Background: an optimization exercise with open tools, aiming at small area and a short achievable clock period. Do not read the settings as production practice.
RTL that was checked went through simulation tests only; none was proved equivalent to the original.
Some runs may be left out. An edit can pass the tests and still lose a function that they never use.
The RTL of runs 6 and 7 was laid out without a check of its function.

==> flow/design.v <==
module rca #(parameter W = 16) (
  input  [W-1:0] a, b,
  input          ci,
  output [W-1:0] s
);
  wire [W:0] c;
  assign c[0] = ci;
  genvar j;
  generate
    for (j = 0; j < W; j = j + 1) begin : b_
      assign s[j] = a[j] ^ b[j] ^ c[j];
      assign c[j+1] = (a[j] & b[j]) | (c[j] & (a[j] ^ b[j]));
    end
  endgenerate
endmodule
module cstage #(parameter I = 0) (
  input  [15:0] x, w,
  input         d,
  output [15:0] xn, wn
);
  wire [14:0] nm = w[14:0] ^ {15{~w[15]}};    
  wire [31:0] xe = {{16{x[15]}}, x};
  wire [31:0] ne = {17'h1ffff, nm};
  wire [15:0] xs = xe[15+I:I];                 
  wire [15:0] ns = ne[15+I:I];                 
  rca #(16) ax (.a(x), .b(~ns), .ci(d), .s(xn));             
  rca #(16) aw (.a({1'b1, nm}), .b(xs), .ci(1'b0), .s(wn));  
endmodule
module cstage_late #(parameter I = 12) (
  input  [15:0] x, w,
  input         d,
  output [15:0] xn, wn
);
  localparam L = 16 - I;   
  wire [14:0] nm = w[14:0] ^ {15{~w[15]}};
  wire [14:0] m = ~nm;
  wire [L-1:0] xl = {1'b0, x[L-2:0]} + {1'b0, m[14:I]} + {{(L-1){1'b0}}, d};
  wire cx = xl[L-1];
  wire [I:0] xu = x[15:L-1];
  wire [I:0] fx;
  wire [L:0] wl = {1'b0, nm[L-1:0]} + {1'b0, x[15:I]};
  wire e = x[15];
  wire [15-L:0] wu = {1'b1, nm[14:L]};
  wire inc = wl[L] & ~e;
  wire dec = ~wl[L] & e;
  wire [15-L:0] fw;
  genvar j;
  generate
    for (j = 0; j <= I; j = j + 1) begin : g
      if (j == 0) begin : z
        assign fx[j] = cx;
      end else begin : o
        assign fx[j] = cx & (&xu[j-1:0]);
      end
    end
    for (j = 0; j <= 15 - L; j = j + 1) begin : f
      if (j == 0) begin : z
        assign fw[j] = inc | dec;
      end else begin : o
        assign fw[j] = (inc & (&wu[j-1:0])) | (dec & ~(|wu[j-1:0]));
      end
    end
  endgenerate
  assign xn = {xu ^ fx, xl[L-2:0]};
  assign wn = {wu ^ fw, wl[L-1:0]};
endmodule
module cordic_vec(clk,a0,b0,r,ang);
  input signed [15:0] a0,b0;
  input clk;
  output signed [15:0] r,ang;
  reg [15:0] x0r, w0r;
  always @(posedge clk) begin
    x0r <= a0;
    w0r <= b0;
  end
  genvar k;
  generate
    for (k = 1; k <= 12; k = k + 1) begin : st
      wire [15:0] xi, wi, xo, wo;
      wire di;                
      wire [k-1:0] dhi;
      reg [15:0] x, w;
      reg [k-1:0] dh;
      if (k == 1) begin : f
        assign xi = x0r;
        assign wi = w0r;
        assign di = w0r[15];
        assign dhi = di;
      end else begin : n
        assign xi = st[k-1].x;
        assign wi = st[k-1].w;
        assign di = st[k-1].dh[k-2] ^ ~st[k-1].w[15];
        assign dhi = {di, st[k-1].dh};
      end
      cstage #(k-1) cs (.x(xi), .w(wi), .d(di), .xn(xo), .wn(wo));
      always @(posedge clk) begin
        x <= xo;
        w <= wo;
        dh <= dhi;
      end
    end
  endgenerate
  wire d12 = st[12].dh[11] ^ ~st[12].w[15];
  wire [15:0] x13, w13, x14, w14;
  cstage_late #(12) ca (.x(st[12].x), .w(st[12].w), .d(d12), .xn(x13), .wn(w13));
  wire d13 = d12 ^ ~w13[15];
  cstage_late #(13) cb (.x(x13), .w(w13), .d(d13), .xn(x14), .wn(w14));
  reg [15:0] x14r, w14r;
  reg [13:0] dh14r;
  always @(posedge clk) begin
    x14r <= x14;
    w14r <= w14;
    dh14r <= {d13, d12, st[12].dh};
  end
  wire d14 = dh14r[13] ^ ~w14r[15];
  wire [15:0] x15, w15;
  cstage_late #(14) cc (.x(x14r), .w(w14r), .d(d14), .xn(x15), .wn(w15));
  wire d15 = d14 ^ ~w15[15];
  wire [15:0] x16 = x15 + {15'd0, d15};
  reg [15:0] xr;
  reg [15:0] dr;
  always @(posedge clk) begin
    xr <= x16;
    dr <= {d15, d14, dh14r};
  end
  wire sc_1 = xr[11] ^ ~xr[9] ^ ~xr[7];
  wire sc_2 = (xr[11] & ~xr[9]) | (~xr[7] & (xr[11] ^ ~xr[9]));
  wire sc_3 = xr[5] ^ xr[2] ^ 1'b1;
  wire sc_4 = (xr[5] & xr[2]) | (1'b1 & (xr[5] ^ xr[2]));
  wire sc_5 = xr[12] ^ ~xr[10] ^ ~xr[8];
  wire sc_6 = (xr[12] & ~xr[10]) | (~xr[8] & (xr[12] ^ ~xr[10]));
  wire sc_7 = xr[6] ^ xr[3] ^ ~xr[0];
  wire sc_8 = (xr[6] & xr[3]) | (~xr[0] & (xr[6] ^ xr[3]));
  wire sc_9 = xr[13] ^ ~xr[11] ^ ~xr[9];
  wire sc_10 = (xr[13] & ~xr[11]) | (~xr[9] & (xr[13] ^ ~xr[11]));
  wire sc_11 = xr[7] ^ xr[4] ^ ~xr[1];
  wire sc_12 = (xr[7] & xr[4]) | (~xr[1] & (xr[7] ^ xr[4]));
  wire sc_13 = xr[14] ^ ~xr[12] ^ ~xr[10];
  wire sc_14 = (xr[14] & ~xr[12]) | (~xr[10] & (xr[14] ^ ~xr[12]));
  wire sc_15 = xr[8] ^ xr[5] ^ ~xr[2];
  wire sc_16 = (xr[8] & xr[5]) | (~xr[2] & (xr[8] ^ xr[5]));
  wire sc_17 = ~xr[0] ^ xr[15] ^ 1'b1;
  wire sc_18 = (~xr[0] & xr[15]) | (1'b1 & (~xr[0] ^ xr[15]));
  wire sc_19 = ~xr[15] ^ ~xr[13] ^ ~xr[11];
  wire sc_20 = (~xr[15] & ~xr[13]) | (~xr[11] & (~xr[15] ^ ~xr[13]));
  wire sc_21 = xr[9] ^ xr[6] ^ ~xr[3];
  wire sc_22 = (xr[9] & xr[6]) | (~xr[3] & (xr[9] ^ xr[6]));
  wire sc_23 = ~xr[1] ^ xr[15] ^ 1'b1;
  wire sc_24 = (~xr[1] & xr[15]) | (1'b1 & (~xr[1] ^ xr[15]));
  wire sc_25 = ~xr[14] ^ ~xr[12] ^ xr[10];
  wire sc_26 = (~xr[14] & ~xr[12]) | (xr[10] & (~xr[14] ^ ~xr[12]));
  wire sc_27 = xr[7] ^ ~xr[4] ^ ~xr[2];
  wire sc_28 = (xr[7] & ~xr[4]) | (~xr[2] & (xr[7] ^ ~xr[4]));
  wire sc_29 = xr[15] ^ ~xr[13] ^ xr[11];
  wire sc_30 = (xr[15] & ~xr[13]) | (xr[11] & (xr[15] ^ ~xr[13]));
  wire sc_31 = xr[8] ^ ~xr[5] ^ ~xr[3];
  wire sc_32 = (xr[8] & ~xr[5]) | (~xr[3] & (xr[8] ^ ~xr[5]));
  wire sc_33 = ~xr[0] ^ xr[15] ^ 1'b1;
  wire sc_34 = (~xr[0] & xr[15]) | (1'b1 & (~xr[0] ^ xr[15]));
  wire sc_35 = ~xr[14] ^ xr[12] ^ xr[9];
  wire sc_36 = (~xr[14] & xr[12]) | (xr[9] & (~xr[14] ^ xr[12]));
  wire sc_37 = ~xr[6] ^ ~xr[4] ^ ~xr[1];
  wire sc_38 = (~xr[6] & ~xr[4]) | (~xr[1] & (~xr[6] ^ ~xr[4]));
  wire sc_39 = xr[15] ^ xr[13] ^ xr[10];
  wire sc_40 = (xr[15] & xr[13]) | (xr[10] & (xr[15] ^ xr[13]));
  wire sc_41 = ~xr[7] ^ ~xr[5] ^ ~xr[2];
  wire sc_42 = (~xr[7] & ~xr[5]) | (~xr[2] & (~xr[7] ^ ~xr[5]));
  wire sc_43 = xr[14] ^ xr[11] ^ ~xr[8];
  wire sc_44 = (xr[14] & xr[11]) | (~xr[8] & (xr[14] ^ xr[11]));
  wire sc_45 = ~xr[6] ^ ~xr[3] ^ xr[0];
  wire sc_46 = (~xr[6] & ~xr[3]) | (xr[0] & (~xr[6] ^ ~xr[3]));
  wire sc_47 = ~xr[15] ^ xr[12] ^ ~xr[9];
  wire sc_48 = (~xr[15] & xr[12]) | (~xr[9] & (~xr[15] ^ xr[12]));
  wire sc_49 = ~xr[7] ^ ~xr[4] ^ xr[1];
  wire sc_50 = (~xr[7] & ~xr[4]) | (xr[1] & (~xr[7] ^ ~xr[4]));
  wire sc_51 = xr[13] ^ ~xr[10] ^ ~xr[8];
  wire sc_52 = (xr[13] & ~xr[10]) | (~xr[8] & (xr[13] ^ ~xr[10]));
  wire sc_53 = ~xr[5] ^ xr[2] ^ xr[0];
  wire sc_54 = (~xr[5] & xr[2]) | (xr[0] & (~xr[5] ^ xr[2]));
  wire sc_55 = xr[14] ^ ~xr[11] ^ ~xr[9];
  wire sc_56 = (xr[14] & ~xr[11]) | (~xr[9] & (xr[14] ^ ~xr[11]));
  wire sc_57 = ~xr[6] ^ xr[3] ^ xr[1];
  wire sc_58 = (~xr[6] & xr[3]) | (xr[1] & (~xr[6] ^ xr[3]));
  wire sc_59 = ~xr[15] ^ ~xr[12] ^ ~xr[10];
  wire sc_60 = (~xr[15] & ~xr[12]) | (~xr[10] & (~xr[15] ^ ~xr[12]));
  wire sc_61 = ~xr[7] ^ xr[4] ^ xr[2];
  wire sc_62 = (~xr[7] & xr[4]) | (xr[2] & (~xr[7] ^ xr[4]));
  wire sc_63 = ~xr[13] ^ ~xr[11] ^ ~xr[8];
  wire sc_64 = (~xr[13] & ~xr[11]) | (~xr[8] & (~xr[13] ^ ~xr[11]));
  wire sc_65 = xr[5] ^ xr[3] ^ 1'b1;
  wire sc_66 = (xr[5] & xr[3]) | (1'b1 & (xr[5] ^ xr[3]));
  wire sc_67 = ~xr[14] ^ ~xr[12] ^ ~xr[9];
  wire sc_68 = (~xr[14] & ~xr[12]) | (~xr[9] & (~xr[14] ^ ~xr[12]));
  wire sc_69 = xr[6] ^ xr[4] ^ 1'b1;
  wire sc_70 = (xr[6] & xr[4]) | (1'b1 & (xr[6] ^ xr[4]));
  wire sc_71 = xr[15] ^ ~xr[13] ^ ~xr[10];
  wire sc_72 = (xr[15] & ~xr[13]) | (~xr[10] & (xr[15] ^ ~xr[13]));
  wire sc_73 = ~xr[14] ^ ~xr[11] ^ xr[8];
  wire sc_74 = (~xr[14] & ~xr[11]) | (xr[8] & (~xr[14] ^ ~xr[11]));
  wire sc_75 = xr[15] ^ ~xr[12] ^ xr[9];
  wire sc_76 = (xr[15] & ~xr[12]) | (xr[9] & (xr[15] ^ ~xr[12]));
  wire sc_77 = ~xr[13] ^ xr[10] ^ xr[8];
  wire sc_78 = (~xr[13] & xr[10]) | (xr[8] & (~xr[13] ^ xr[10]));
  wire sc_79 = ~xr[14] ^ xr[11] ^ xr[9];
  wire sc_80 = (~xr[14] & xr[11]) | (xr[9] & (~xr[14] ^ xr[11]));
  wire sc_81 = xr[15] ^ xr[12] ^ xr[10];
  wire sc_82 = (xr[15] & xr[12]) | (xr[10] & (xr[15] ^ xr[12]));
  wire sc_83 = xr[13] ^ xr[11] ^ 1'b1;
  wire sc_84 = (xr[13] & xr[11]) | (1'b1 & (xr[13] ^ xr[11]));
  wire sc_85 = xr[14] ^ xr[12] ^ 1'b1;
  wire sc_86 = (xr[14] & xr[12]) | (1'b1 & (xr[14] ^ xr[12]));
  wire sc_87 = sc_2 ^ sc_4 ^ sc_5;
  wire sc_88 = (sc_2 & sc_4) | (sc_5 & (sc_2 ^ sc_4));
  wire sc_89 = sc_6 ^ sc_8 ^ sc_9;
  wire sc_90 = (sc_6 & sc_8) | (sc_9 & (sc_6 ^ sc_8));
  wire sc_91 = sc_11 ^ xr[15] ^ 1'b1;
  wire sc_92 = (sc_11 & xr[15]) | (1'b1 & (sc_11 ^ xr[15]));
  wire sc_93 = sc_10 ^ sc_12 ^ sc_13;
  wire sc_94 = (sc_10 & sc_12) | (sc_13 & (sc_10 ^ sc_12));
  wire sc_95 = sc_14 ^ sc_16 ^ sc_18;
  wire sc_96 = (sc_14 & sc_16) | (sc_18 & (sc_14 ^ sc_16));
  wire sc_97 = sc_19 ^ sc_21 ^ sc_23;
  wire sc_98 = (sc_19 & sc_21) | (sc_23 & (sc_19 ^ sc_21));
  wire sc_99 = sc_20 ^ sc_22 ^ sc_24;
  wire sc_100 = (sc_20 & sc_22) | (sc_24 & (sc_20 ^ sc_22));
  wire sc_101 = sc_25 ^ sc_27 ^ xr[15];
  wire sc_102 = (sc_25 & sc_27) | (xr[15] & (sc_25 ^ sc_27));
  wire sc_103 = sc_26 ^ sc_28 ^ sc_29;
  wire sc_104 = (sc_26 & sc_28) | (sc_29 & (sc_26 ^ sc_28));
  wire sc_105 = sc_30 ^ sc_32 ^ sc_34;
  wire sc_106 = (sc_30 & sc_32) | (sc_34 & (sc_30 ^ sc_32));
  wire sc_107 = sc_35 ^ sc_37 ^ xr[15];
  wire sc_108 = (sc_35 & sc_37) | (xr[15] & (sc_35 ^ sc_37));
  wire sc_109 = sc_36 ^ sc_38 ^ sc_39;
  wire sc_110 = (sc_36 & sc_38) | (sc_39 & (sc_36 ^ sc_38));
  wire sc_111 = sc_40 ^ sc_42 ^ sc_43;
  wire sc_112 = (sc_40 & sc_42) | (sc_43 & (sc_40 ^ sc_42));
  wire sc_113 = sc_45 ^ xr[15] ^ 1'b1;
  wire sc_114 = (sc_45 & xr[15]) | (1'b1 & (sc_45 ^ xr[15]));
  wire sc_115 = sc_44 ^ sc_46 ^ sc_47;
  wire sc_116 = (sc_44 & sc_46) | (sc_47 & (sc_44 ^ sc_46));
  wire sc_117 = sc_48 ^ sc_50 ^ sc_51;
  wire sc_118 = (sc_48 & sc_50) | (sc_51 & (sc_48 ^ sc_50));
  wire sc_119 = sc_53 ^ xr[15] ^ 1'b1;
  wire sc_120 = (sc_53 & xr[15]) | (1'b1 & (sc_53 ^ xr[15]));
  wire sc_121 = sc_52 ^ sc_54 ^ sc_55;
  wire sc_122 = (sc_52 & sc_54) | (sc_55 & (sc_52 ^ sc_54));
  wire sc_123 = sc_56 ^ sc_58 ^ sc_59;
  wire sc_124 = (sc_56 & sc_58) | (sc_59 & (sc_56 ^ sc_58));
  wire sc_125 = sc_60 ^ sc_62 ^ sc_63;
  wire sc_126 = (sc_60 & sc_62) | (sc_63 & (sc_60 ^ sc_62));
  wire sc_127 = sc_64 ^ sc_66 ^ sc_67;
  wire sc_128 = (sc_64 & sc_66) | (sc_67 & (sc_64 ^ sc_66));
  wire sc_129 = sc_68 ^ sc_70 ^ sc_71;
  wire sc_130 = (sc_68 & sc_70) | (sc_71 & (sc_68 ^ sc_70));
  wire sc_131 = sc_72 ^ sc_73 ^ xr[6];
  wire sc_132 = (sc_72 & sc_73) | (xr[6] & (sc_72 ^ sc_73));
  wire sc_133 = sc_74 ^ sc_75 ^ xr[7];
  wire sc_134 = (sc_74 & sc_75) | (xr[7] & (sc_74 ^ sc_75));
  wire sc_135 = sc_76 ^ sc_77 ^ 1'b1;
  wire sc_136 = (sc_76 & sc_77) | (1'b1 & (sc_76 ^ sc_77));
  wire sc_137 = sc_78 ^ sc_79 ^ 1'b1;
  wire sc_138 = (sc_78 & sc_79) | (1'b1 & (sc_78 ^ sc_79));
  wire sc_139 = sc_86 ^ ~xr[15] ^ xr[13];
  wire sc_140 = (sc_86 & ~xr[15]) | (xr[13] & (sc_86 ^ ~xr[15]));
  wire sc_141 = sc_88 ^ sc_89 ^ sc_91;
  wire sc_142 = (sc_88 & sc_89) | (sc_91 & (sc_88 ^ sc_89));
  wire sc_143 = sc_90 ^ sc_92 ^ sc_93;
  wire sc_144 = (sc_90 & sc_92) | (sc_93 & (sc_90 ^ sc_92));
  wire sc_145 = sc_94 ^ sc_95 ^ sc_97;
  wire sc_146 = (sc_94 & sc_95) | (sc_97 & (sc_94 ^ sc_95));
  wire sc_147 = sc_96 ^ sc_98 ^ sc_99;
  wire sc_148 = (sc_96 & sc_98) | (sc_99 & (sc_96 ^ sc_98));
  wire sc_149 = sc_100 ^ sc_102 ^ sc_103;
  wire sc_150 = (sc_100 & sc_102) | (sc_103 & (sc_100 ^ sc_102));
  wire sc_151 = sc_104 ^ sc_105 ^ sc_107;
  wire sc_152 = (sc_104 & sc_105) | (sc_107 & (sc_104 ^ sc_105));
  wire sc_153 = sc_106 ^ sc_108 ^ sc_109;
  wire sc_154 = (sc_106 & sc_108) | (sc_109 & (sc_106 ^ sc_108));
  wire sc_155 = sc_110 ^ sc_111 ^ sc_113;
  wire sc_156 = (sc_110 & sc_111) | (sc_113 & (sc_110 ^ sc_111));
  wire sc_157 = sc_112 ^ sc_114 ^ sc_115;
  wire sc_158 = (sc_112 & sc_114) | (sc_115 & (sc_112 ^ sc_114));
  wire sc_159 = sc_116 ^ sc_117 ^ sc_119;
  wire sc_160 = (sc_116 & sc_117) | (sc_119 & (sc_116 ^ sc_117));
  wire sc_161 = sc_118 ^ sc_120 ^ sc_121;
  wire sc_162 = (sc_118 & sc_120) | (sc_121 & (sc_118 ^ sc_120));
  wire sc_163 = sc_122 ^ sc_123 ^ sc_61;
  wire sc_164 = (sc_122 & sc_123) | (sc_61 & (sc_122 ^ sc_123));
  wire sc_165 = sc_124 ^ sc_125 ^ sc_65;
  wire sc_166 = (sc_124 & sc_125) | (sc_65 & (sc_124 ^ sc_125));
  wire sc_167 = sc_126 ^ sc_127 ^ sc_69;
  wire sc_168 = (sc_126 & sc_127) | (sc_69 & (sc_126 ^ sc_127));
  wire sc_169 = sc_128 ^ sc_129 ^ xr[7];
  wire sc_170 = (sc_128 & sc_129) | (xr[7] & (sc_128 ^ sc_129));
  wire sc_171 = sc_130 ^ sc_131 ^ 1'b1;
  wire sc_172 = (sc_130 & sc_131) | (1'b1 & (sc_130 ^ sc_131));
  wire sc_173 = sc_138 ^ sc_80 ^ sc_81;
  wire sc_174 = (sc_138 & sc_80) | (sc_81 & (sc_138 ^ sc_80));
  wire sc_175 = sc_140 ^ xr[14] ^ 1'b1;
  wire sc_176 = (sc_140 & xr[14]) | (1'b1 & (sc_140 ^ xr[14]));
  wire sc_177 = sc_142 ^ sc_143 ^ sc_15;
  wire sc_178 = (sc_142 & sc_143) | (sc_15 & (sc_142 ^ sc_143));
  wire sc_179 = sc_146 ^ sc_147 ^ sc_101;
  wire sc_180 = (sc_146 & sc_147) | (sc_101 & (sc_146 ^ sc_147));
  wire sc_181 = sc_148 ^ sc_149 ^ sc_31;
  wire sc_182 = (sc_148 & sc_149) | (sc_31 & (sc_148 ^ sc_149));
  wire sc_183 = sc_150 ^ sc_151 ^ 1'b1;
  wire sc_184 = (sc_150 & sc_151) | (1'b1 & (sc_150 ^ sc_151));
  wire sc_185 = sc_152 ^ sc_153 ^ sc_41;
  wire sc_186 = (sc_152 & sc_153) | (sc_41 & (sc_152 ^ sc_153));
  wire sc_187 = sc_156 ^ sc_157 ^ sc_49;
  wire sc_188 = (sc_156 & sc_157) | (sc_49 & (sc_156 ^ sc_157));
  wire sc_189 = sc_160 ^ sc_161 ^ sc_57;
  wire sc_190 = (sc_160 & sc_161) | (sc_57 & (sc_160 ^ sc_161));
  wire sc_191 = sc_168 ^ sc_169 ^ xr[5];
  wire sc_192 = (sc_168 & sc_169) | (xr[5] & (sc_168 ^ sc_169));
  wire sc_193 = sc_172 ^ sc_132 ^ sc_133;
  wire sc_194 = (sc_172 & sc_132) | (sc_133 & (sc_172 ^ sc_132));
  wire sc_195 = sc_174 ^ sc_82 ^ sc_83;
  wire sc_196 = (sc_174 & sc_82) | (sc_83 & (sc_174 ^ sc_82));
  wire sc_197 = sc_178 ^ sc_144 ^ sc_145;
  wire sc_198 = (sc_178 & sc_144) | (sc_145 & (sc_178 ^ sc_144));
  wire sc_199 = sc_180 ^ sc_181 ^ sc_33;
  wire sc_200 = (sc_180 & sc_181) | (sc_33 & (sc_180 ^ sc_181));
  wire sc_201 = sc_184 ^ sc_185 ^ xr[15];
  wire sc_202 = (sc_184 & sc_185) | (xr[15] & (sc_184 ^ sc_185));
  wire sc_203 = sc_186 ^ sc_154 ^ sc_155;
  wire sc_204 = (sc_186 & sc_154) | (sc_155 & (sc_186 ^ sc_154));
  wire sc_205 = sc_188 ^ sc_158 ^ sc_159;
  wire sc_206 = (sc_188 & sc_158) | (sc_159 & (sc_188 ^ sc_158));
  wire sc_207 = sc_190 ^ sc_162 ^ sc_163;
  wire sc_208 = (sc_190 & sc_162) | (sc_163 & (sc_190 ^ sc_162));
  wire sc_209 = sc_192 ^ sc_170 ^ sc_171;
  wire sc_210 = (sc_192 & sc_170) | (sc_171 & (sc_192 ^ sc_170));
  wire sc_211 = sc_194 ^ sc_134 ^ sc_135;
  wire sc_212 = (sc_194 & sc_134) | (sc_135 & (sc_194 ^ sc_134));
  wire sc_213 = sc_196 ^ sc_84 ^ sc_85;
  wire sc_214 = (sc_196 & sc_84) | (sc_85 & (sc_196 ^ sc_84));
  wire sc_215 = sc_198 ^ sc_179 ^ 1'b1;
  wire sc_216 = (sc_198 & sc_179) | (1'b1 & (sc_198 ^ sc_179));
  wire sc_217 = sc_200 ^ sc_182 ^ sc_183;
  wire sc_218 = (sc_200 & sc_182) | (sc_183 & (sc_200 ^ sc_182));
  wire sc_219 = sc_204 ^ sc_187 ^ xr[15];
  wire sc_220 = (sc_204 & sc_187) | (xr[15] & (sc_204 ^ sc_187));
  wire sc_221 = sc_206 ^ sc_189 ^ 1'b1;
  wire sc_222 = (sc_206 & sc_189) | (1'b1 & (sc_206 ^ sc_189));
  wire sc_223 = sc_208 ^ sc_164 ^ sc_165;
  wire sc_224 = (sc_208 & sc_164) | (sc_165 & (sc_208 ^ sc_164));
  wire sc_225 = sc_212 ^ sc_136 ^ sc_137;
  wire sc_226 = (sc_212 & sc_136) | (sc_137 & (sc_212 ^ sc_136));
  wire sc_227 = sc_224 ^ sc_166 ^ sc_167;
  wire sc_228 = (sc_224 & sc_166) | (sc_167 & (sc_224 ^ sc_166));
  wire [38:0] sc_229 = {1'b1, sc_176, sc_175, sc_214, sc_213, sc_195, sc_226, sc_225, sc_211, sc_210, sc_209, sc_228, sc_227, sc_223, sc_222, sc_221, sc_220, sc_219, sc_202, sc_218, sc_217, sc_216, sc_215, sc_197, sc_177, sc_141, sc_87, sc_1, 1'b0, 1'b1, 1'b1, 1'b1, 1'b1, 1'b1, 1'b1, 1'b1, 1'b1, 1'b1, 1'b1};
  wire [38:0] sc_230 = {1'b0, ~xr[15], 1'b0, sc_139, 1'b0, 1'b0, sc_173, 1'b0, 1'b0, sc_193, 1'b0, sc_191, 1'b0, 1'b0, sc_207, 1'b0, sc_205, 1'b0, sc_203, sc_201, 1'b0, sc_199, 1'b0, 1'b0, sc_17, 1'b0, sc_7, sc_3, 1'b0, 1'b0, 1'b0, 1'b0, 1'b0, 1'b0, 1'b0, 1'b0, 1'b0, 1'b0, 1'b0};
  wire [38:0] sc_231 = sc_229 + sc_230;
  wire zs_1 = dr[6] ^ ~dr[12] ^ dr[13];
  wire zs_2 = (dr[6] & ~dr[12]) | (dr[13] & (dr[6] ^ ~dr[12]));
  wire zs_3 = ~dr[1] ^ ~dr[3] ^ dr[5];
  wire zs_4 = (~dr[1] & ~dr[3]) | (dr[5] & (~dr[1] ^ ~dr[3]));
  wire zs_5 = dr[4] ^ dr[11] ^ dr[12];
  wire zs_6 = (dr[4] & dr[11]) | (dr[12] & (dr[4] ^ dr[11]));
  wire zs_7 = ~dr[0] ^ ~dr[1] ^ dr[2];
  wire zs_8 = (~dr[0] & ~dr[1]) | (dr[2] & (~dr[0] ^ ~dr[1]));
  wire zs_9 = dr[3] ^ dr[10] ^ ~dr[13];
  wire zs_10 = (dr[3] & dr[10]) | (~dr[13] & (dr[3] ^ dr[10]));
  wire zs_11 = dr[2] ^ dr[3] ^ dr[8];
  wire zs_12 = (dr[2] & dr[3]) | (dr[8] & (dr[2] ^ dr[3]));
  wire zs_13 = dr[0] ^ dr[1] ^ dr[7];
  wire zs_14 = (dr[0] & dr[1]) | (dr[7] & (dr[0] ^ dr[1]));
  wire zs_15 = dr[2] ^ dr[5] ^ ~dr[8];
  wire zs_16 = (dr[2] & dr[5]) | (~dr[8] & (dr[2] ^ dr[5]));
  wire zs_17 = dr[4] ^ ~dr[7] ^ 1'b1;
  wire zs_18 = (dr[4] & ~dr[7]) | (1'b1 & (dr[4] ^ ~dr[7]));
  wire zs_19 = ~dr[1] ^ dr[2] ^ ~dr[5];
  wire zs_20 = (~dr[1] & dr[2]) | (~dr[5] & (~dr[1] ^ dr[2]));
  wire zs_21 = dr[0] ^ ~dr[4] ^ 1'b1;
  wire zs_22 = (dr[0] & ~dr[4]) | (1'b1 & (dr[0] ^ ~dr[4]));
  wire zs_23 = dr[1] ^ ~dr[3] ^ 1'b1;
  wire zs_24 = (dr[1] & ~dr[3]) | (1'b1 & (dr[1] ^ ~dr[3]));
  wire zs_25 = zs_1 ^ dr[14] ^ ~dr[15];
  wire zs_26 = (zs_1 & dr[14]) | (~dr[15] & (zs_1 ^ dr[14]));
  wire zs_27 = zs_2 ^ zs_3 ^ 1'b1;
  wire zs_28 = (zs_2 & zs_3) | (1'b1 & (zs_2 ^ zs_3));
  wire zs_29 = zs_4 ^ zs_5 ^ ~dr[14];
  wire zs_30 = (zs_4 & zs_5) | (~dr[14] & (zs_4 ^ zs_5));
  wire zs_31 = zs_6 ^ zs_7 ^ zs_9;
  wire zs_32 = (zs_6 & zs_7) | (zs_9 & (zs_6 ^ zs_7));
  wire zs_33 = zs_8 ^ zs_10 ^ dr[9];
  wire zs_34 = (zs_8 & zs_10) | (dr[9] & (zs_8 ^ zs_10));
  wire zs_35 = zs_12 ^ zs_13 ^ ~dr[10];
  wire zs_36 = (zs_12 & zs_13) | (~dr[10] & (zs_12 ^ zs_13));
  wire zs_37 = zs_14 ^ dr[6] ^ ~dr[9];
  wire zs_38 = (zs_14 & dr[6]) | (~dr[9] & (zs_14 ^ dr[6]));
  wire zs_39 = zs_18 ^ dr[3] ^ ~dr[6];
  wire zs_40 = (zs_18 & dr[3]) | (~dr[6] & (zs_18 ^ dr[3]));
  wire zs_41 = zs_24 ^ dr[0] ^ ~dr[2];
  wire zs_42 = (zs_24 & dr[0]) | (~dr[2] & (zs_24 ^ dr[0]));
  wire zs_43 = zs_30 ^ zs_31 ^ 1'b1;
  wire zs_44 = (zs_30 & zs_31) | (1'b1 & (zs_30 ^ zs_31));
  wire zs_45 = zs_32 ^ zs_33 ^ ~dr[12];
  wire zs_46 = (zs_32 & zs_33) | (~dr[12] & (zs_32 ^ zs_33));
  wire zs_47 = zs_34 ^ zs_11 ^ ~dr[11];
  wire zs_48 = (zs_34 & zs_11) | (~dr[11] & (zs_34 ^ zs_11));
  wire zs_49 = zs_38 ^ zs_15 ^ 1'b1;
  wire zs_50 = (zs_38 & zs_15) | (1'b1 & (zs_38 ^ zs_15));
  wire zs_51 = zs_40 ^ zs_19 ^ 1'b1;
  wire zs_52 = (zs_40 & zs_19) | (1'b1 & (zs_40 ^ zs_19));
  wire zs_53 = zs_50 ^ zs_16 ^ zs_17;
  wire zs_54 = (zs_50 & zs_16) | (zs_17 & (zs_50 ^ zs_16));
  wire zs_55 = zs_52 ^ zs_20 ^ zs_21;
  wire zs_56 = (zs_52 & zs_20) | (zs_21 & (zs_52 ^ zs_20));
  wire zs_57 = zs_56 ^ zs_22 ^ zs_23;
  wire zs_58 = (zs_56 & zs_22) | (zs_23 & (zs_56 ^ zs_22));
  wire [15:0] zs_59 = {zs_58, zs_57, zs_55, zs_51, zs_54, zs_53, zs_49, zs_36, zs_48, zs_46, zs_44, zs_43, zs_28, zs_26, zs_25, 1'b1};
  wire [15:0] zs_60 = {zs_41, 1'b0, 1'b0, 1'b0, zs_39, 1'b0, 1'b0, zs_37, zs_35, zs_47, zs_45, 1'b0, zs_29, zs_27, 1'b0, 1'b0};
  wire [15:0] zs_61 = zs_59 + zs_60;
  reg [15:0] rr, angr;
  always @(posedge clk) begin
    rr <= sc_231[38:23];
    angr <= zs_61;
  end
  assign r = rr;
  assign ang = angr;
endmodule
==> flow/run.sh <==
#!/bin/bash
# synth_recipe.tcl (not shown) runs the flow's synth.tcl, then flattens the netlist and writes it again
# the make line also repeats each setting of config.mk as NAME=value (left out here)
make -C /OpenROAD-flow-scripts/flow DESIGN_CONFIG=/design/flow/config.mk WORK_HOME=/design/flow/orfs CLKGATE_MAP_FILE= SYNTH_SCRIPT=/design/flow/synth_recipe.tcl finish
==> flow/config.mk <==
export PLATFORM = sky130hd
export DESIGN_NAME = cordic_vec
export DESIGN_NICKNAME = cordic_vec
export VERILOG_FILES = /design/flow/design.v
export SDC_FILE = /design/flow/constraint.sdc
export NUM_CORES = 4
export LEC_CHECK = 0
export CAP_MARGIN = 20
export CORE_MARGIN = 2
export CORE_UTILIZATION = 40
export SLEW_MARGIN = 20
==> flow/constraint.sdc <==
create_clock -name core_clock -period 32.0 [get_ports {clk}]
set_input_delay 6.4000 -clock core_clock [delete_from_list [all_inputs] [get_ports {clk}]]
set_output_delay 6.4000 -clock core_clock [all_outputs]
set_load 0.01 [all_outputs]
==> impl_metrics.ini, run 1 <==
[run_status]
status = complete, no violations

[synthesis]
syn_nets = 2867
yosysSeqAreaShare_pct = 42.2
avgSynthCellArea_um2 = 12.5
ys_async_sr_fraction_pct = 0
netlist_instances = 2287
synth-main-ff-cell = dfxtp_1
syn-cell-area_um2 = 28600
ys_ff_latch = 603
synth_cell_types = 76
synth_edf_count = 0
yosysWarningCount = 1

[clocking]
clkSinkCount = 603
clkTransAtPathRegs_ps = 60
post_cts_buffers = 0
cts_tree = yes
clock-root-buffer = clkbuf_16
cts_resized = 0
clockBufferDepth = 3
hold_buffers = 0
clock_latency_ps = 630
htree_levels = 2
cts_made_buffers = 59

[setup_path]
critical-path-max-stage-delay_ps = 530
worst_setup_path_start_kind = flop
arrival_ps = 1470
critPathLaunch = angr[15]
crit_required_ps = 25600
critPathKind = flop to output port
worst-path-max-fanout = 1
slowest_stage = clkdlybuf4s50_1
critPathTopFamily = buffers and inverters
rr_startpoint = w0r[15]
cp_num_buf_inv = 1
endpoint_kind = output port
cp_cell_sequence = clkdlybuf4s50_1

[run]
max_cap_violations = 0

[grt]
grt_pass1_vias = 16000
grt_usage_pct = 12.8
overflow = 0
grt_pass1_wl_um = 77200
grt_max_degree = 34
antenna_found_initial = 3

[place]
place_congestion = 0.827
dpl-instance-area_um2 = 30300
port_buffers = 63
hpwl_um = 36500

[floorplan]
rows = 98
die_w_um = 271
die_h_um = 271
die_area_um2 = 73700
boundaryPins = 65
core_area_um2 = 71100
floorplan.initialDensity_pct = 40.2

[cells_and_area]
fin_util_pct = 45.7
nNetsFinal = 2960
drive_gt1_share_pct = 5.76
antenna_cells = 0
syn2layout_area_growth_pct = 13.7
final_cell_area_um2 = 32500
fill_cells = 6387

[hold_path]
hold_path_class = flop to flop
hold_start = st[12].dh[6]

[sta]
timing.fmax_ghz = 0.127
hold_viol_final = 0
tightest_slew_ps = 891
finalSetupTns_ps = 0
setup_violations = 0
drv_slew = 0
whs_ps = 294
skew_ps = 35.7
post-route-min-period_ps = 7870
period_share_pct = 24.6
rsz0062_at_grt = false
slew_headroom_pct = 40.5

[routing]
via_per_inst = 4.22
initialDrtViolationCount = 522
dr.pass1.iters = 5
drc = 0
vias = 14300
routed_wl_um = 44900
ant_nets = 0
wl_per_cell_um = 13.3
-- run 1: metal layers --
| layer | track usage [%] | share of wire, % |
|---|---|---|
| met5 | 0 | 0.045 |
| met4 | 3.72 | 2.4 |
| met3 | 2.20 | 3.2 |
| met2 | 23.9 | 54 |
| met1 | 15.0 | 41 |
-- run 1: layout make-up --
| cell class | instances | area [µm²] | area share (%) |
|---|---|---|---|
| well taps | 950 | 1190 | 3.65 |
| flip-flops and latches | 603 | 12100 | 37.1 |
| clock buffers | 75 | 1660 | 5.09 |
| inverters | 493 | 1850 | 5.69 |
| clock inverters | 37 | 584 | 1.80 |
| multi-input cells | 1154 | 14500 | 44.6 |
| repair buffers | 69 | 676 | 2.08 |
-- run 1: synthesized netlist by cell type, types with 4 or more instances --
cell | count | share of area, %
or3_1 | 5 | 0.11
nand3_1 | 22 | 0.38
o21bai_1 | 4 | 0.10
dfxtp_1 | 603 | 42
nand4_1 | 11 | 0.24
nor2_1 | 35 | 0.46
fa_1 | 405 | 28
o21ai_0 | 12 | 0.21
inv_1 | 493 | 6.5
nor4_1 | 6 | 0.13
and3_1 | 10 | 0.22
nor3_1 | 13 | 0.23
buf_2 | 4 | 0.070
o211ai_1 | 4 | 0.10
a21oi_1 | 20 | 0.35
xnor2_1 | 81 | 2.5
mux2i_1 | 5 | 0.17
a21o_1 | 11 | 0.29
a211oi_1 | 6 | 0.16
nor2b_1 | 4 | 0.087
and2_1 | 6 | 0.13
ha_1 | 142 | 6.2
clkbuf_1 | 27 | 0.35
nand2_1 | 42 | 0.55
xor2_1 | 240 | 7.3
-- run 1: cells in the final DEF (no fill, tap or decap), drive strengths merged, types with 13 or more instances in the layout --
master,count
dfxtp,603
inv,496
fa,405
xor2,240
ha,142
xnor2,82
clkbuf,75
clkdlybuf4s50,63
nand2,45
nor2,35
nand3,22
a21oi,20
clkinv,17
nor3,13
o21ai,13
-- run 1: cells by family (layout without fill, tap and decap cells) --
kind of cell	Yosys count	after routing	synth area share, %
xor gates and xnor gates	322	322	9.88
muxes	9	9	0.380
adders and majority gates	548	548	34.6
buffers and inverters	530	674	7.12
DFF	603	603	42.2
and+or+nand+nor	183	183	3.42
AOI/OAI and AO/OA	91	91	2.42
other	1	1	0.0131
-- run 1: flip-flops by register name (all words and copies together) (netlist names) --
name   cells
st.w     192
st.x     192
st.dh     78
dr        16
rr        16
w0r       16
w14r      16
x0r       16
x14r      16
xr        16
angr      15
dh14r     14
-- run 1: metrics by stage --
stage | cells | setup WS, ps
4_1_cts | 3381 | 24060
5_1_grt | 3381 | 23940
3_3_place_gp | 3269 | 24490
6_report | 3381 | 24130
3_5_place_dp | 3269 | 24350
2_1_floorplan | 2287 | 24430
-- run 1: worst paths after layout --
check / slack (ps) / end / depth (start not counted)
max: 24130 / ang[15] / 1
min: 290 / dh14r[6] / 0
max reg2reg: 24400 / st[1].w[15] / 18
min reg2reg: 290 / dh14r[6] / 0
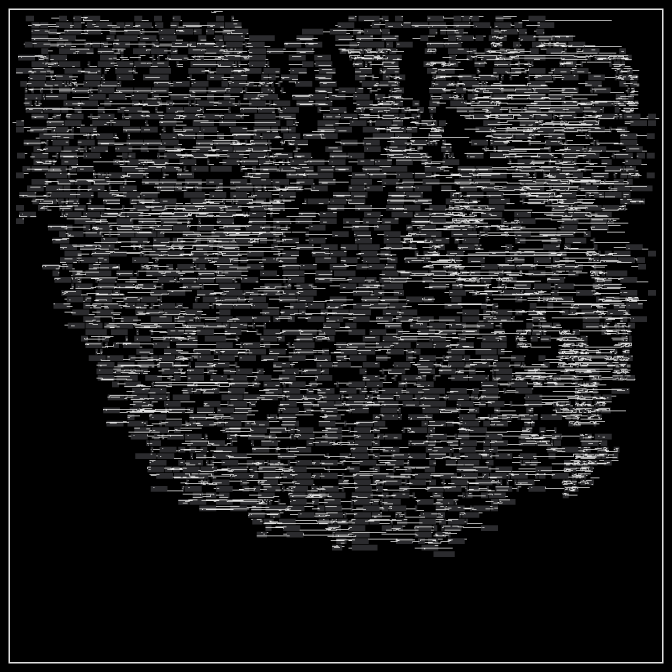
(run_1/m1.png)
Cells faint in the background.
The longest straight run is 50.1 µm. The wires run mostly horizontal. The layer holds 41% of the routed length.

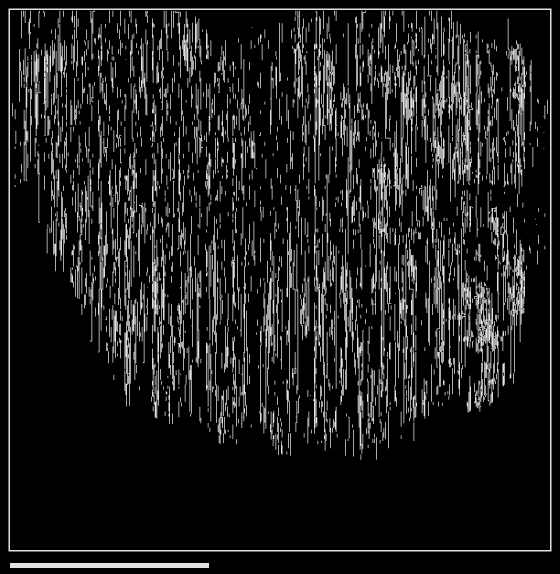
(run_1/m2.png)
The bar under the picture is 100 µm long.
The wires run mostly vertical. The longest straight run is 78.2 µm. The layer carries 24.1 mm of wire.

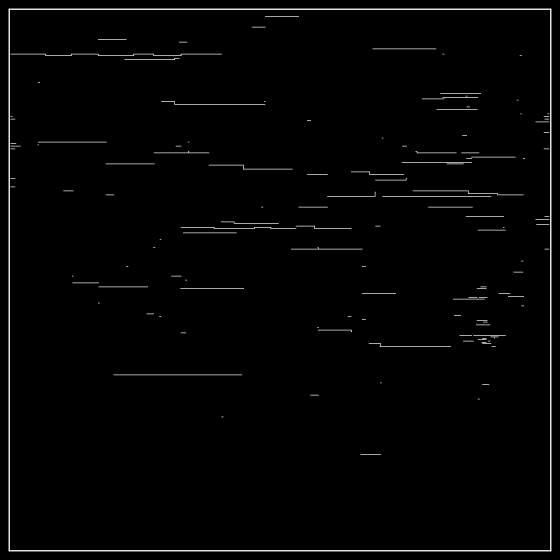
(run_1/m3.png)
The longest straight run is 64.4 µm. The wires run mostly horizontal. The layer holds 3.2% of the routed length. 62 nets have wire on it.

==> run_1/m4.png <==
The bar under the picture is 100 µm long. Cells faint in the background.
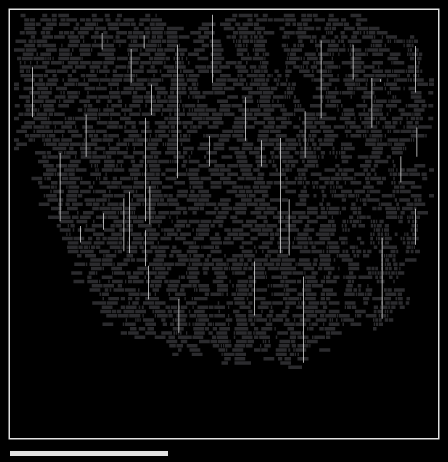

==> run 2, diff against run 1 <==
==> flow/flow/run.sh (new file) <==
#!/bin/bash
# The standard layout with two changes:
#  1. after the standard synthesis, flow/polarity.py re-balances the
#     inverters around full adders and XOR gates (each full adder may work on
#     complemented values, each XOR may become an XNOR); registers and all
#     other cells are untouched;
#  2. the port buffers are plain buffers (sky130_fd_sc_hd__buf_1) instead of
#     the delay cells buffer_ports picks by default.
set -euo pipefail
R=orfs/results/sky130hd/cordic_vec/base
bash standard.sh synth > standard_synth.log 2>&1
cp $R/1_2_yosys.v $R/1_2_yosys.standard.v
python3 flow/polarity.py $R/1_2_yosys.standard.v $R/1_2_yosys.v > polarity.log 2>&1
rm -f $R/1_synth.odb $R/1_synth.sdc
bash standard.sh "BUFFER_PORTS_ARGS=-buffer_cell sky130_fd_sc_hd__buf_1" finish > standard_flow.log 2>&1
==> flow/flow/polarity.py (new file) <==
#!/usr/bin/env python3
"""Re-balance inverters around full adders and XOR gates in a mapped sky130hd
netlist (Yosys write_verilog output, flat, no assigns).

A full adder is self-dual, FA(~a,~b,~c) = (~sum,~cout), and an XOR/XNOR gate
absorbs an inversion on any pin by switching between XOR and XNOR.  The
script chooses, for every full adder, whether it works on the true or the
complemented values, and for every XOR/XNOR gate which polarity it outputs,
so that as few inverters as possible are needed; then it removes the old
inverters and inserts the needed ones.  Flip-flops and all other cells keep
exactly the signals they had.

usage: polarity.py in.v out.v
"""
import re, sys, collections

src = open(sys.argv[1]).read()
cell_re = re.compile(r'^\s*(sky130_fd_sc_hd__\w+)\s+(\S+)\s*\((.*?)\);\s*$', re.S | re.M)
pin_re = re.compile(r'\.(\w+)\(\s*(.*?)\s*\)(?=\s*[,)]|\s*$)', re.S)

OUT_PINS = {'Y', 'X', 'SUM', 'COUT', 'Q', 'Q_N', 'HI', 'LO'}
cells = []   # [type, name, {pin: net}, order]
for m in cell_re.finditer(src):
    t, n, body = m.group(1), m.group(2), m.group(3)
    pins = collections.OrderedDict()
    for pm in re.finditer(r'\.(\w+)\(([^()]*)\)', body):
        pins[pm.group(1)] = pm.group(2).strip()
    cells.append([t, n, pins, m.span()])

ports_out = set()
for m in re.finditer(r'^\s*output\s+(\[\d+:\d+\]\s+)?(\S+);', src, re.M):
    rng, name = m.group(1), m.group(2)
    if rng:
        hi, lo = map(int, re.findall(r'\d+', rng))
        for i in range(min(hi, lo), max(hi, lo) + 1):
            ports_out.add('%s[%d]' % (name, i))
    else:
        ports_out.add(name)

def short(t): return t.replace('sky130_fd_sc_hd__', '')
def is_inv(t): return re.match(r'sky130_fd_sc_hd__(inv|clkinv)_\d+$', t) is not None
def is_fa(t): return re.match(r'sky130_fd_sc_hd__fa_\d+$', t) is not None
def xor_kind(t):
    m = re.match(r'sky130_fd_sc_hd__(xor|xnor)([23])_(\d+)$', t)
    return m.groups() if m else None

driver = {}
for c in cells:
    for p, n in c[2].items():
        if p in OUT_PINS: driver[n] = c

# removable inverters: output is not a port
inv_in = {}
for c in cells:
    if is_inv(c[0]) and c[2]['Y'] not in ports_out:
        inv_in[c[2]['Y']] = c[2]['A']

def resolve(n):
    p = 0
    while n in inv_in:
        n = inv_in[n]; p ^= 1
    return n, p

# consumers: list of (cell, pin, base, parity)
kind = {}
for c in cells:
    if is_inv(c[0]) and c[2]['Y'] in inv_in: kind[id(c)] = 'rm'
    elif is_fa(c[0]): kind[id(c)] = 'fa'
    elif xor_kind(c[0]): kind[id(c)] = 'xor'
    else: kind[id(c)] = 'fix'

uses = collections.defaultdict(list)   # base -> [(cellidx, pin, parity)]
for ci, c in enumerate(cells):
    if kind[id(c)] == 'rm': continue
    for p, n in c[2].items():
        if p in OUT_PINS: continue
        if n.startswith("1'b") or n == '': continue
        b, par = resolve(n)
        uses[b].append((ci, p, par))
# port outputs driven through removable inverters would lose their driver:
for n in ports_out:
    assert n not in inv_in

# state
flip = [0] * len(cells)          # FA orientation
def prod_par(b):
    """parity (relative to the logical base) carried by the physical net b"""
    c = driver.get(b)
    if c is None: return 0
    k = kind[id(c)]
    if k == 'fa': return flip[cells.index(c)] if False else flip[cidx[id(c)]]
    return 0
cidx = {id(c): i for i, c in enumerate(cells)}
xor_out = {}   # base -> chosen parity for xor-driven bases
def demands(b):
    d = set()
    for ci, p, par in uses[b]:
        k = kind[id(cells[ci])]
        if k == 'xor': continue
        if k == 'fa': d.add(par ^ flip[ci])
        else: d.add(par)
    return d
def cost(b):
    d = demands(b)
    c = driver.get(b)
    if c is not None and kind[id(c)] == 'xor':
        return 1 if len(d) == 2 else 0
    P = prod_par(b)
    return 1 if (P ^ 1) in d else 0

bases = set(uses.keys())
fa_list = [i for i, c in enumerate(cells) if kind[id(c)] == 'fa']
def fa_bases(i):
    c = cells[i]
    s = set()
    for p in ('A', 'B', 'CIN'):
        n = c[2][p]
        if not n.startswith("1'b"): s.add(resolve(n)[0])
    for p in ('SUM', 'COUT'):
        s.add(c[2][p])
    return s
# outputs of FAs that drive ports cannot flip
noflip = set()
for i in fa_list:
    for p in ('SUM', 'COUT'):
        if cells[i][2][p] in ports_out: noflip.add(i)
    for p in ('A', 'B', 'CIN'):
        if cells[i][2][p].startswith("1'b"): noflip.add(i)

before = sum(cost(b) for b in bases)
improved = True; rounds = 0
while improved and rounds < 50:
    improved = False; rounds += 1
    for i in fa_list:
        if i in noflip: continue
        bs = fa_bases(i)
        c0 = sum(cost(b) for b in bs)
        flip[i] ^= 1
        c1 = sum(cost(b) for b in bs)
        if c1 < c0: improved = True
        else: flip[i] ^= 1
after = sum(cost(b) for b in bases)
n_old = sum(1 for c in cells if kind[id(c)] == 'rm')
sys.stderr.write("inverters: removable %d, needed before %d, after %d (%d rounds)\n" % (n_old, before, after, rounds))

# rewrite
def esc(n):
    return n + ' ' if n.startswith('\\') else n
newnet = {}
extra = []
def inv_net(b):
    if b not in newnet:
        nn = 'pol_%d_' % len(newnet)
        newnet[b] = nn
        extra.append((nn, b))
    return newnet[b]
# physical parity of each base
phys = {}
for b in bases:
    c = driver.get(b)
    if c is not None and kind[id(c)] == 'xor':
        d = demands(b)
        phys[b] = min(d) if len(d) == 1 else 0
    else:
        phys[b] = prod_par(b)
def net_for(b, want):
    return b if phys.get(b, 0) == want else inv_net(b)
out = []
pos = 0
for ci, c in enumerate(cells):
    t, name, pins, (s, e) = c
    out.append(src[pos:s]); pos = e
    k = kind[id(c)]
    if k == 'rm':
        continue
    newpins = collections.OrderedDict()
    if k == 'xor':
        xk = xor_kind(t)
        tot = 1 if xk[0] == 'xnor' else 0
        for p, n in pins.items():
            if p in OUT_PINS:
                newpins[p] = n
                tot ^= phys.get(n, 0)
            elif n.startswith("1'b"):
                newpins[p] = n
            else:
                b, par = resolve(n)
                pb = phys.get(b, 0)
                newpins[p] = b          # physical b carries logical b ^ pb; want b ^ par
                tot ^= par ^ pb
        t = 'sky130_fd_sc_hd__%s%s_%s' % ('xnor' if tot else 'xor', xk[1], xk[2])
        outp = 'Y' if (tot and xk[1] == '2') else 'X'
        onet = [n for p, n in newpins.items() if p in OUT_PINS][0]
        newpins = collections.OrderedDict((p, n) for p, n in newpins.items() if p not in OUT_PINS)
        newpins[outp] = onet
    else:
        f = flip[ci] if k == 'fa' else 0
        for p, n in pins.items():
            if p in OUT_PINS or n.startswith("1'b"):
                newpins[p] = n
            else:
                b, par = resolve(n)
                newpins[p] = net_for(b, par ^ f)
    body = ",\n".join("    .%s(%s)" % (p, esc(n)) for p, n in newpins.items())
    out.append("%s %s (\n%s\n  );" % (t, name, body))
out.append(src[pos:])
txt = "".join(out)
decl = "".join("  wire %s;\n" % nn for nn, b in extra)
insts = "".join("  sky130_fd_sc_hd__inv_1 pol_inv_%d (\n    .A(%s),\n    .Y(%s)\n  );\n" % (i, esc(b), nn)
                for i, (nn, b) in enumerate(extra))
# declare the new wires after the port list and add the inverters before endmodule
txt = re.sub(r'(module\s+\w+\s*\([^;]*\);\n)', lambda m: m.group(1) + decl, txt, count=1)
idx = txt.rindex('endmodule')
txt = txt[:idx] + insts + txt[idx:]
open(sys.argv[2], 'w').write(txt)
sys.stderr.write("inverters written: %d (was %d)\n" % (len(extra), n_old))
==> flow/standard.sh (new file) <==
#!/bin/bash
# synth_recipe.tcl (not shown) runs the flow's synth.tcl, then flattens the netlist and writes it again
# the make line also repeats each setting of config.mk as NAME=value (left out here)
make -C /OpenROAD-flow-scripts/flow DESIGN_CONFIG=/design/flow/config.mk WORK_HOME=/design/flow/orfs CLKGATE_MAP_FILE= SYNTH_SCRIPT=/design/flow/synth_recipe.tcl "${@:-finish}"
removed: flow/run.sh
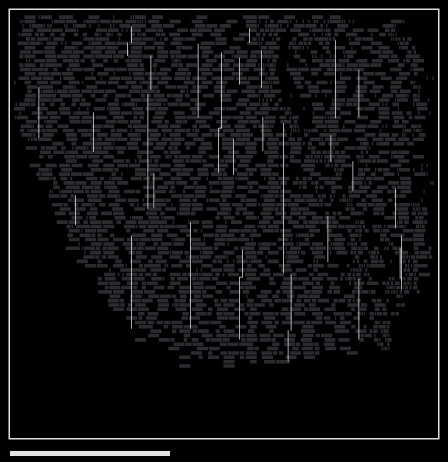
(run_2/m4.png)
The bar under the picture is 100 µm long. Cells faint in the background.
The layer holds 2.3% of the routed length. 11 nets have wire on it. The wires run mostly vertical. The longest straight run is 93.2 µm.

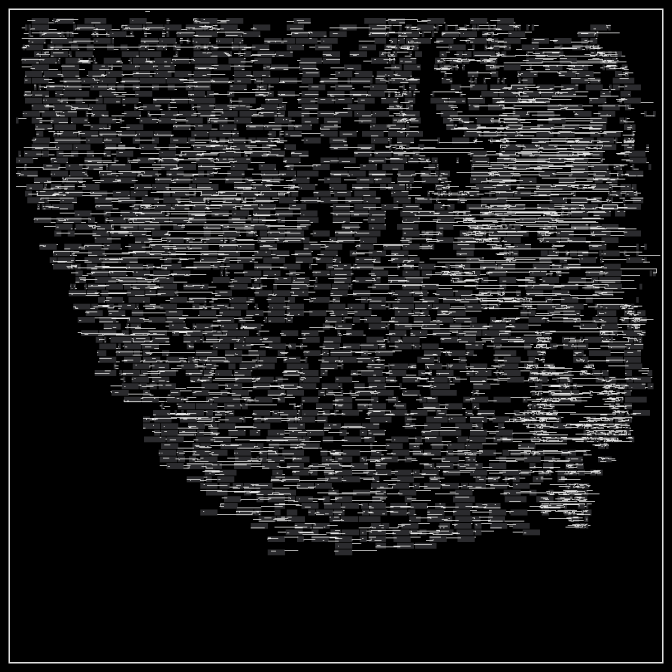
(run_2/m1.png)
Cells faint in the background.
The layer carries 17500 µm of wire. The wires run mostly horizontal. The longest straight run is 63.9 µm. The layer holds 41% of the routed length.

==> run 2 against run 1 <==
Against the previous run: area after synthesis down 3.4%; fmax up 4.0%; worst setup slack better by 310 ps; via count down 6.3%; global-route usage about the same; hold slack worse by 14 ps; final cell count down 9.7%; critical path depth up 16; cell area down 4.7%.
==> impl_metrics.ini, run 2 <==
[clocking]
clock-root-buffer = clkbuf_16
cts_tree = yes
cts_resized = 0
clkTransAtPathRegs_ps = 60
clock_latency_ps = 650
htree_levels = 2
hold_buffers = 0
clkSinkCount = 603
cts_made_buffers = 60
post_cts_buffers = 0
clockBufferDepth = 3

[setup_path]
crit_top_cell = fa_1
critPathKind = flop to flop
endpoint = st[1].w[15]
slowest_stage = dfxtp_1
arrival_ps = 8110
r2r_setup_slack_ps = 24430
cp_num_buf_inv = 1
critPathLaunch = w0r[15]
crit_required_ps = 32540
worst-path-max-fanout = 18
rr_endpoint = st[1].w[15]
cp.depth = 17
worst_setup_path_start_kind = flop
endpoint_kind = flop
r2r_cells = 17
critical-path-max-stage-delay_ps = 870
critPathTopFamily = adder cells
rr_startpoint = w0r[15]
cp_cell_sequence = xor2_1, inv_1, fa_1, fa_1, fa_1, fa_1, fa_1, fa_1, fa_1, fa_1, fa_1, fa_1, fa_1, fa_1, fa_1, fa_1, xnor2_1

[hold_path]
hold_path_class = flop to flop

[sta]
finalSetupTns_ps = 0
slew_headroom_pct = 36.7
fin_ws_ps = 24430
whs_ps = 280
setup_violations = 0
period_share_pct = 23.7
drv_slew = 0
tightest_slew_ps = 948
rsz0062_at_grt = false
post-route-min-period_ps = 7570
skew_ps = 51.3
timing.fmax_ghz = 0.132
hold_viol_final = 0

[cells_and_area]
final_common_cell = dfxtp_1
final_cells = 3052
reg_top3 = st.w: 192 flops, st.x: 192 flops, st.dh: 78 flops
drive_gt1_share_pct = 6.13
final_cell_area_um2 = 31000
nNetsFinal = 2703
antenna_cells = 0
fill_cells = 6108
syn2layout_area_growth_pct = 12.1
final_cell_mix = dfxtp_1, fa_1, inv_1, xor2_1

[grt]
antenna_found_initial = 1
grt_max_degree = 34
grt_usage_pct = 12.8
overflow = 0
grt_pass1_wl_um = 73200
grt_pass1_vias = 15100

[routing]
vias = 13400
dr.pass1.iters = 4
drc = 0
wl_per_cell_um = 14.1
routed_wl_um = 43200
ant_nets = 0
initialDrtViolationCount = 538
via_per_inst = 4.38

[run_status]
status = complete, no violations

[floorplan]
boundaryPins = 65
die_area_um2 = 71300
rows = 96
core_area_um2 = 68500
floorplan.initialDensity_pct = 40.4

[synthesis]
netlist_instances = 2031
yosysWarningCount = 1
syn_nets = 2611
avgSynthCellArea_um2 = 13.6
syn-cell-area_um2 = 27700

[place]
dp_slack_ps = 24310
hpwl_um = 35300
place_congestion = 0.869
dpl-instance-area_um2 = 28800
port_buffers = 63
placedCellCount = 2943

[run]
max_cap_violations = 0
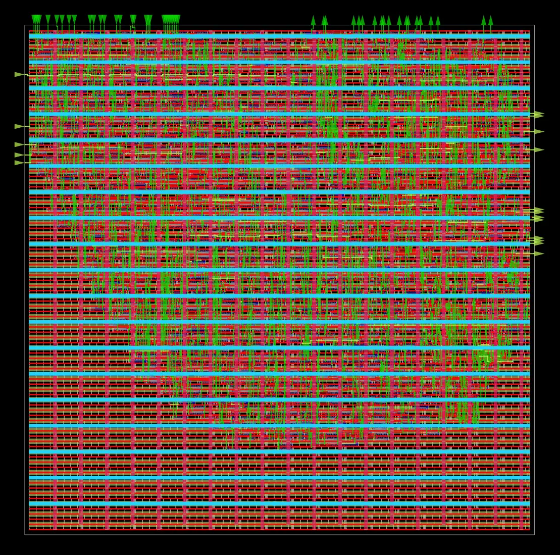
(run_2/top_view.png)
Core Util, Final: 45.3%
Chip Width: 267 µm

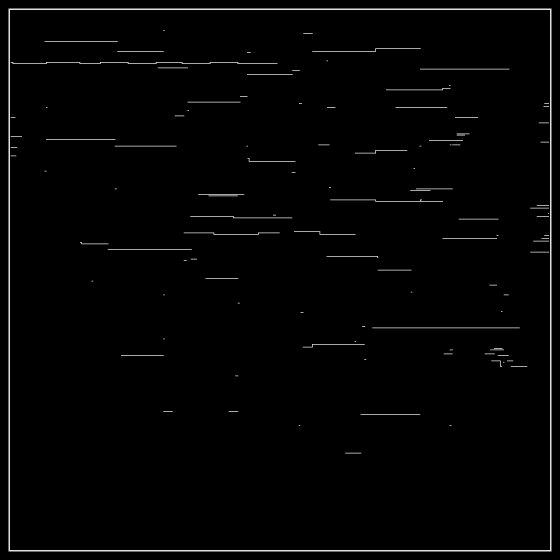
(run_2/m3.png)
The layer carries 1320 µm of wire. The layer holds 3.1% of the routed length. 45 nets have wire on it. The longest straight run is 72.7 µm.

-- run 2: cell types whose count changed in the layout (fill, tap and decap cells not counted), sizes merged --
cell	change
xor2	-61
xnor2	+61
inv	-257
clkinv	-4
clkdlybuf4s50	-63
clkbuf	+3
buf	+61
bufinv	-4
clkinvlp	+3
-- run 2: worst min-delay path by stage --
stage	cells after the start	slack [ps]	end	from
final	0	280	dh14r[8]	st[12].dh[8]
after global routing	0	280	dr[0]	dh14r[0]
after CTS	0	280	dh14r[8]	st[12].dh[8]
after detailed placement	0	310	st[10].dh[3]	st[9].dh[3]
after global placement	0	310	dr[2]	dh14r[2]
after floorplan	0	310	dh14r[0]	st[12].dh[0]
-- run 2: final cells by class --
| cell class | count | area [µm²] | share of cell area [%] |
|---|---|---|---|
| Tap cell | 882 | 1100 | 3.56 |
| Multi-Input combinational cell | 1154 | 14500 | 46.8 |
| Inverter | 237 | 890 | 2.87 |
| Timing Repair Buffer | 67 | 267 | 0.860 |
| Clock buffer | 78 | 1690 | 5.45 |
| Sequential cell | 603 | 12100 | 39.0 |
| Clock inverter | 31 | 464 | 1.50 |
-- run 2: routing by layer --
layer	GRT usage, %	wire length, µm	part of all wire [%]
met4	3.74	1000	2.3
met5	0	0	0
met1	15.0	17500	41
met3	2.07	1320	3.1
met2	24.0	23300	54
==> run_2/m2.png <==
The bar under the picture is 100 µm long.
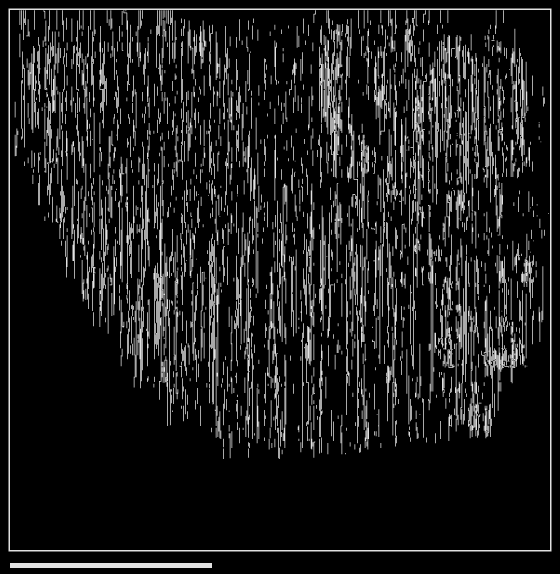

==> run 3, diff against run 2 <==
--- a/flow/flow/polarity.py
+++ b/flow/flow/polarity.py
@@ -128,17 +128,34 @@
         if cells[i][2][p].startswith("1'b"): noflip.add(i)
 
 before = sum(cost(b) for b in bases)
-improved = True; rounds = 0
-while improved and rounds < 50:
-    improved = False; rounds += 1
+fab = {i: fa_bases(i) for i in fa_list}
+def greedy(order):
+    improved = True; rounds = 0
+    while improved and rounds < 50:
+        improved = False; rounds += 1
+        for i in order:
+            if i in noflip: continue
+            bs = fab[i]
+            c0 = sum(cost(b) for b in bs)
+            flip[i] ^= 1
+            c1 = sum(cost(b) for b in bs)
+            if c1 < c0: improved = True
+            elif c1 == c0 and rnd.random() < 0.3: pass
+            else: flip[i] ^= 1
+    return rounds
+import random
+rnd = random.Random(1)
+rounds = greedy(fa_list)
+best = sum(cost(b) for b in bases); best_flip = list(flip)
+# perturb and re-descend a few times (deterministic seed)
+for it in range(300):
     for i in fa_list:
-        if i in noflip: continue
-        bs = fa_bases(i)
-        c0 = sum(cost(b) for b in bs)
-        flip[i] ^= 1
-        c1 = sum(cost(b) for b in bs)
-        if c1 < c0: improved = True
-        else: flip[i] ^= 1
+        if i not in noflip and rnd.random() < 0.1: flip[i] ^= 1
+    greedy(fa_list if it % 2 else list(reversed(fa_list)))
+    c = sum(cost(b) for b in bases)
+    if c < best: best = c; best_flip = list(flip)
+    else: flip[:] = best_flip
+flip[:] = best_flip
 after = sum(cost(b) for b in bases)
 n_old = sum(1 for c in cells if kind[id(c)] == 'rm')
 sys.stderr.write("inverters: removable %d, needed before %d, after %d (%d rounds)\n" % (n_old, before, after, rounds))
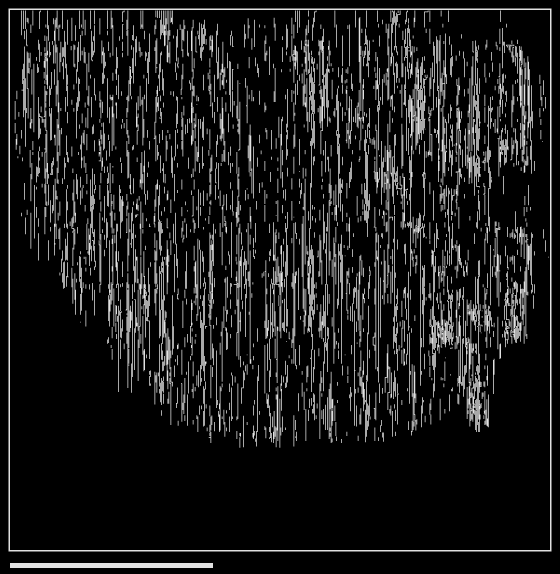
(run_3/m2.png)
The bar under the picture is 100 µm long.
2293 nets have wire on it. The longest straight run is 77.6 µm.

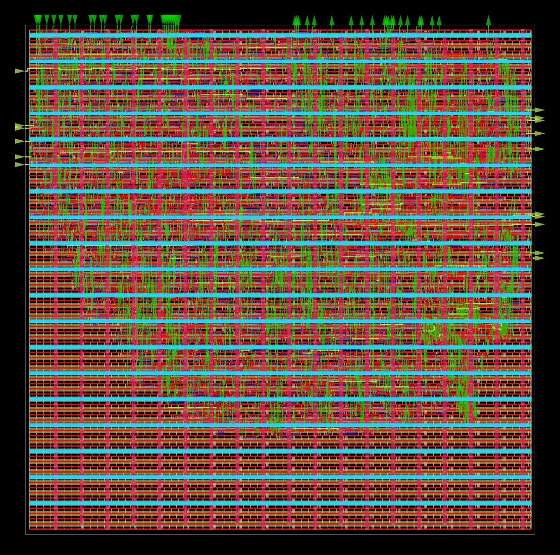
(run_3/top_view.png)
WL final: 42700 µm
Core Util, Final: 45.2%
DIE AREA: 71000 µm²
Finished Layout Cells: 3028

==> run 3 against run 2 <==
Against the previous run: final cell count down 0.79%; synthesized cell count down 1.2%; wire length down 1.2%; still clean on timing, DRC and antenna; flip-flop and latch count unchanged; largest cell class unchanged; worst setup slack worse by 1.8 ps; critical path depth unchanged; fmax about the same; global-route usage about the same; clock skew up 21 ps; cell area down 0.11%; non-clock buffer count up 3.
==> impl_metrics.ini, run 3 <==
[run_status]
status = complete, no violations

[sta]
tightest_slew_ps = 907
fin_ws_ps = 24430
slew_headroom_pct = 39.4
post-route-min-period_ps = 7570
drv_slew = 0
skew_ps = 72.6
timing.fmax_ghz = 0.132
finalSetupTns_ps = 0
setup_violations = 0
hold_viol_final = 0
rsz0062_at_grt = false
period_share_pct = 23.7

[clocking]
hold_buffers = 0
cts_tree = yes
clock_latency_ps = 660
htree_levels = 2
cts_resized = 0
clkTransAtPathRegs_ps = 60
clkSinkCount = 603
cts_made_buffers = 60
clock-root-buffer = clkbuf_16
clockBufferDepth = 3
post_cts_buffers = 0

[routing]
wl_per_cell_um = 14.1
ant_nets = 0
drc = 0
vias = 13300
via_per_inst = 4.39
initialDrtViolationCount = 354
dr.pass1.iters = 4

[grt]
grt_usage_pct = 12.8
grt_pass1_wl_um = 73700
grt_max_degree = 34
grt_pass1_vias = 15100
antenna_found_initial = 1
overflow = 0

[cells_and_area]
seq_area_um2 = 12100
final_cell_mix = dfxtp_1, fa_1, inv_1, xor2_1, xnor2_1
nNetsFinal = 2682
final_common_cell = dfxtp_1
antenna_cells = 0
multi_input_area_um2 = 14500
fill_cells = 6130
reg_top3 = st.w: 192 flops, st.x: 192 flops, st.dh: 78 flops
drive_gt1_share_pct = 6.29
syn2layout_area_growth_pct = 12.3
final_cell_area_um2 = 31000

[place]
port_buffers = 63
dp_slack_ps = 24340
hpwl_um = 35100
place_congestion = 0.850
dpl-instance-area_um2 = 28800

[synthesis]
avgSynthCellArea_um2 = 13.7
syn-cell-area_um2 = 27600
netlist_instances = 2007
yosysWarningCount = 1
syn_nets = 2587

[setup_path]
r2r_cells = 17
cp_cell_sequence = xnor2_1, ha_1, fa_1, fa_1, fa_1, fa_1, fa_1, fa_1, fa_1, fa_1, fa_1, fa_1, fa_1, fa_1, fa_1, fa_1, xnor2_1
arrival_ps = 8030
endpoint_kind = flop
critPathKind = flop to flop
worst-path-max-fanout = 16
rr_startpoint = st[9].w[15]
worst_setup_path_start_kind = flop
crit_top_cell = fa_1
r2r_setup_slack_ps = 24430
slowest_stage = dfxtp_1
critical-path-max-stage-delay_ps = 850
rr_endpoint = st[10].w[15]
crit_required_ps = 32460

[floorplan]
boundaryPins = 65
core_area_um2 = 68500
die_w_um = 267
die_h_um = 267
floorplan.initialDensity_pct = 40.3
rows = 96

[hold_path]
worst_hold_path.endpoint = st[9].dh[6]
hold_start = st[8].dh[6]
hold_path_depth = 0
hold_path_class = flop to flop

[run]
max_cap_violations = 0
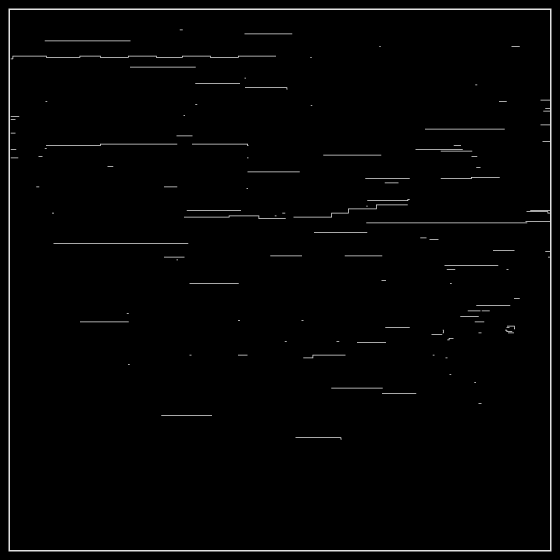
(run_3/m3.png)
The layer carries 1360 µm of wire. The wires run mostly horizontal. 51 nets have wire on it.

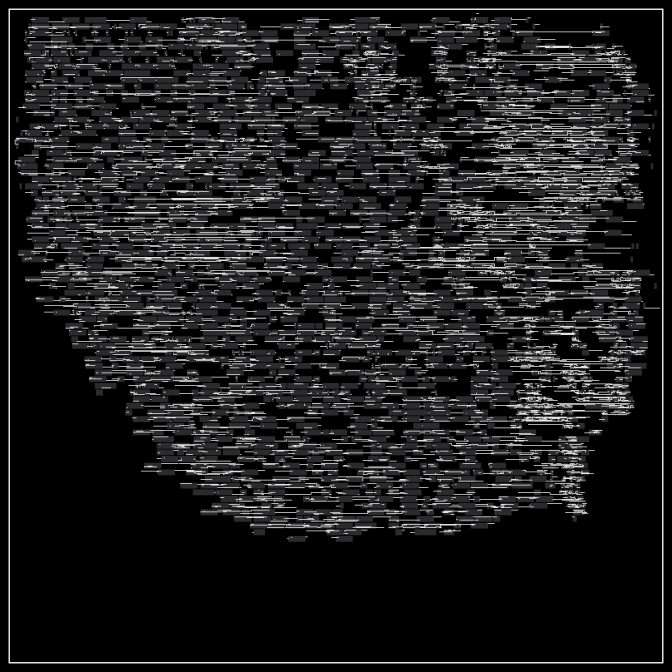
(run_3/m1.png)
Cells faint in the background.
The longest straight run is 54.1 µm. 2551 nets have wire on it. The layer carries 17800 µm of wire. The layer holds 42% of the routed length. The wires run mostly horizontal.

run 3: cell type report:
type | count | area share (%)
Inverter | 213 | 2.58
Clock buffer | 80 | 5.61
Clock inverter | 26 | 1.45
Multi-Input combinational cell | 1154 | 46.9
Sequential cell | 603 | 39.0
Tap cell | 882 | 3.57
Timing Repair Buffer | 70 | 0.934
run 3: routing by layer:
metal  wire, µm  global-route usage (%)  vias up
met3       1360                    2.12       83
met2      22300                    23.2      149
met4       1230                    4.31        0
met1      17800                    15.5     6607
met5          0                       0        -
li1           -                       -     6449
run 3: critical path, delay by kind of cell, from the launching register on:
| kind | cells | cell delay [ps] |
|---|---|---|
| DFF | 1 | 850 |
| xor gates and xnor gates | 2 | 310 |
| adders and majority gates | 15 | 6280 |
run 3: stage by stage:
step	utilization [%]	instances	hold WS (ps)
floorplan	-	2007	310
detailed placement	42.0	2922	312
global route	45.2	3028	299
global placement	42.0	2922	310
CTS	45.2	3028	299
finish	45.2	3028	303
run 3: how the worst max path moves through the flow:
stage                           start  depth (start not counted)  slack, ps           end
after floorplan               w0r[15]                         19      24430   st[1].w[15]
after global placement        w0r[15]                         17      24490   st[1].w[15]
after detailed placement  st[9].w[15]                         17      24340  st[10].w[15]
after CTS                 st[9].w[15]                         17      24330  st[10].w[15]
after global routing      st[9].w[15]                         17      24110  st[10].w[15]
final                     st[9].w[15]                         17      24430  st[10].w[15]
==> run_3/m4.png <==
The bar under the picture is 100 µm long. Cells faint in the background.
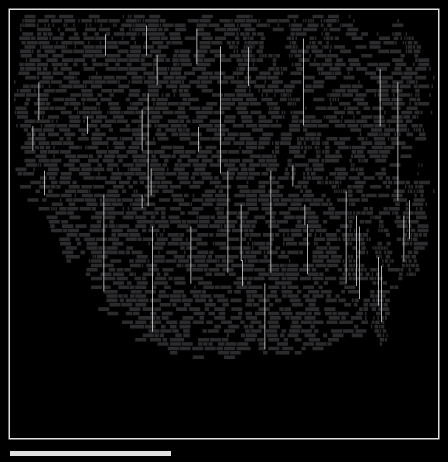

==> run 4, diff against run 3 <==
--- a/flow/design.v
+++ b/flow/design.v
@@ -14,11 +14,11 @@
   endgenerate
 endmodule
 module cstage #(parameter I = 0) (
-  input  [15:0] x, w,
+  input  [15:0] x,
+  input  [14:0] nm,                            
   input         d,
   output [15:0] xn, wn
 );
-  wire [14:0] nm = w[14:0] ^ {15{~w[15]}};    
   wire [31:0] xe = {{16{x[15]}}, x};
   wire [31:0] ne = {17'h1ffff, nm};
   wire [15:0] xs = xe[15+I:I];                 
@@ -68,31 +68,35 @@
   input signed [15:0] a0,b0;
   input clk;
   output signed [15:0] r,ang;
-  reg [15:0] x0r, w0r;
+  reg [15:0] x0r;
+  reg [14:0] n0r;
+  reg d0r;
   always @(posedge clk) begin
     x0r <= a0;
-    w0r <= b0;
+    n0r <= b0[14:0] ^ {15{~b0[15]}};
+    d0r <= b0[15];
   end
   genvar k;
   generate
     for (k = 1; k <= 12; k = k + 1) begin : st
-      wire [15:0] xi, wi, xo, wo;
+      wire [15:0] xi, xo, wo;
+      wire [14:0] ni;         
       wire di;                
       wire [k-1:0] dhi;
       reg [15:0] x, w;
       reg [k-1:0] dh;
       if (k == 1) begin : f
         assign xi = x0r;
-        assign wi = w0r;
-        assign di = w0r[15];
+        assign ni = n0r;
+        assign di = d0r;
         assign dhi = di;
       end else begin : n
         assign xi = st[k-1].x;
-        assign wi = st[k-1].w;
+        assign ni = st[k-1].w[14:0] ^ {15{~st[k-1].w[15]}};
         assign di = st[k-1].dh[k-2] ^ ~st[k-1].w[15];
         assign dhi = {di, st[k-1].dh};
       end
-      cstage #(k-1) cs (.x(xi), .w(wi), .d(di), .xn(xo), .wn(wo));
+      cstage #(k-1) cs (.x(xi), .nm(ni), .d(di), .xn(xo), .wn(wo));
       always @(posedge clk) begin
         x <= xo;
         w <= wo;
--- a/flow/config.mk
+++ b/flow/config.mk
@@ -8,4 +8,6 @@
 export CAP_MARGIN = 20
 export CORE_MARGIN = 2
 export CORE_UTILIZATION = 40
+export CTS_CLUSTER_DIAMETER = 100
+export CTS_CLUSTER_SIZE = 24
 export SLEW_MARGIN = 20
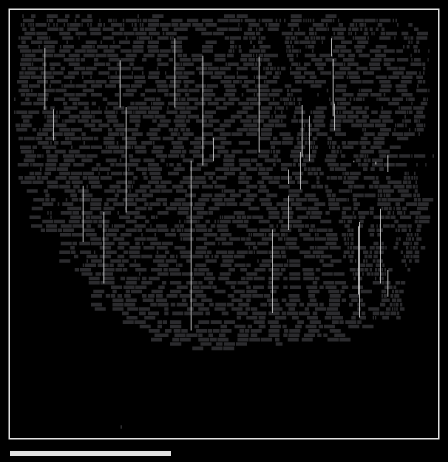
(run_4/m4.png)
The bar under the picture is 100 µm long. Cells faint in the background.
The layer holds 2.3% of the routed length. The longest straight run is 105 µm. The layer carries 923 µm of wire. 13 nets have wire on it.

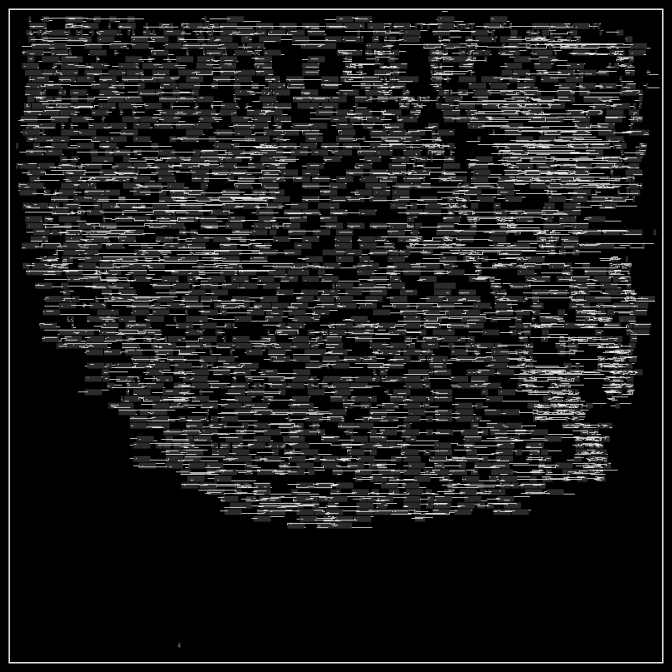
(run_4/m1.png)
Cells faint in the background.
The wires run mostly horizontal. The layer holds 42% of the routed length.

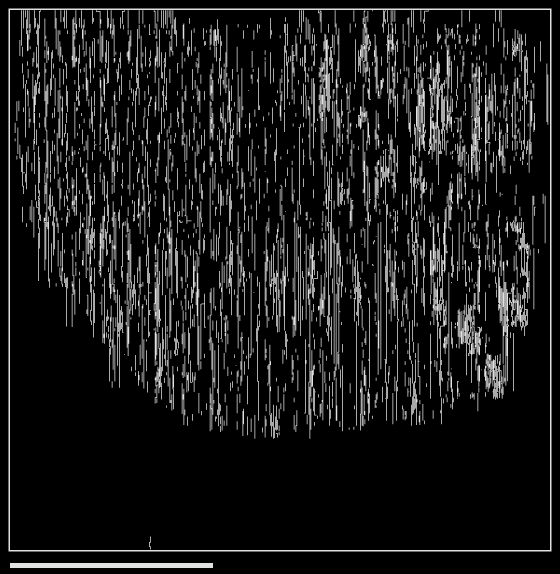
(run_4/m2.png)
The bar under the picture is 100 µm long.
The layer carries 21.4 mm of wire. The wires run mostly vertical. 2252 nets have wire on it.

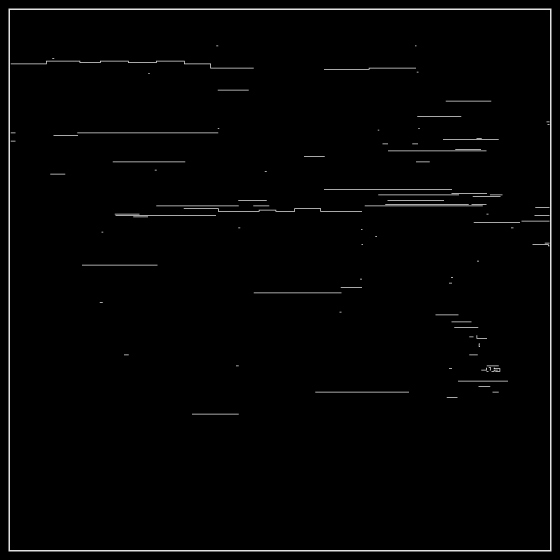
(run_4/m3.png)
The wires run mostly horizontal. The longest straight run is 69.2 µm. 48 nets have wire on it. The layer holds 3.2% of the routed length. The layer carries 1310 µm of wire.

==> run 4 against run 3 <==
Against the previous run: still clean; fmax is 0.18% lower; global-route usage fell by 0.73 points; register-to-register slack barely moved; area after synthesis down 0.17%; critical path type unchanged.
==> impl_metrics.ini, run 4 <==
[clocking]
clkSinkCount = 603
cts_tree = yes
htree_levels = 1
post_cts_buffers = 0
cts_resized = 0
cts_made_buffers = 29
hold_buffers = 0
clockBufferDepth = 3
clock_latency_ps = 610

[setup_path]
endpoint_kind = flop
rr_endpoint = st[10].w[15]
critPathKind = flop to flop
r2r_cells = 17
worst-path-max-fanout = 16
arrival_ps = 8050
critPathLaunch = st[9].w[15]
worst_setup_path_start_kind = flop
crit_required_ps = 32470
rr_startpoint = st[9].w[15]
endpoint = st[10].w[15]

[synthesis]
avgSynthCellArea_um2 = 13.8
syn-cell-area_um2 = 27500
yosysWarningCount = 1
netlist_instances = 1993
syn_nets = 2575

[hold_path]
hold_path_class = flop to flop

[floorplan]
boundaryPins = 65
die_w_um = 266
die_h_um = 266
die_area_um2 = 70900
floorplan.initialDensity_pct = 40.3

[cells_and_area]
final_cell_mix = dfxtp_1, fa_1, inv_1, xnor2_1, xor2_1
nNetsFinal = 2637
antenna_cells = 0
syn2layout_area_growth_pct = 7.27
final_common_cell = dfxtp_1
reg_top3 = st.w: 192 flops, st.x: 192 flops, st.dh: 78 flops
final_cells = 2939
final_cell_area_um2 = 29500

[sta]
fin_ws_ps = 24420
drv_slew = 0
tightest_slew_ps = 897
post-route-min-period_ps = 7580
rsz0062_at_grt = false
finalSetupTns_ps = 0
period_share_pct = 23.7

[place]
port_buffers = 63
place_congestion = 0.814
placedCellCount = 2906
hpwl_um = 34200
dpl-instance-area_um2 = 28700

[run]
max_cap_violations = 0

[routing]
wl_per_cell_um = 13.9
ant_nets = 0
vias = 12900
initialDrtViolationCount = 396
routed_wl_um = 40800

[grt]
grt_pass1_vias = 14500
overflow = 0
antenna_found_initial = 3
grt_usage_pct = 12.1
grt_max_degree = 25

[run_status]
status = complete, no violations
==> run 4: final cells by class <==
cell class	instances	area, µm²
multi-input combinational	1139	14500
clock inverter	4	70.1
inverter	214	803
clock buffer	29	726
timing repair buffer	68	275
sequential	603	12100
fill	6243	38800
tap	882	1100
==> run 4: critical path: stages, from the launching register on <==
cell and delay [ps]:
dfxtp_1 860, xnor2_1 190, ha_1 270, fa_1 430, fa_1 430, fa_1 440
fa_1 430, fa_1 430, fa_1 430, fa_1 430, fa_1 430, fa_1 430
fa_1 420, fa_1 430, fa_1 430, fa_1 430, fa_1 420, xnor2_1 140
==> run 4: through the flow <==
stage / hold WS [ps] / utilization (%)
2_1_floorplan: 310 / -
3_3_place_gp: 310 / 42.0
3_5_place_dp: 312 / 42.0
4_1_cts: 317 / 43.2
5_1_grt: 335 / 43.2
6_report: 316 / 43.2
==> run 4: how the worst min path moves through the flow <==
stage,cells after the start,endpoint,slack (ps)
finish,0,dh14r[7],320
global route,0,dh14r[9],340
detailed placement,0,st[9].dh[2],310
floorplan,0,dh14r[0],310
global placement,0,dh14r[0],310
CTS,0,dh14r[7],320
==> run 4: layer usage <==
metal	global-route usage, %	part of all wire, %	vias up
met5	0	0.071	-
met2	22.3	52	121
met4	2.73	2.3	4
met1	15.0	42	6407
li1	-	-	6266
met3	1.69	3.2	66
==> run_4/top_view.png <==
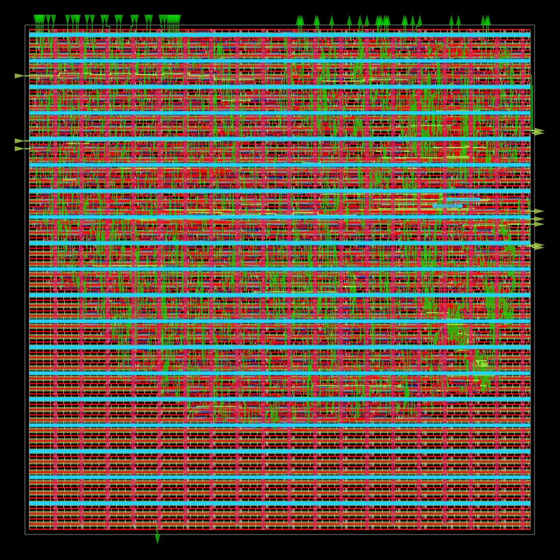

==> run 5, diff against run 4 <==
--- a/flow/config.mk
+++ b/flow/config.mk
@@ -8,6 +8,6 @@
 export CAP_MARGIN = 20
 export CORE_MARGIN = 2
 export CORE_UTILIZATION = 40
-export CTS_CLUSTER_DIAMETER = 100
-export CTS_CLUSTER_SIZE = 24
+export CTS_CLUSTER_DIAMETER = 120
+export CTS_CLUSTER_SIZE = 30
 export SLEW_MARGIN = 20
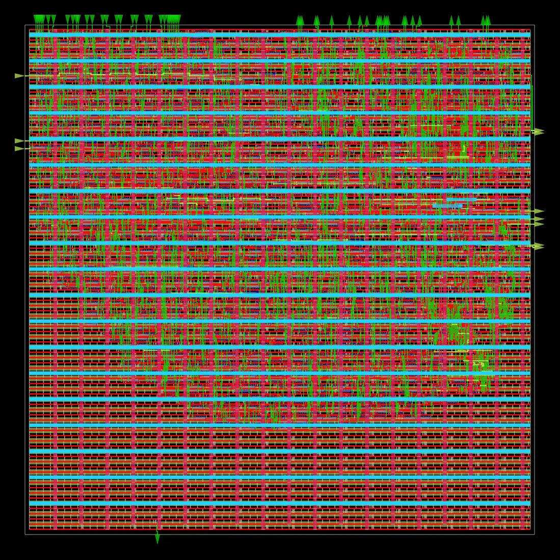
(run_5/top_view.png)
Finished Layout Cells: 2934
Chip Width: 266 µm

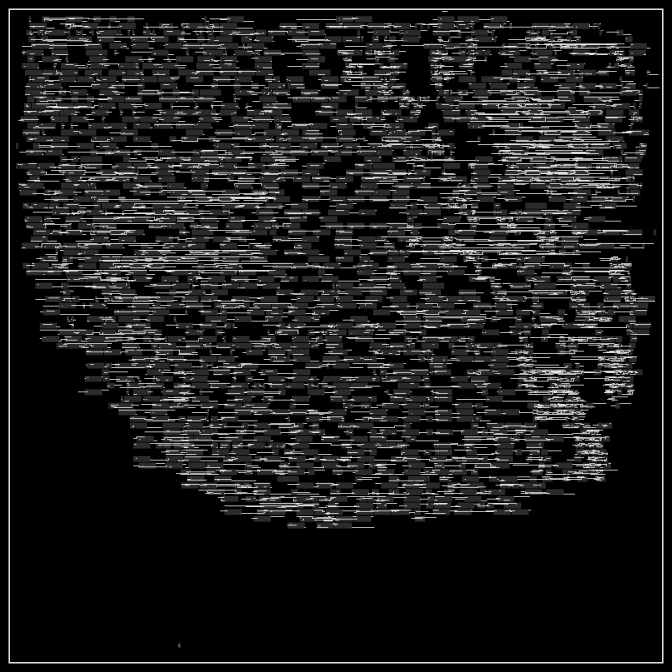
(run_5/m1.png)
Cells faint in the background.
The layer carries 17400 µm of wire. The longest straight run is 51.5 µm. The wires run mostly horizontal.

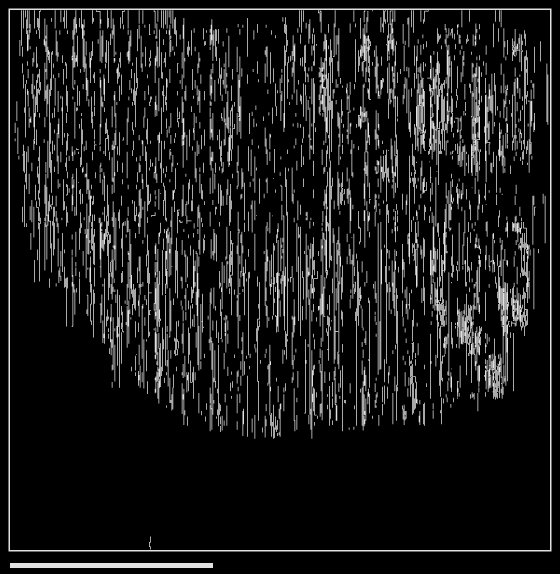
(run_5/m2.png)
The bar under the picture is 100 µm long.
2248 nets have wire on it. The layer carries 21.3 mm of wire.

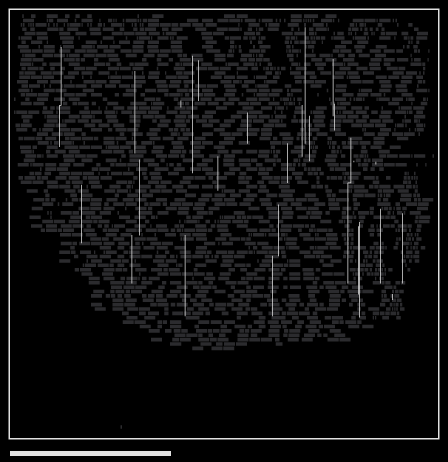
(run_5/m4.png)
The bar under the picture is 100 µm long. Cells faint in the background.
The layer carries 985 µm of wire. The longest straight run is 72.8 µm. The wires run mostly vertical.

==> run 5 against run 4 <==
Against the previous run: wire length shrank 0.32%; register-to-register slack about the same; sequential share of layout area up 0.20 points; via count about the same; still clean.
==> impl_metrics.ini, run 5 <==
[run_status]
status = complete, no violations

[sta]
slew_headroom_pct = 39.1
whs_ps = 328
skew_ps = 22.0
tightest_slew_ps = 912
finalSetupTns_ps = 0
rsz0062_at_grt = false
post-route-min-period_ps = 7590
drv_slew = 0
hold_viol_final = 0
fin_ws_ps = 24410
timing.fmax_ghz = 0.132
setup_violations = 0
period_share_pct = 23.7

[routing]
vias = 12900
routed_wl_um = 40600
wl_per_cell_um = 13.9
via_per_inst = 4.39
ant_nets = 0
dr.pass1.iters = 4
initialDrtViolationCount = 356
drc = 0

[cells_and_area]
drive_gt1_share_pct = 2.78
antenna_cells = 0
fill_cells = 6246
reg_top3 = st.w: 192 flops, st.x: 192 flops, st.dh: 78 flops
final_common_cell = dfxtp_1
fin_util_pct = 43.0
final_cell_area_um2 = 29400
syn2layout_area_growth_pct = 6.76
final_cell_mix = dfxtp_1, fa_1, inv_1, xnor2_1, xor2_1
nNetsFinal = 2632

[hold_path]
hold_path_class = flop to flop

[setup_path]
crit_top_cell = fa_1
cp_num_buf_inv = 0
critPathTopFamily = adder cells
slowest_stage = dfxtp_1
worst-path-max-fanout = 16
worst_setup_path_start_kind = flop
endpoint_kind = flop
crit_required_ps = 32460
cp_cell_sequence = xnor2_1, ha_1, fa_1, fa_1, fa_1, fa_1, fa_1, fa_1, fa_1, fa_1, fa_1, fa_1, fa_1, fa_1, fa_1, fa_1, xnor2_1
arrival_ps = 8050
critical-path-max-stage-delay_ps = 870
critPathKind = flop to flop

[grt]
grt_max_degree = 31
grt_pass1_vias = 14400
grt_usage_pct = 12.1
antenna_found_initial = 3
overflow = 0
grt_pass1_wl_um = 69700

[synthesis]
netlist_instances = 1993
syn-cell-area_um2 = 27500
yosysWarningCount = 1
syn_nets = 2575
avgSynthCellArea_um2 = 13.8

[place]
hpwl_um = 34200
place_congestion = 0.814
dpl-instance-area_um2 = 28700
dp_slack_ps = 24370
placedCellCount = 2906
port_buffers = 63

[clocking]
clock-root-buffer = clkbuf_16
clkSinkCount = 603
clkTransAtPathRegs_ps = 110
hold_buffers = 0
cts_resized = 0
clockBufferDepth = 3
clock_latency_ps = 590
htree_levels = 1
cts_made_buffers = 24
post_cts_buffers = 0
cts_tree = yes

[floorplan]
boundaryPins = 65
rows = 96
core_area_um2 = 68300
floorplan.initialDensity_pct = 40.3
die_area_um2 = 70900

[run]
max_cap_violations = 0
[run 5: cell count changes in the layout (fill, tap and decap cells not counted)]
cell       previous run  this run
clkinv_8              0         3
inv_16                1         0
bufinv_16             1         0
clkbuf_16            29        24
clkinv_2              0         1
inv_8                 1         0
inv_6                 1         0
[run 5: area by class of cell]
| type | instances | area [µm²] | share of cell area [%] |
|---|---|---|---|
| clock inverter | 4 | 53.8 | 0.183 |
| clock buffer | 24 | 601 | 2.04 |
| multi-input combinational | 1139 | 14500 | 49.2 |
| timing repair buffer | 68 | 275 | 0.937 |
| sequential | 603 | 12100 | 41.1 |
| tap | 882 | 1100 | 3.76 |
| inverter | 214 | 803 | 2.73 |
[run 5: worst paths after layout]
path,from,to,slack (ps),cells past startpoint
setup / recovery,st[9].w[15],st[10].w[15],24410,17
hold / removal,st[11].dh[0],st[12].dh[0],330,0
setup reg to reg,st[9].w[15],st[10].w[15],24410,17
hold reg to reg,st[11].dh[0],st[12].dh[0],330,0
[run 5: routing by layer]
metal | global-route usage, % | part of all wire, %
met5 | 0 | 0.066
met4 | 3.08 | 2.4
met3 | 1.54 | 2.3
met2 | 22.2 | 52
met1 | 14.9 | 43
==> run_5/m3.png <==
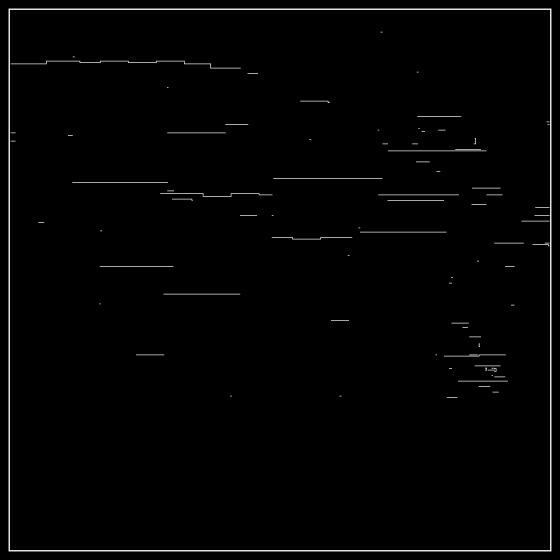

==> run 6, diff against run 5 <==
--- a/flow/design.v
+++ b/flow/design.v
@@ -78,7 +78,7 @@
   end
   genvar k;
   generate
-    for (k = 1; k <= 12; k = k + 1) begin : st
+    for (k = 1; k <= 13; k = k + 1) begin : st
       wire [15:0] xi, xo, wo;
       wire [14:0] ni;         
       wire di;                
@@ -104,28 +104,18 @@
       end
     end
   endgenerate
-  wire d12 = st[12].dh[11] ^ ~st[12].w[15];
-  wire [15:0] x13, w13, x14, w14;
-  cstage_late #(12) ca (.x(st[12].x), .w(st[12].w), .d(d12), .xn(x13), .wn(w13));
-  wire d13 = d12 ^ ~w13[15];
-  cstage_late #(13) cb (.x(x13), .w(w13), .d(d13), .xn(x14), .wn(w14));
-  reg [15:0] x14r, w14r;
-  reg [13:0] dh14r;
-  always @(posedge clk) begin
-    x14r <= x14;
-    w14r <= w14;
-    dh14r <= {d13, d12, st[12].dh};
-  end
-  wire d14 = dh14r[13] ^ ~w14r[15];
-  wire [15:0] x15, w15;
-  cstage_late #(14) cc (.x(x14r), .w(w14r), .d(d14), .xn(x15), .wn(w15));
+  wire d13 = st[13].dh[12] ^ ~st[13].w[15];
+  wire [15:0] x14, w14, x15, w15;
+  cstage_late #(13) cb (.x(st[13].x), .w(st[13].w), .d(d13), .xn(x14), .wn(w14));
+  wire d14 = d13 ^ ~w14[15];
+  cstage_late #(14) cc (.x(x14), .w(w14), .d(d14), .xn(x15), .wn(w15));
   wire d15 = d14 ^ ~w15[15];
   wire [15:0] x16 = x15 + {15'd0, d15};
   reg [15:0] xr;
   reg [15:0] dr;
   always @(posedge clk) begin
     xr <= x16;
-    dr <= {d15, d14, dh14r};
+    dr <= {d15, d14, d13, st[13].dh};
   end
   wire sc_1 = xr[11] ^ ~xr[9] ^ ~xr[7];
   wire sc_2 = (xr[11] & ~xr[9]) | (~xr[7] & (xr[11] ^ ~xr[9]));
--- a/flow/config.mk
+++ b/flow/config.mk
@@ -8,6 +8,4 @@
 export CAP_MARGIN = 20
 export CORE_MARGIN = 2
 export CORE_UTILIZATION = 40
-export CTS_CLUSTER_DIAMETER = 120
-export CTS_CLUSTER_SIZE = 30
 export SLEW_MARGIN = 20
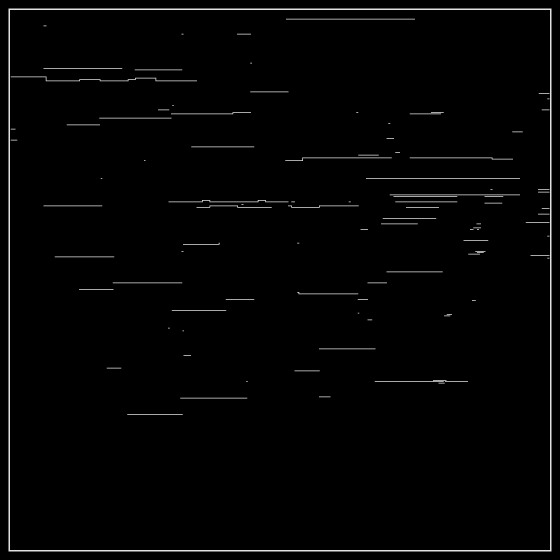
(run_6/m3.png)
The longest straight run is 75.9 µm. The wires run mostly horizontal. The layer carries 1460 µm of wire.

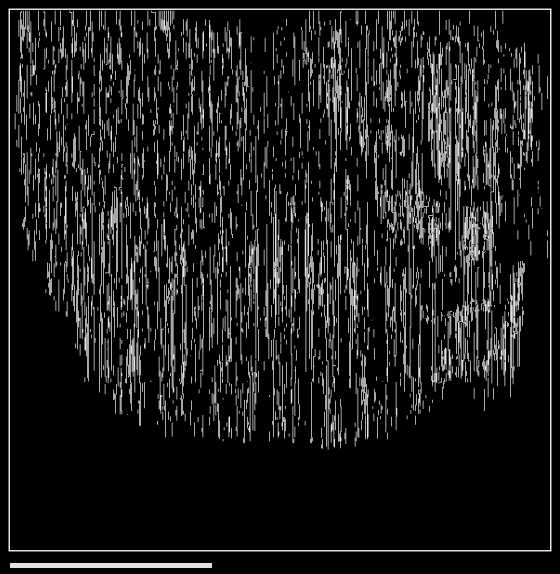
(run_6/m2.png)
The bar under the picture is 100 µm long.
The wires run mostly vertical. The layer holds 53% of the routed length. The layer carries 23.0 mm of wire. The longest straight run is 79.9 µm.

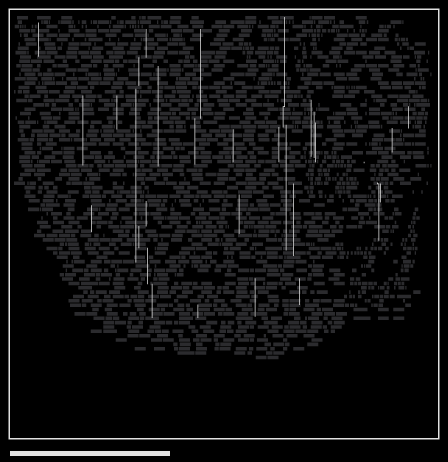
(run_6/m4.png)
The bar under the picture is 100 µm long. Cells faint in the background.
The layer carries 939 µm of wire. The wires run mostly vertical. The longest straight run is 108 µm. The layer holds 2.2% of the routed length. 11 nets have wire on it.

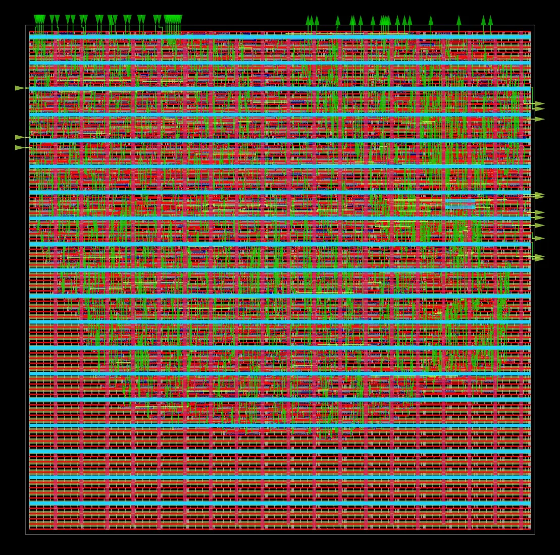
(run_6/top_view.png)
Chip Width: 267 µm
io pins: 65

==> run 6 against run 5 <==
Against the previous run: fmax fell by 18%; clock skew grew 19 ps; still clean; first-iteration DRC count is 42% higher; largest cell class unchanged; core utilization rose by 2.5 points.
==> impl_metrics.ini, run 6 <==
[clocking]
cts_tree = yes
hold_buffers = 0
clockBufferDepth = 3
clock_latency_ps = 640
clkTransAtPathRegs_ps = 60
post_cts_buffers = 0
cts_made_buffers = 59
cts_resized = 0
clock-root-buffer = clkbuf_16

[sta]
setup_violations = 0
skew_ps = 40.8
timing.fmax_ghz = 0.108
drv_slew = 0
finalSetupTns_ps = 0
rsz0062_at_grt = false
period_share_pct = 28.8
post-route-min-period_ps = 9220

[routing]
vias = 13200
initialDrtViolationCount = 504
dr.pass1.iters = 4
drc = 0
routed_wl_um = 43300
ant_nets = 0
wl_per_cell_um = 14.1
via_per_inst = 4.32

[setup_path]
worst_setup_path_start_kind = flop
r2r_setup_slack_ps = 22780
crit_top_cell = ha_1
slowest_stage = nor3_2
worst-path-max-fanout = 36
arrival_ps = 9710
critPathTopFamily = simple AND/OR/NAND/NOR gates
endpoint_kind = flop
critical-path-max-stage-delay_ps = 620
r2r_cells = 37
rr_startpoint = st[13].w[15]
critPathKind = flop to flop

[cells_and_area]
syn2layout_area_growth_pct = 12.4
nNetsFinal = 2684
seq_area_um2 = 12100
reg_top3 = st.w: 208 flops, st.x: 208 flops, st.dh: 91 flops
final_cell_area_um2 = 31200
fin_util_pct = 45.5
multi_input_area_um2 = 14700
fill_cells = 6124
drive_gt1_share_pct = 6.74

[place]
place_congestion = 0.873
dpl-instance-area_um2 = 29000
port_buffers = 63

[run]
max_cap_violations = 0

[grt]
grt_max_degree = 37
grtUsageMet1_pct = 15.5
grt_usage_pct = 12.9
use_met3_pct = 2.34
use_met2_pct = 23.5
grt_pass1_wl_um = 73900
antenna_found_initial = 3
overflow = 0
busiest_layer = met2
grt_pass1_vias = 15000

[run_status]
status = complete, no violations

[hold_path]
hold_path_class = flop to flop
worst_hold_path.endpoint = st[9].dh[0]
hold_path_depth = 0
hold_start = st[8].dh[0]

[floorplan]
floorplan.initialDensity_pct = 40.4
die_area_um2 = 71500

[synthesis]
avgSynthCellArea_um2 = 13.9
yosysWarningCount = 1
run 6: area by class of cell:
class	count	share of cell area [%]
Sequential cell	602	38.6
Multi-Input combinational cell	1134	47.0
Antenna cell	1	0.00802
Timing Repair Buffer	69	0.907
Inverter	218	2.62
Clock buffer	80	5.44
Tap cell	931	3.74
Clock inverter	32	1.61
run 6: worst max-delay path by stage:
| stage | start | slack, ps | endpoint | depth (start not counted) |
|---|---|---|---|---|
| global route | st[13].w[15] | 21910 | xr[14] | 37 |
| finish | st[13].w[15] | 22780 | xr[14] | 37 |
| CTS | st[13].w[15] | 22850 | xr[14] | 37 |
| global placement | st[13].w[15] | 23110 | xr[14] | 37 |
| floorplan | st[13].w[15] | 23800 | xr[14] | 41 |
| detailed placement | st[13].w[15] | 22920 | xr[14] | 37 |
run 6: worst register-to-register path: cells and delay by family, from the launching register on:
kind / cells / cell delay, ps
AO/OA/AOI/OAI: 12 / 2080
buffers and inverters: 2 / 440
XOR/XNOR: 4 / 950
adder cells (fa/ha/maj): 6 / 1830
AND/OR/NAND/NOR: 13 / 3520
flip-flops: 1 / 300
run 6: metrics by stage:
stage	instances	worst slack, ps
after detailed placement	2954	22920
after floorplan	1999	23800
after global placement	2954	23110
after CTS	3066	22850
after global routing	3067	21910
final	3067	22780
run 6: routing by layer:
metal	share of wire, %	vias to the layer above
li1	-	6409
met1	41	6625
met2	53	133
met3	3.4	77
met4	2.2	4
met5	0.062	-
==> run_6/m1.png <==
Cells faint in the background.
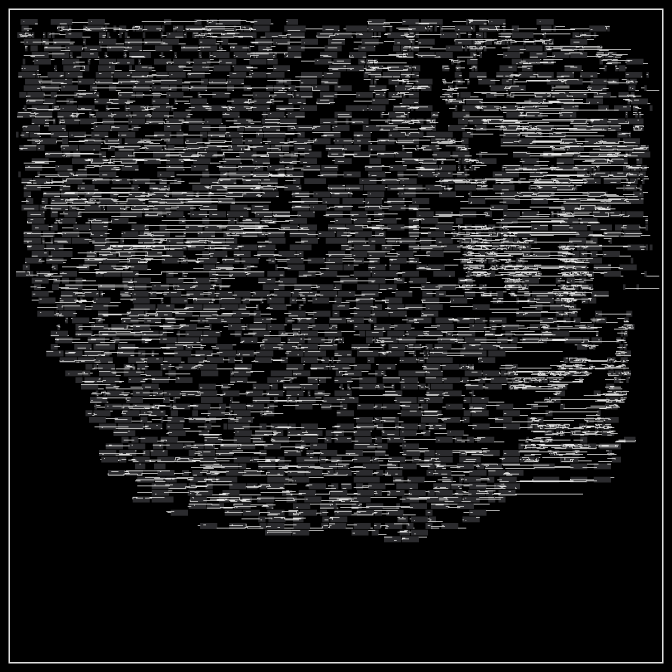

==> run 7, diff against run 6 <==
--- a/flow/config.mk
+++ b/flow/config.mk
@@ -8,4 +8,6 @@
 export CAP_MARGIN = 20
 export CORE_MARGIN = 2
 export CORE_UTILIZATION = 40
+export CTS_CLUSTER_DIAMETER = 120
+export CTS_CLUSTER_SIZE = 30
 export SLEW_MARGIN = 20
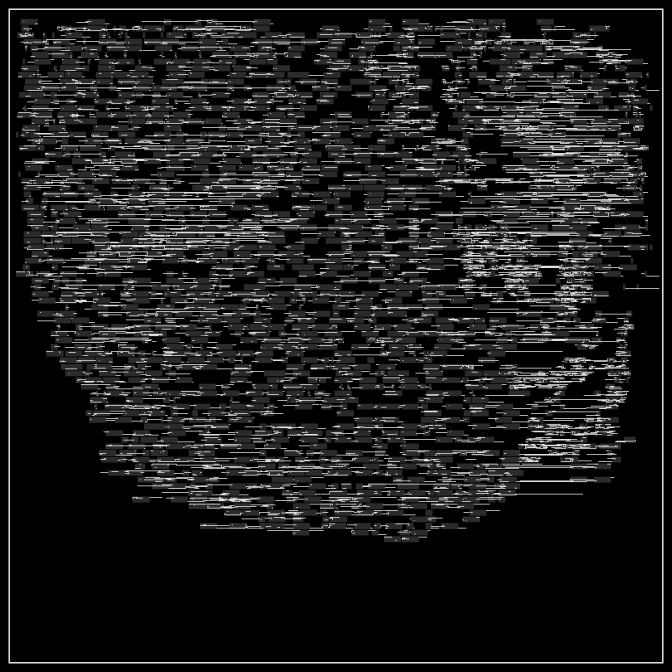
(run_7/m1.png)
Cells faint in the background.
The layer holds 42% of the routed length. The longest straight run is 53.4 µm. The layer carries 17600 µm of wire. The wires run mostly horizontal.

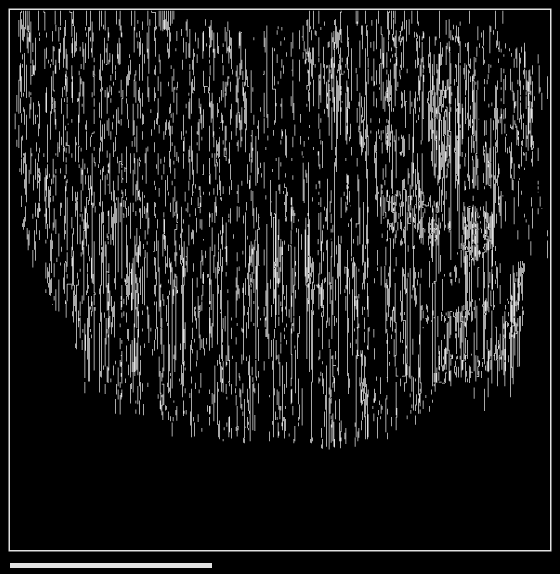
(run_7/m2.png)
The bar under the picture is 100 µm long.
The longest straight run is 75.5 µm. The layer holds 54% of the routed length.

==> run 7 against run 6 <==
Against the previous run: flip-flop and latch count unchanged; area after synthesis unchanged; non-clock buffer count unchanged; global-route usage down 0.47 points; critical path type unchanged; critical endpoint unchanged.
==> impl_metrics.ini, run 7 <==
[grt]
grtUsageMet1_pct = 15.5
use_met3_pct = 1.64
use_met2_pct = 23.2
grt_usage_pct = 12.4
overflow = 0
grt_max_degree = 37
busiest_layer = met2
grt_pass1_vias = 14600
antenna_found_initial = 3
grt_pass1_wl_um = 72000

[place]
dp_slack_ps = 22920
port_buffers = 63
hpwl_um = 35700
place_congestion = 0.873

[sta]
timing.fmax_ghz = 0.108
fin_ws_ps = 22770
period_share_pct = 28.8
setup_violations = 0
skew_ps = 28.1
post-route-min-period_ps = 9230
tightest_slew_ps = 938
slew_headroom_pct = 35.9
finalSetupTns_ps = 0
rsz0062_at_grt = false
drv_slew = 0

[cells_and_area]
nNetsFinal = 2649
seq_area_um2 = 12100
drive_gt1_share_pct = 3.22
final_cell_mix = dfxtp_1, fa_1, inv_1, xnor2_1, ha_1
fin_util_pct = 43.2
syn2layout_area_growth_pct = 6.86
multi_input_area_um2 = 14700
fill_cells = 6262
reg_top3 = st.w: 208 flops, st.x: 208 flops, st.dh: 91 flops

[routing]
vias = 13000
ant_nets = 0
dr.pass1.iters = 4
initialDrtViolationCount = 466
via_per_inst = 4.36
wl_per_cell_um = 14.1
routed_wl_um = 42000
drc = 0

[clocking]
cts_resized = 0
cts_tree = yes
clock_latency_ps = 590
clockBufferDepth = 3
clkSinkCount = 602
post_cts_buffers = 0
clkTransAtPathRegs_ps = 120
hold_buffers = 0
cts_made_buffers = 24
clock-root-buffer = clkbuf_16

[run]
max_cap_violations = 0

[setup_path]
critPathKind = flop to flop
critical-path-max-stage-delay_ps = 620
worst-path-max-fanout = 36
arrival_ps = 9710
slowest_stage = nor4_1
worst_setup_path_start_kind = flop
crit_top_cell = ha_1
endpoint_kind = flop
crit_required_ps = 32480

[floorplan]
boundaryPins = 65
core_area_um2 = 68600
floorplan.initialDensity_pct = 40.4
die_area_um2 = 71500
die_h_um = 267
die_w_um = 267

[synthesis]
yosysWarningCount = 1
avgSynthCellArea_um2 = 13.9

[hold_path]
hold_path_class = flop to flop

[run_status]
status = complete, no violations
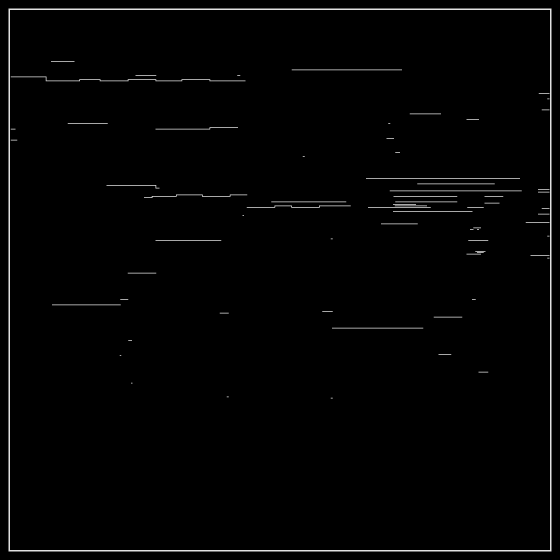
(run_7/m3.png)
The longest straight run is 75.9 µm. The layer holds 2.6% of the routed length.

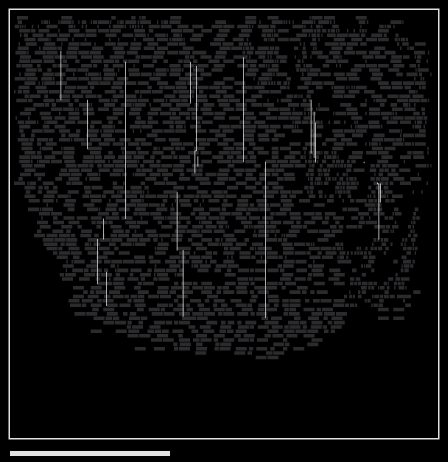
(run_7/m4.png)
The bar under the picture is 100 µm long. Cells faint in the background.
10 nets have wire on it. The wires run mostly vertical. The layer holds 1.7% of the routed length. The layer carries 695 µm of wire. The longest straight run is 97.9 µm.

-- run 7: changes by cell type in the layout (fill, tap and decap cells not counted), moves of 6 or more --
cell / before / now
clkbuf_1: 7 / 0
clkbuf_16: 59 / 24
clkbuf_8: 14 / 0
clkinv_4: 6 / 0
clkinv_2: 11 / 0
bufinv_16: 10 / 0
-- run 7: stage by stage --
| stage | hold WS, ps | area (µm²) | std cells |
|---|---|---|---|
| 2_1_floorplan | 310 | 27700 | 1999 |
| 3_5_place_dp | 312 | 29000 | 2954 |
| 3_3_place_gp | 310 | 29000 | 2954 |
| 4_1_cts | 304 | 29600 | 2981 |
| 5_1_grt | 328 | 29600 | 2982 |
| 6_report | 313 | 29600 | 2982 |
-- run 7: final timing paths --
path	from	to	slack (ps)	depth (start not counted)
max	st[13].w[15]	xr[14]	22770	37
min	st[7].dh[4]	st[8].dh[4]	310	0
max reg2reg	st[13].w[15]	xr[14]	22770	37
min reg2reg	st[7].dh[4]	st[8].dh[4]	310	0
-- run 7: critical path: cells and delay by family, from the launching register on --
family / cells / cell delay (ps)
compound gates: 12 / 2080
flops: 1 / 330
fa+ha+maj: 6 / 1820
buf+inv: 2 / 430
simple gates: 13 / 3560
xor+xnor: 4 / 930
-- run 7: area by class of cell --
type,instances,area share (%)
antenna,1,0.00844
clock buffer,24,2.03
clock inverter,3,0.177
inverter,218,2.76
multi-input combinational,1134,49.5
sequential,602,40.7
tap,931,3.93
timing repair buffer,69,0.954
-- run 7: per-layer routing --
metal  wire length, µm  up-vias  share of wire (%)
met2             22600       85                 54
met5                27        -              0.064
li1                  -     6280                  -
met3              1090       49                2.6
met4               695        4                1.7
met1             17600     6571                 42
==> run_7/top_view.png <==
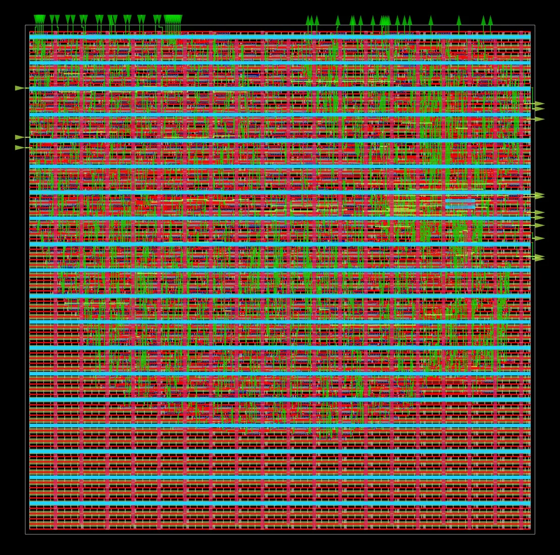

==> run 8, diff against run 7 <==
--- a/flow/design.v
+++ b/flow/design.v
@@ -78,7 +78,7 @@
   end
   genvar k;
   generate
-    for (k = 1; k <= 13; k = k + 1) begin : st
+    for (k = 1; k <= 12; k = k + 1) begin : st
       wire [15:0] xi, xo, wo;
       wire [14:0] ni;         
       wire di;                
@@ -104,18 +104,28 @@
       end
     end
   endgenerate
-  wire d13 = st[13].dh[12] ^ ~st[13].w[15];
-  wire [15:0] x14, w14, x15, w15;
-  cstage_late #(13) cb (.x(st[13].x), .w(st[13].w), .d(d13), .xn(x14), .wn(w14));
-  wire d14 = d13 ^ ~w14[15];
-  cstage_late #(14) cc (.x(x14), .w(w14), .d(d14), .xn(x15), .wn(w15));
+  wire d12 = st[12].dh[11] ^ ~st[12].w[15];
+  wire [15:0] x13, w13, x14, w14;
+  cstage_late #(12) ca (.x(st[12].x), .w(st[12].w), .d(d12), .xn(x13), .wn(w13));
+  wire d13 = d12 ^ ~w13[15];
+  cstage_late #(13) cb (.x(x13), .w(w13), .d(d13), .xn(x14), .wn(w14));
+  reg [15:0] x14r, w14r;
+  reg [13:0] dh14r;
+  always @(posedge clk) begin
+    x14r <= x14;
+    w14r <= w14;
+    dh14r <= {d13, d12, st[12].dh};
+  end
+  wire d14 = dh14r[13] ^ ~w14r[15];
+  wire [15:0] x15, w15;
+  cstage_late #(14) cc (.x(x14r), .w(w14r), .d(d14), .xn(x15), .wn(w15));
   wire d15 = d14 ^ ~w15[15];
   wire [15:0] x16 = x15 + {15'd0, d15};
   reg [15:0] xr;
   reg [15:0] dr;
   always @(posedge clk) begin
     xr <= x16;
-    dr <= {d15, d14, d13, st[13].dh};
+    dr <= {d15, d14, dh14r};
   end
   wire sc_1 = xr[11] ^ ~xr[9] ^ ~xr[7];
   wire sc_2 = (xr[11] & ~xr[9]) | (~xr[7] & (xr[11] ^ ~xr[9]));
--- a/flow/flow/run.sh
+++ b/flow/flow/run.sh
@@ -4,7 +4,8 @@
 #     inverters around full adders and XOR gates (each full adder may work on
 #     complemented values, each XOR may become an XNOR); registers and all
 #     other cells are untouched;
-#  2. the port buffers are plain buffers (sky130_fd_sc_hd__buf_1) instead of
+#  2. flip-flops that drive 8 or more loads get the 4x drive strength;
+#  3. the port buffers are plain buffers (sky130_fd_sc_hd__buf_1) instead of
 #     the delay cells buffer_ports picks by default.
 set -euo pipefail
 R=orfs/results/sky130hd/cordic_vec/base
--- a/flow/flow/polarity.py
+++ b/flow/flow/polarity.py
@@ -182,6 +182,31 @@
         phys[b] = prod_par(b)
 def net_for(b, want):
     return b if phys.get(b, 0) == want else inv_net(b)
+# load count of every net after the rewrite (for flip-flop drive strength)
+loadcnt = collections.Counter()
+for ci, c in enumerate(cells):
+    k = kind[id(c)]
+    if k == 'rm': continue
+    f = flip[ci] if k == 'fa' else 0
+    for p, n in c[2].items():
+        if p in OUT_PINS or n.startswith("1'b"): continue
+        b, par = resolve(n)
+        if k == 'xor': loadcnt[b] += 1
+        else: loadcnt[net_for(b, par ^ f)] += 1
+for nn, b in extra: loadcnt[b] += 1
+# buffers are removed at floorplan: count the loads behind them
+bufout = collections.defaultdict(list)
+for c in cells:
+    if re.match(r'sky130_fd_sc_hd__(clk)?buf_\d+$', c[0]):
+        bufout[c[2]['A']].append(c[2]['X'])
+def tload(n, depth=0):
+    t = loadcnt[n]
+    if depth < 6:
+        for o in bufout.get(n, []):
+            t += tload(o, depth + 1) - 1
+    return t
+BIG = 8
+upsized = 0
 out = []
 pos = 0
 for ci, c in enumerate(cells):
@@ -218,6 +243,10 @@
             else:
                 b, par = resolve(n)
                 newpins[p] = net_for(b, par ^ f)
+        # a flip-flop that drives many loads gets a stronger drive
+        if t == 'sky130_fd_sc_hd__dfxtp_1' and tload(pins['Q']) >= BIG:
+            t = 'sky130_fd_sc_hd__dfxtp_4'
+            upsized += 1
     body = ",\n".join("    .%s(%s)" % (p, esc(n)) for p, n in newpins.items())
     out.append("%s %s (\n%s\n  );" % (t, name, body))
 out.append(src[pos:])
@@ -230,4 +259,4 @@
 idx = txt.rindex('endmodule')
 txt = txt[:idx] + insts + txt[idx:]
 open(sys.argv[2], 'w').write(txt)
-sys.stderr.write("inverters written: %d (was %d)\n" % (len(extra), n_old))
+sys.stderr.write("inverters written: %d (was %d); flip-flops upsized: %d\n" % (len(extra), n_old, upsized))
--- a/flow/config.mk
+++ b/flow/config.mk
@@ -8,6 +8,7 @@
 export CAP_MARGIN = 20
 export CORE_MARGIN = 2
 export CORE_UTILIZATION = 40
-export CTS_CLUSTER_DIAMETER = 120
-export CTS_CLUSTER_SIZE = 30
+export CTS_BUF_LIST = sky130_fd_sc_hd__clkbuf_8
+export CTS_CLUSTER_DIAMETER = 100
+export CTS_CLUSTER_SIZE = 20
 export SLEW_MARGIN = 20
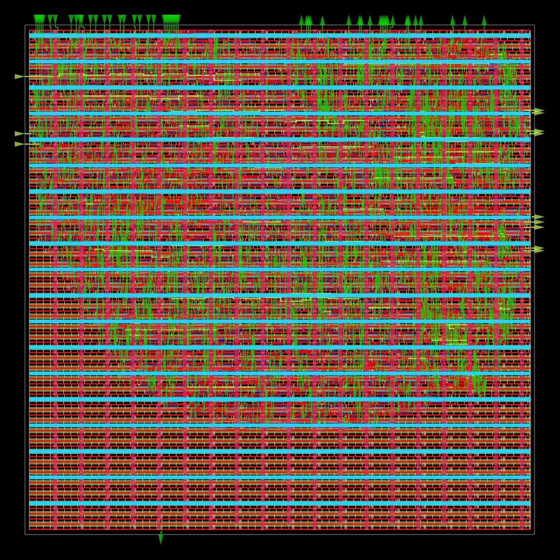
(run_8/top_view.png)
Die H: 267 µm
Chip Width: 267 µm
DIE AREA: 71100 µm²

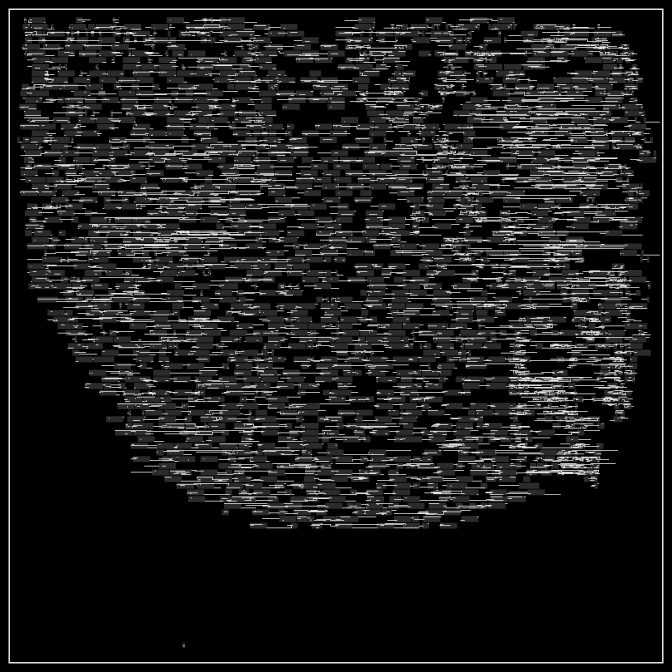
(run_8/m1.png)
Cells faint in the background.
The layer holds 41% of the routed length. The longest straight run is 47.7 µm. 2507 nets have wire on it.

==> run 8 against run 7 <==
Against the previous run: via count down 0.31%; first-iteration DRC count is 15% lower; non-clock buffer count down 6; clock-buffer cell count grew 12; core utilization fell by 0.30 points; cell area down 0.87%; hold slack gained 7.8 ps; fmax rose by 23%; highest routed layer is now met4; critical path type is now flop to output port; flip-flop and latch count increased by 1.
==> impl_metrics.ini, run 8 <==
[setup_path]
crit_required_ps = 25600
critPathTopFamily = flip-flops
worst_setup_path_start_kind = flop
cp.depth = 1
r2r_setup_slack_ps = 24880

[sta]
tightest_slew_ps = 824
slew_headroom_pct = 44.9
drv_slew = 0
fin_ws_ps = 24490

[synthesis]
yosysWarningCount = 1

[run]
max_cap_violations = 0

[run_status]
status = complete, no violations

[grt]
grt_usage_pct = 12.5
grt_pass1_wl_um = 71800

[clocking]
clock-root-buffer = clkbuf_8
clkTransAtPathRegs_ps = 120
hold_buffers = 0

[cells_and_area]
drive_gt1_share_pct = 4.25
reg_top3 = st.w: 192 flops, st.x: 192 flops, st.dh: 78 flops
fill_cells = 6345

[routing]
wl_per_cell_um = 14.0
vias = 12900
drc = 0
via_per_inst = 4.38

[hold_path]
worst_hold_path.endpoint = dh14r[4]
hold_path_depth = 0

[place]
port_buffers = 63
dp_slack_ps = 24480
hpwl_um = 34500

[floorplan]
boundaryPins = 65
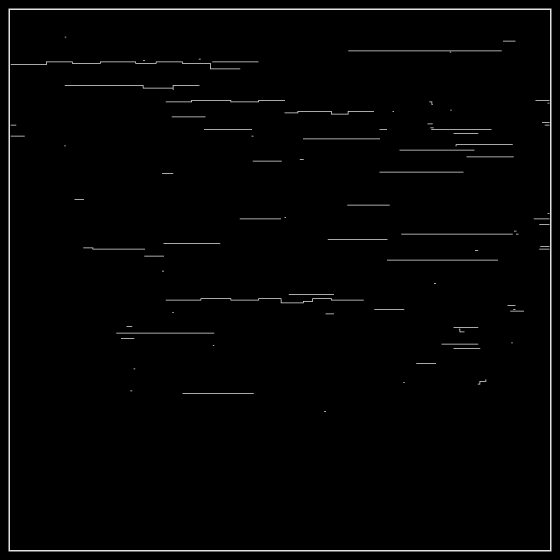
(run_8/m3.png)
The layer holds 3.1% of the routed length. The layer carries 1300 µm of wire.

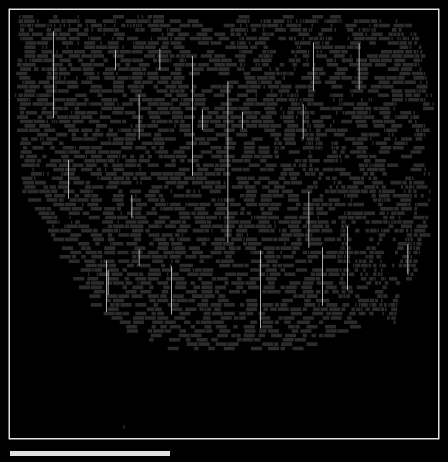
(run_8/m4.png)
The bar under the picture is 100 µm long. Cells faint in the background.
The wires run mostly vertical. The layer carries 684 µm of wire.

run 8: cell count changes in the layout (fill, tap and decap cells not counted), sizes merged, moves of 7 or more:
| cell | previous run | this run |
|---|---|---|
| xnor2 | 166 | 176 |
| mux2i | 4 | 11 |
| inv | 219 | 228 |
| fa | 420 | 406 |
| clkbuf | 25 | 37 |
| a21oi | 23 | 16 |
| and2 | 4 | 12 |
| nand2 | 22 | 37 |
| and3 | 10 | 17 |
run 8: final cells by class:
cell class                      count  area (µm²)  area share, %
Tap cell                          882        1100           3.76
Timing Repair Buffer               63         238          0.809
Multi-Input combinational cell   1139       14500           49.2
Inverter                          214         803           2.73
Clock inverter                     17         119          0.405
Sequential cell                   603       12200           41.4
Clock buffer                       36         495           1.69
run 8: worst max path at each step:
| stage | from | end | slack, ps |
|---|---|---|---|
| after global placement | b0[15] | n0r[0] | 24570 |
| after floorplan | st[9].w[15] | st[10].w[15] | 24470 |
| after global routing | rr[9] | r[9] | 24390 |
| after CTS | angr[3] | ang[3] | 24410 |
| final | angr[3] | ang[3] | 24490 |
| after detailed placement | b0[15] | n0r[9] | 24480 |
run 8: per-layer routing:
metal | share of wire [%] | wire, µm | vias to the layer above | global-route usage, %
met5 | 0 | 0 | - | 0
met4 | 1.7 | 684 | 0 | 2.70
met3 | 3.1 | 1300 | 51 | 2.35
met2 | 54 | 22400 | 116 | 23.3
met1 | 41 | 17000 | 6498 | 14.8
li1 | - | - | 6284 | -
run 8: stage by stage:
step                      hold WS (ps)  utilization (%)  instance area, µm²
after CTS                          324             42.9               29400
after detailed placement           312             42.0               28800
after global routing               328             42.9               29400
after floorplan                    310                -               27600
final                              321             42.9               29400
after global placement             310             42.0               28800

[separate check: timing with driven ports]
How much do the figures lean on ideal ports? The routed layouts below were timed once more, with nothing changed but the port constraints. Step 1 (the two cells are an assumption about what drives the block):
set clk [get_ports {clk}]
set_driving_cell -lib_cell sky130_fd_sc_hd__clkbuf_16 $clk
set_driving_cell -lib_cell sky130_fd_sc_hd__buf_2 [delete_from_list [all_inputs] $clk]
Step 2, shift: input delay + t, output delay - t, t = (earliest + latest rising clock arrival at the registers) / 2. This alone moves slack from input paths to output paths. a / b / c = ideal / step 1 / step 2; a / b = the first two.
run	t, ns	setup WS [ns]	worst hold slack (ns)	worst register clock-pin slew, ns	pins driven straight from the clock port
run 1	0.676	24.126 / 24.069 / 24.400	0.294 / 0.294 / 0.294	0.07 / 0.07	1
run 2	0.677	24.432 / 24.432 / 24.432	0.280 / 0.280 / 0.280	0.07 / 0.07	1
run 3	0.676	24.430 / 24.430 / 24.430	0.303 / 0.303 / 0.303	0.07 / 0.07	1
run 4	0.655	24.416 / 24.416 / 24.416	0.316 / 0.316 / 0.316	0.10 / 0.10	1
run 5	0.633	24.409 / 24.409 / 24.409	0.328 / 0.328 / 0.328	0.11 / 0.11	1
run 6	0.676	22.779 / 22.779 / 22.779	0.292 / 0.292 / 0.292	0.06 / 0.06	1
run 7	0.630	22.771 / 22.771 / 22.771	0.313 / 0.313 / 0.313	0.12 / 0.12	1
run 8	0.668	24.491 / 24.439 / 24.885	0.321 / 0.321 / 0.321	0.12 / 0.12	1
After both steps setup and hold are still met in every run listed.
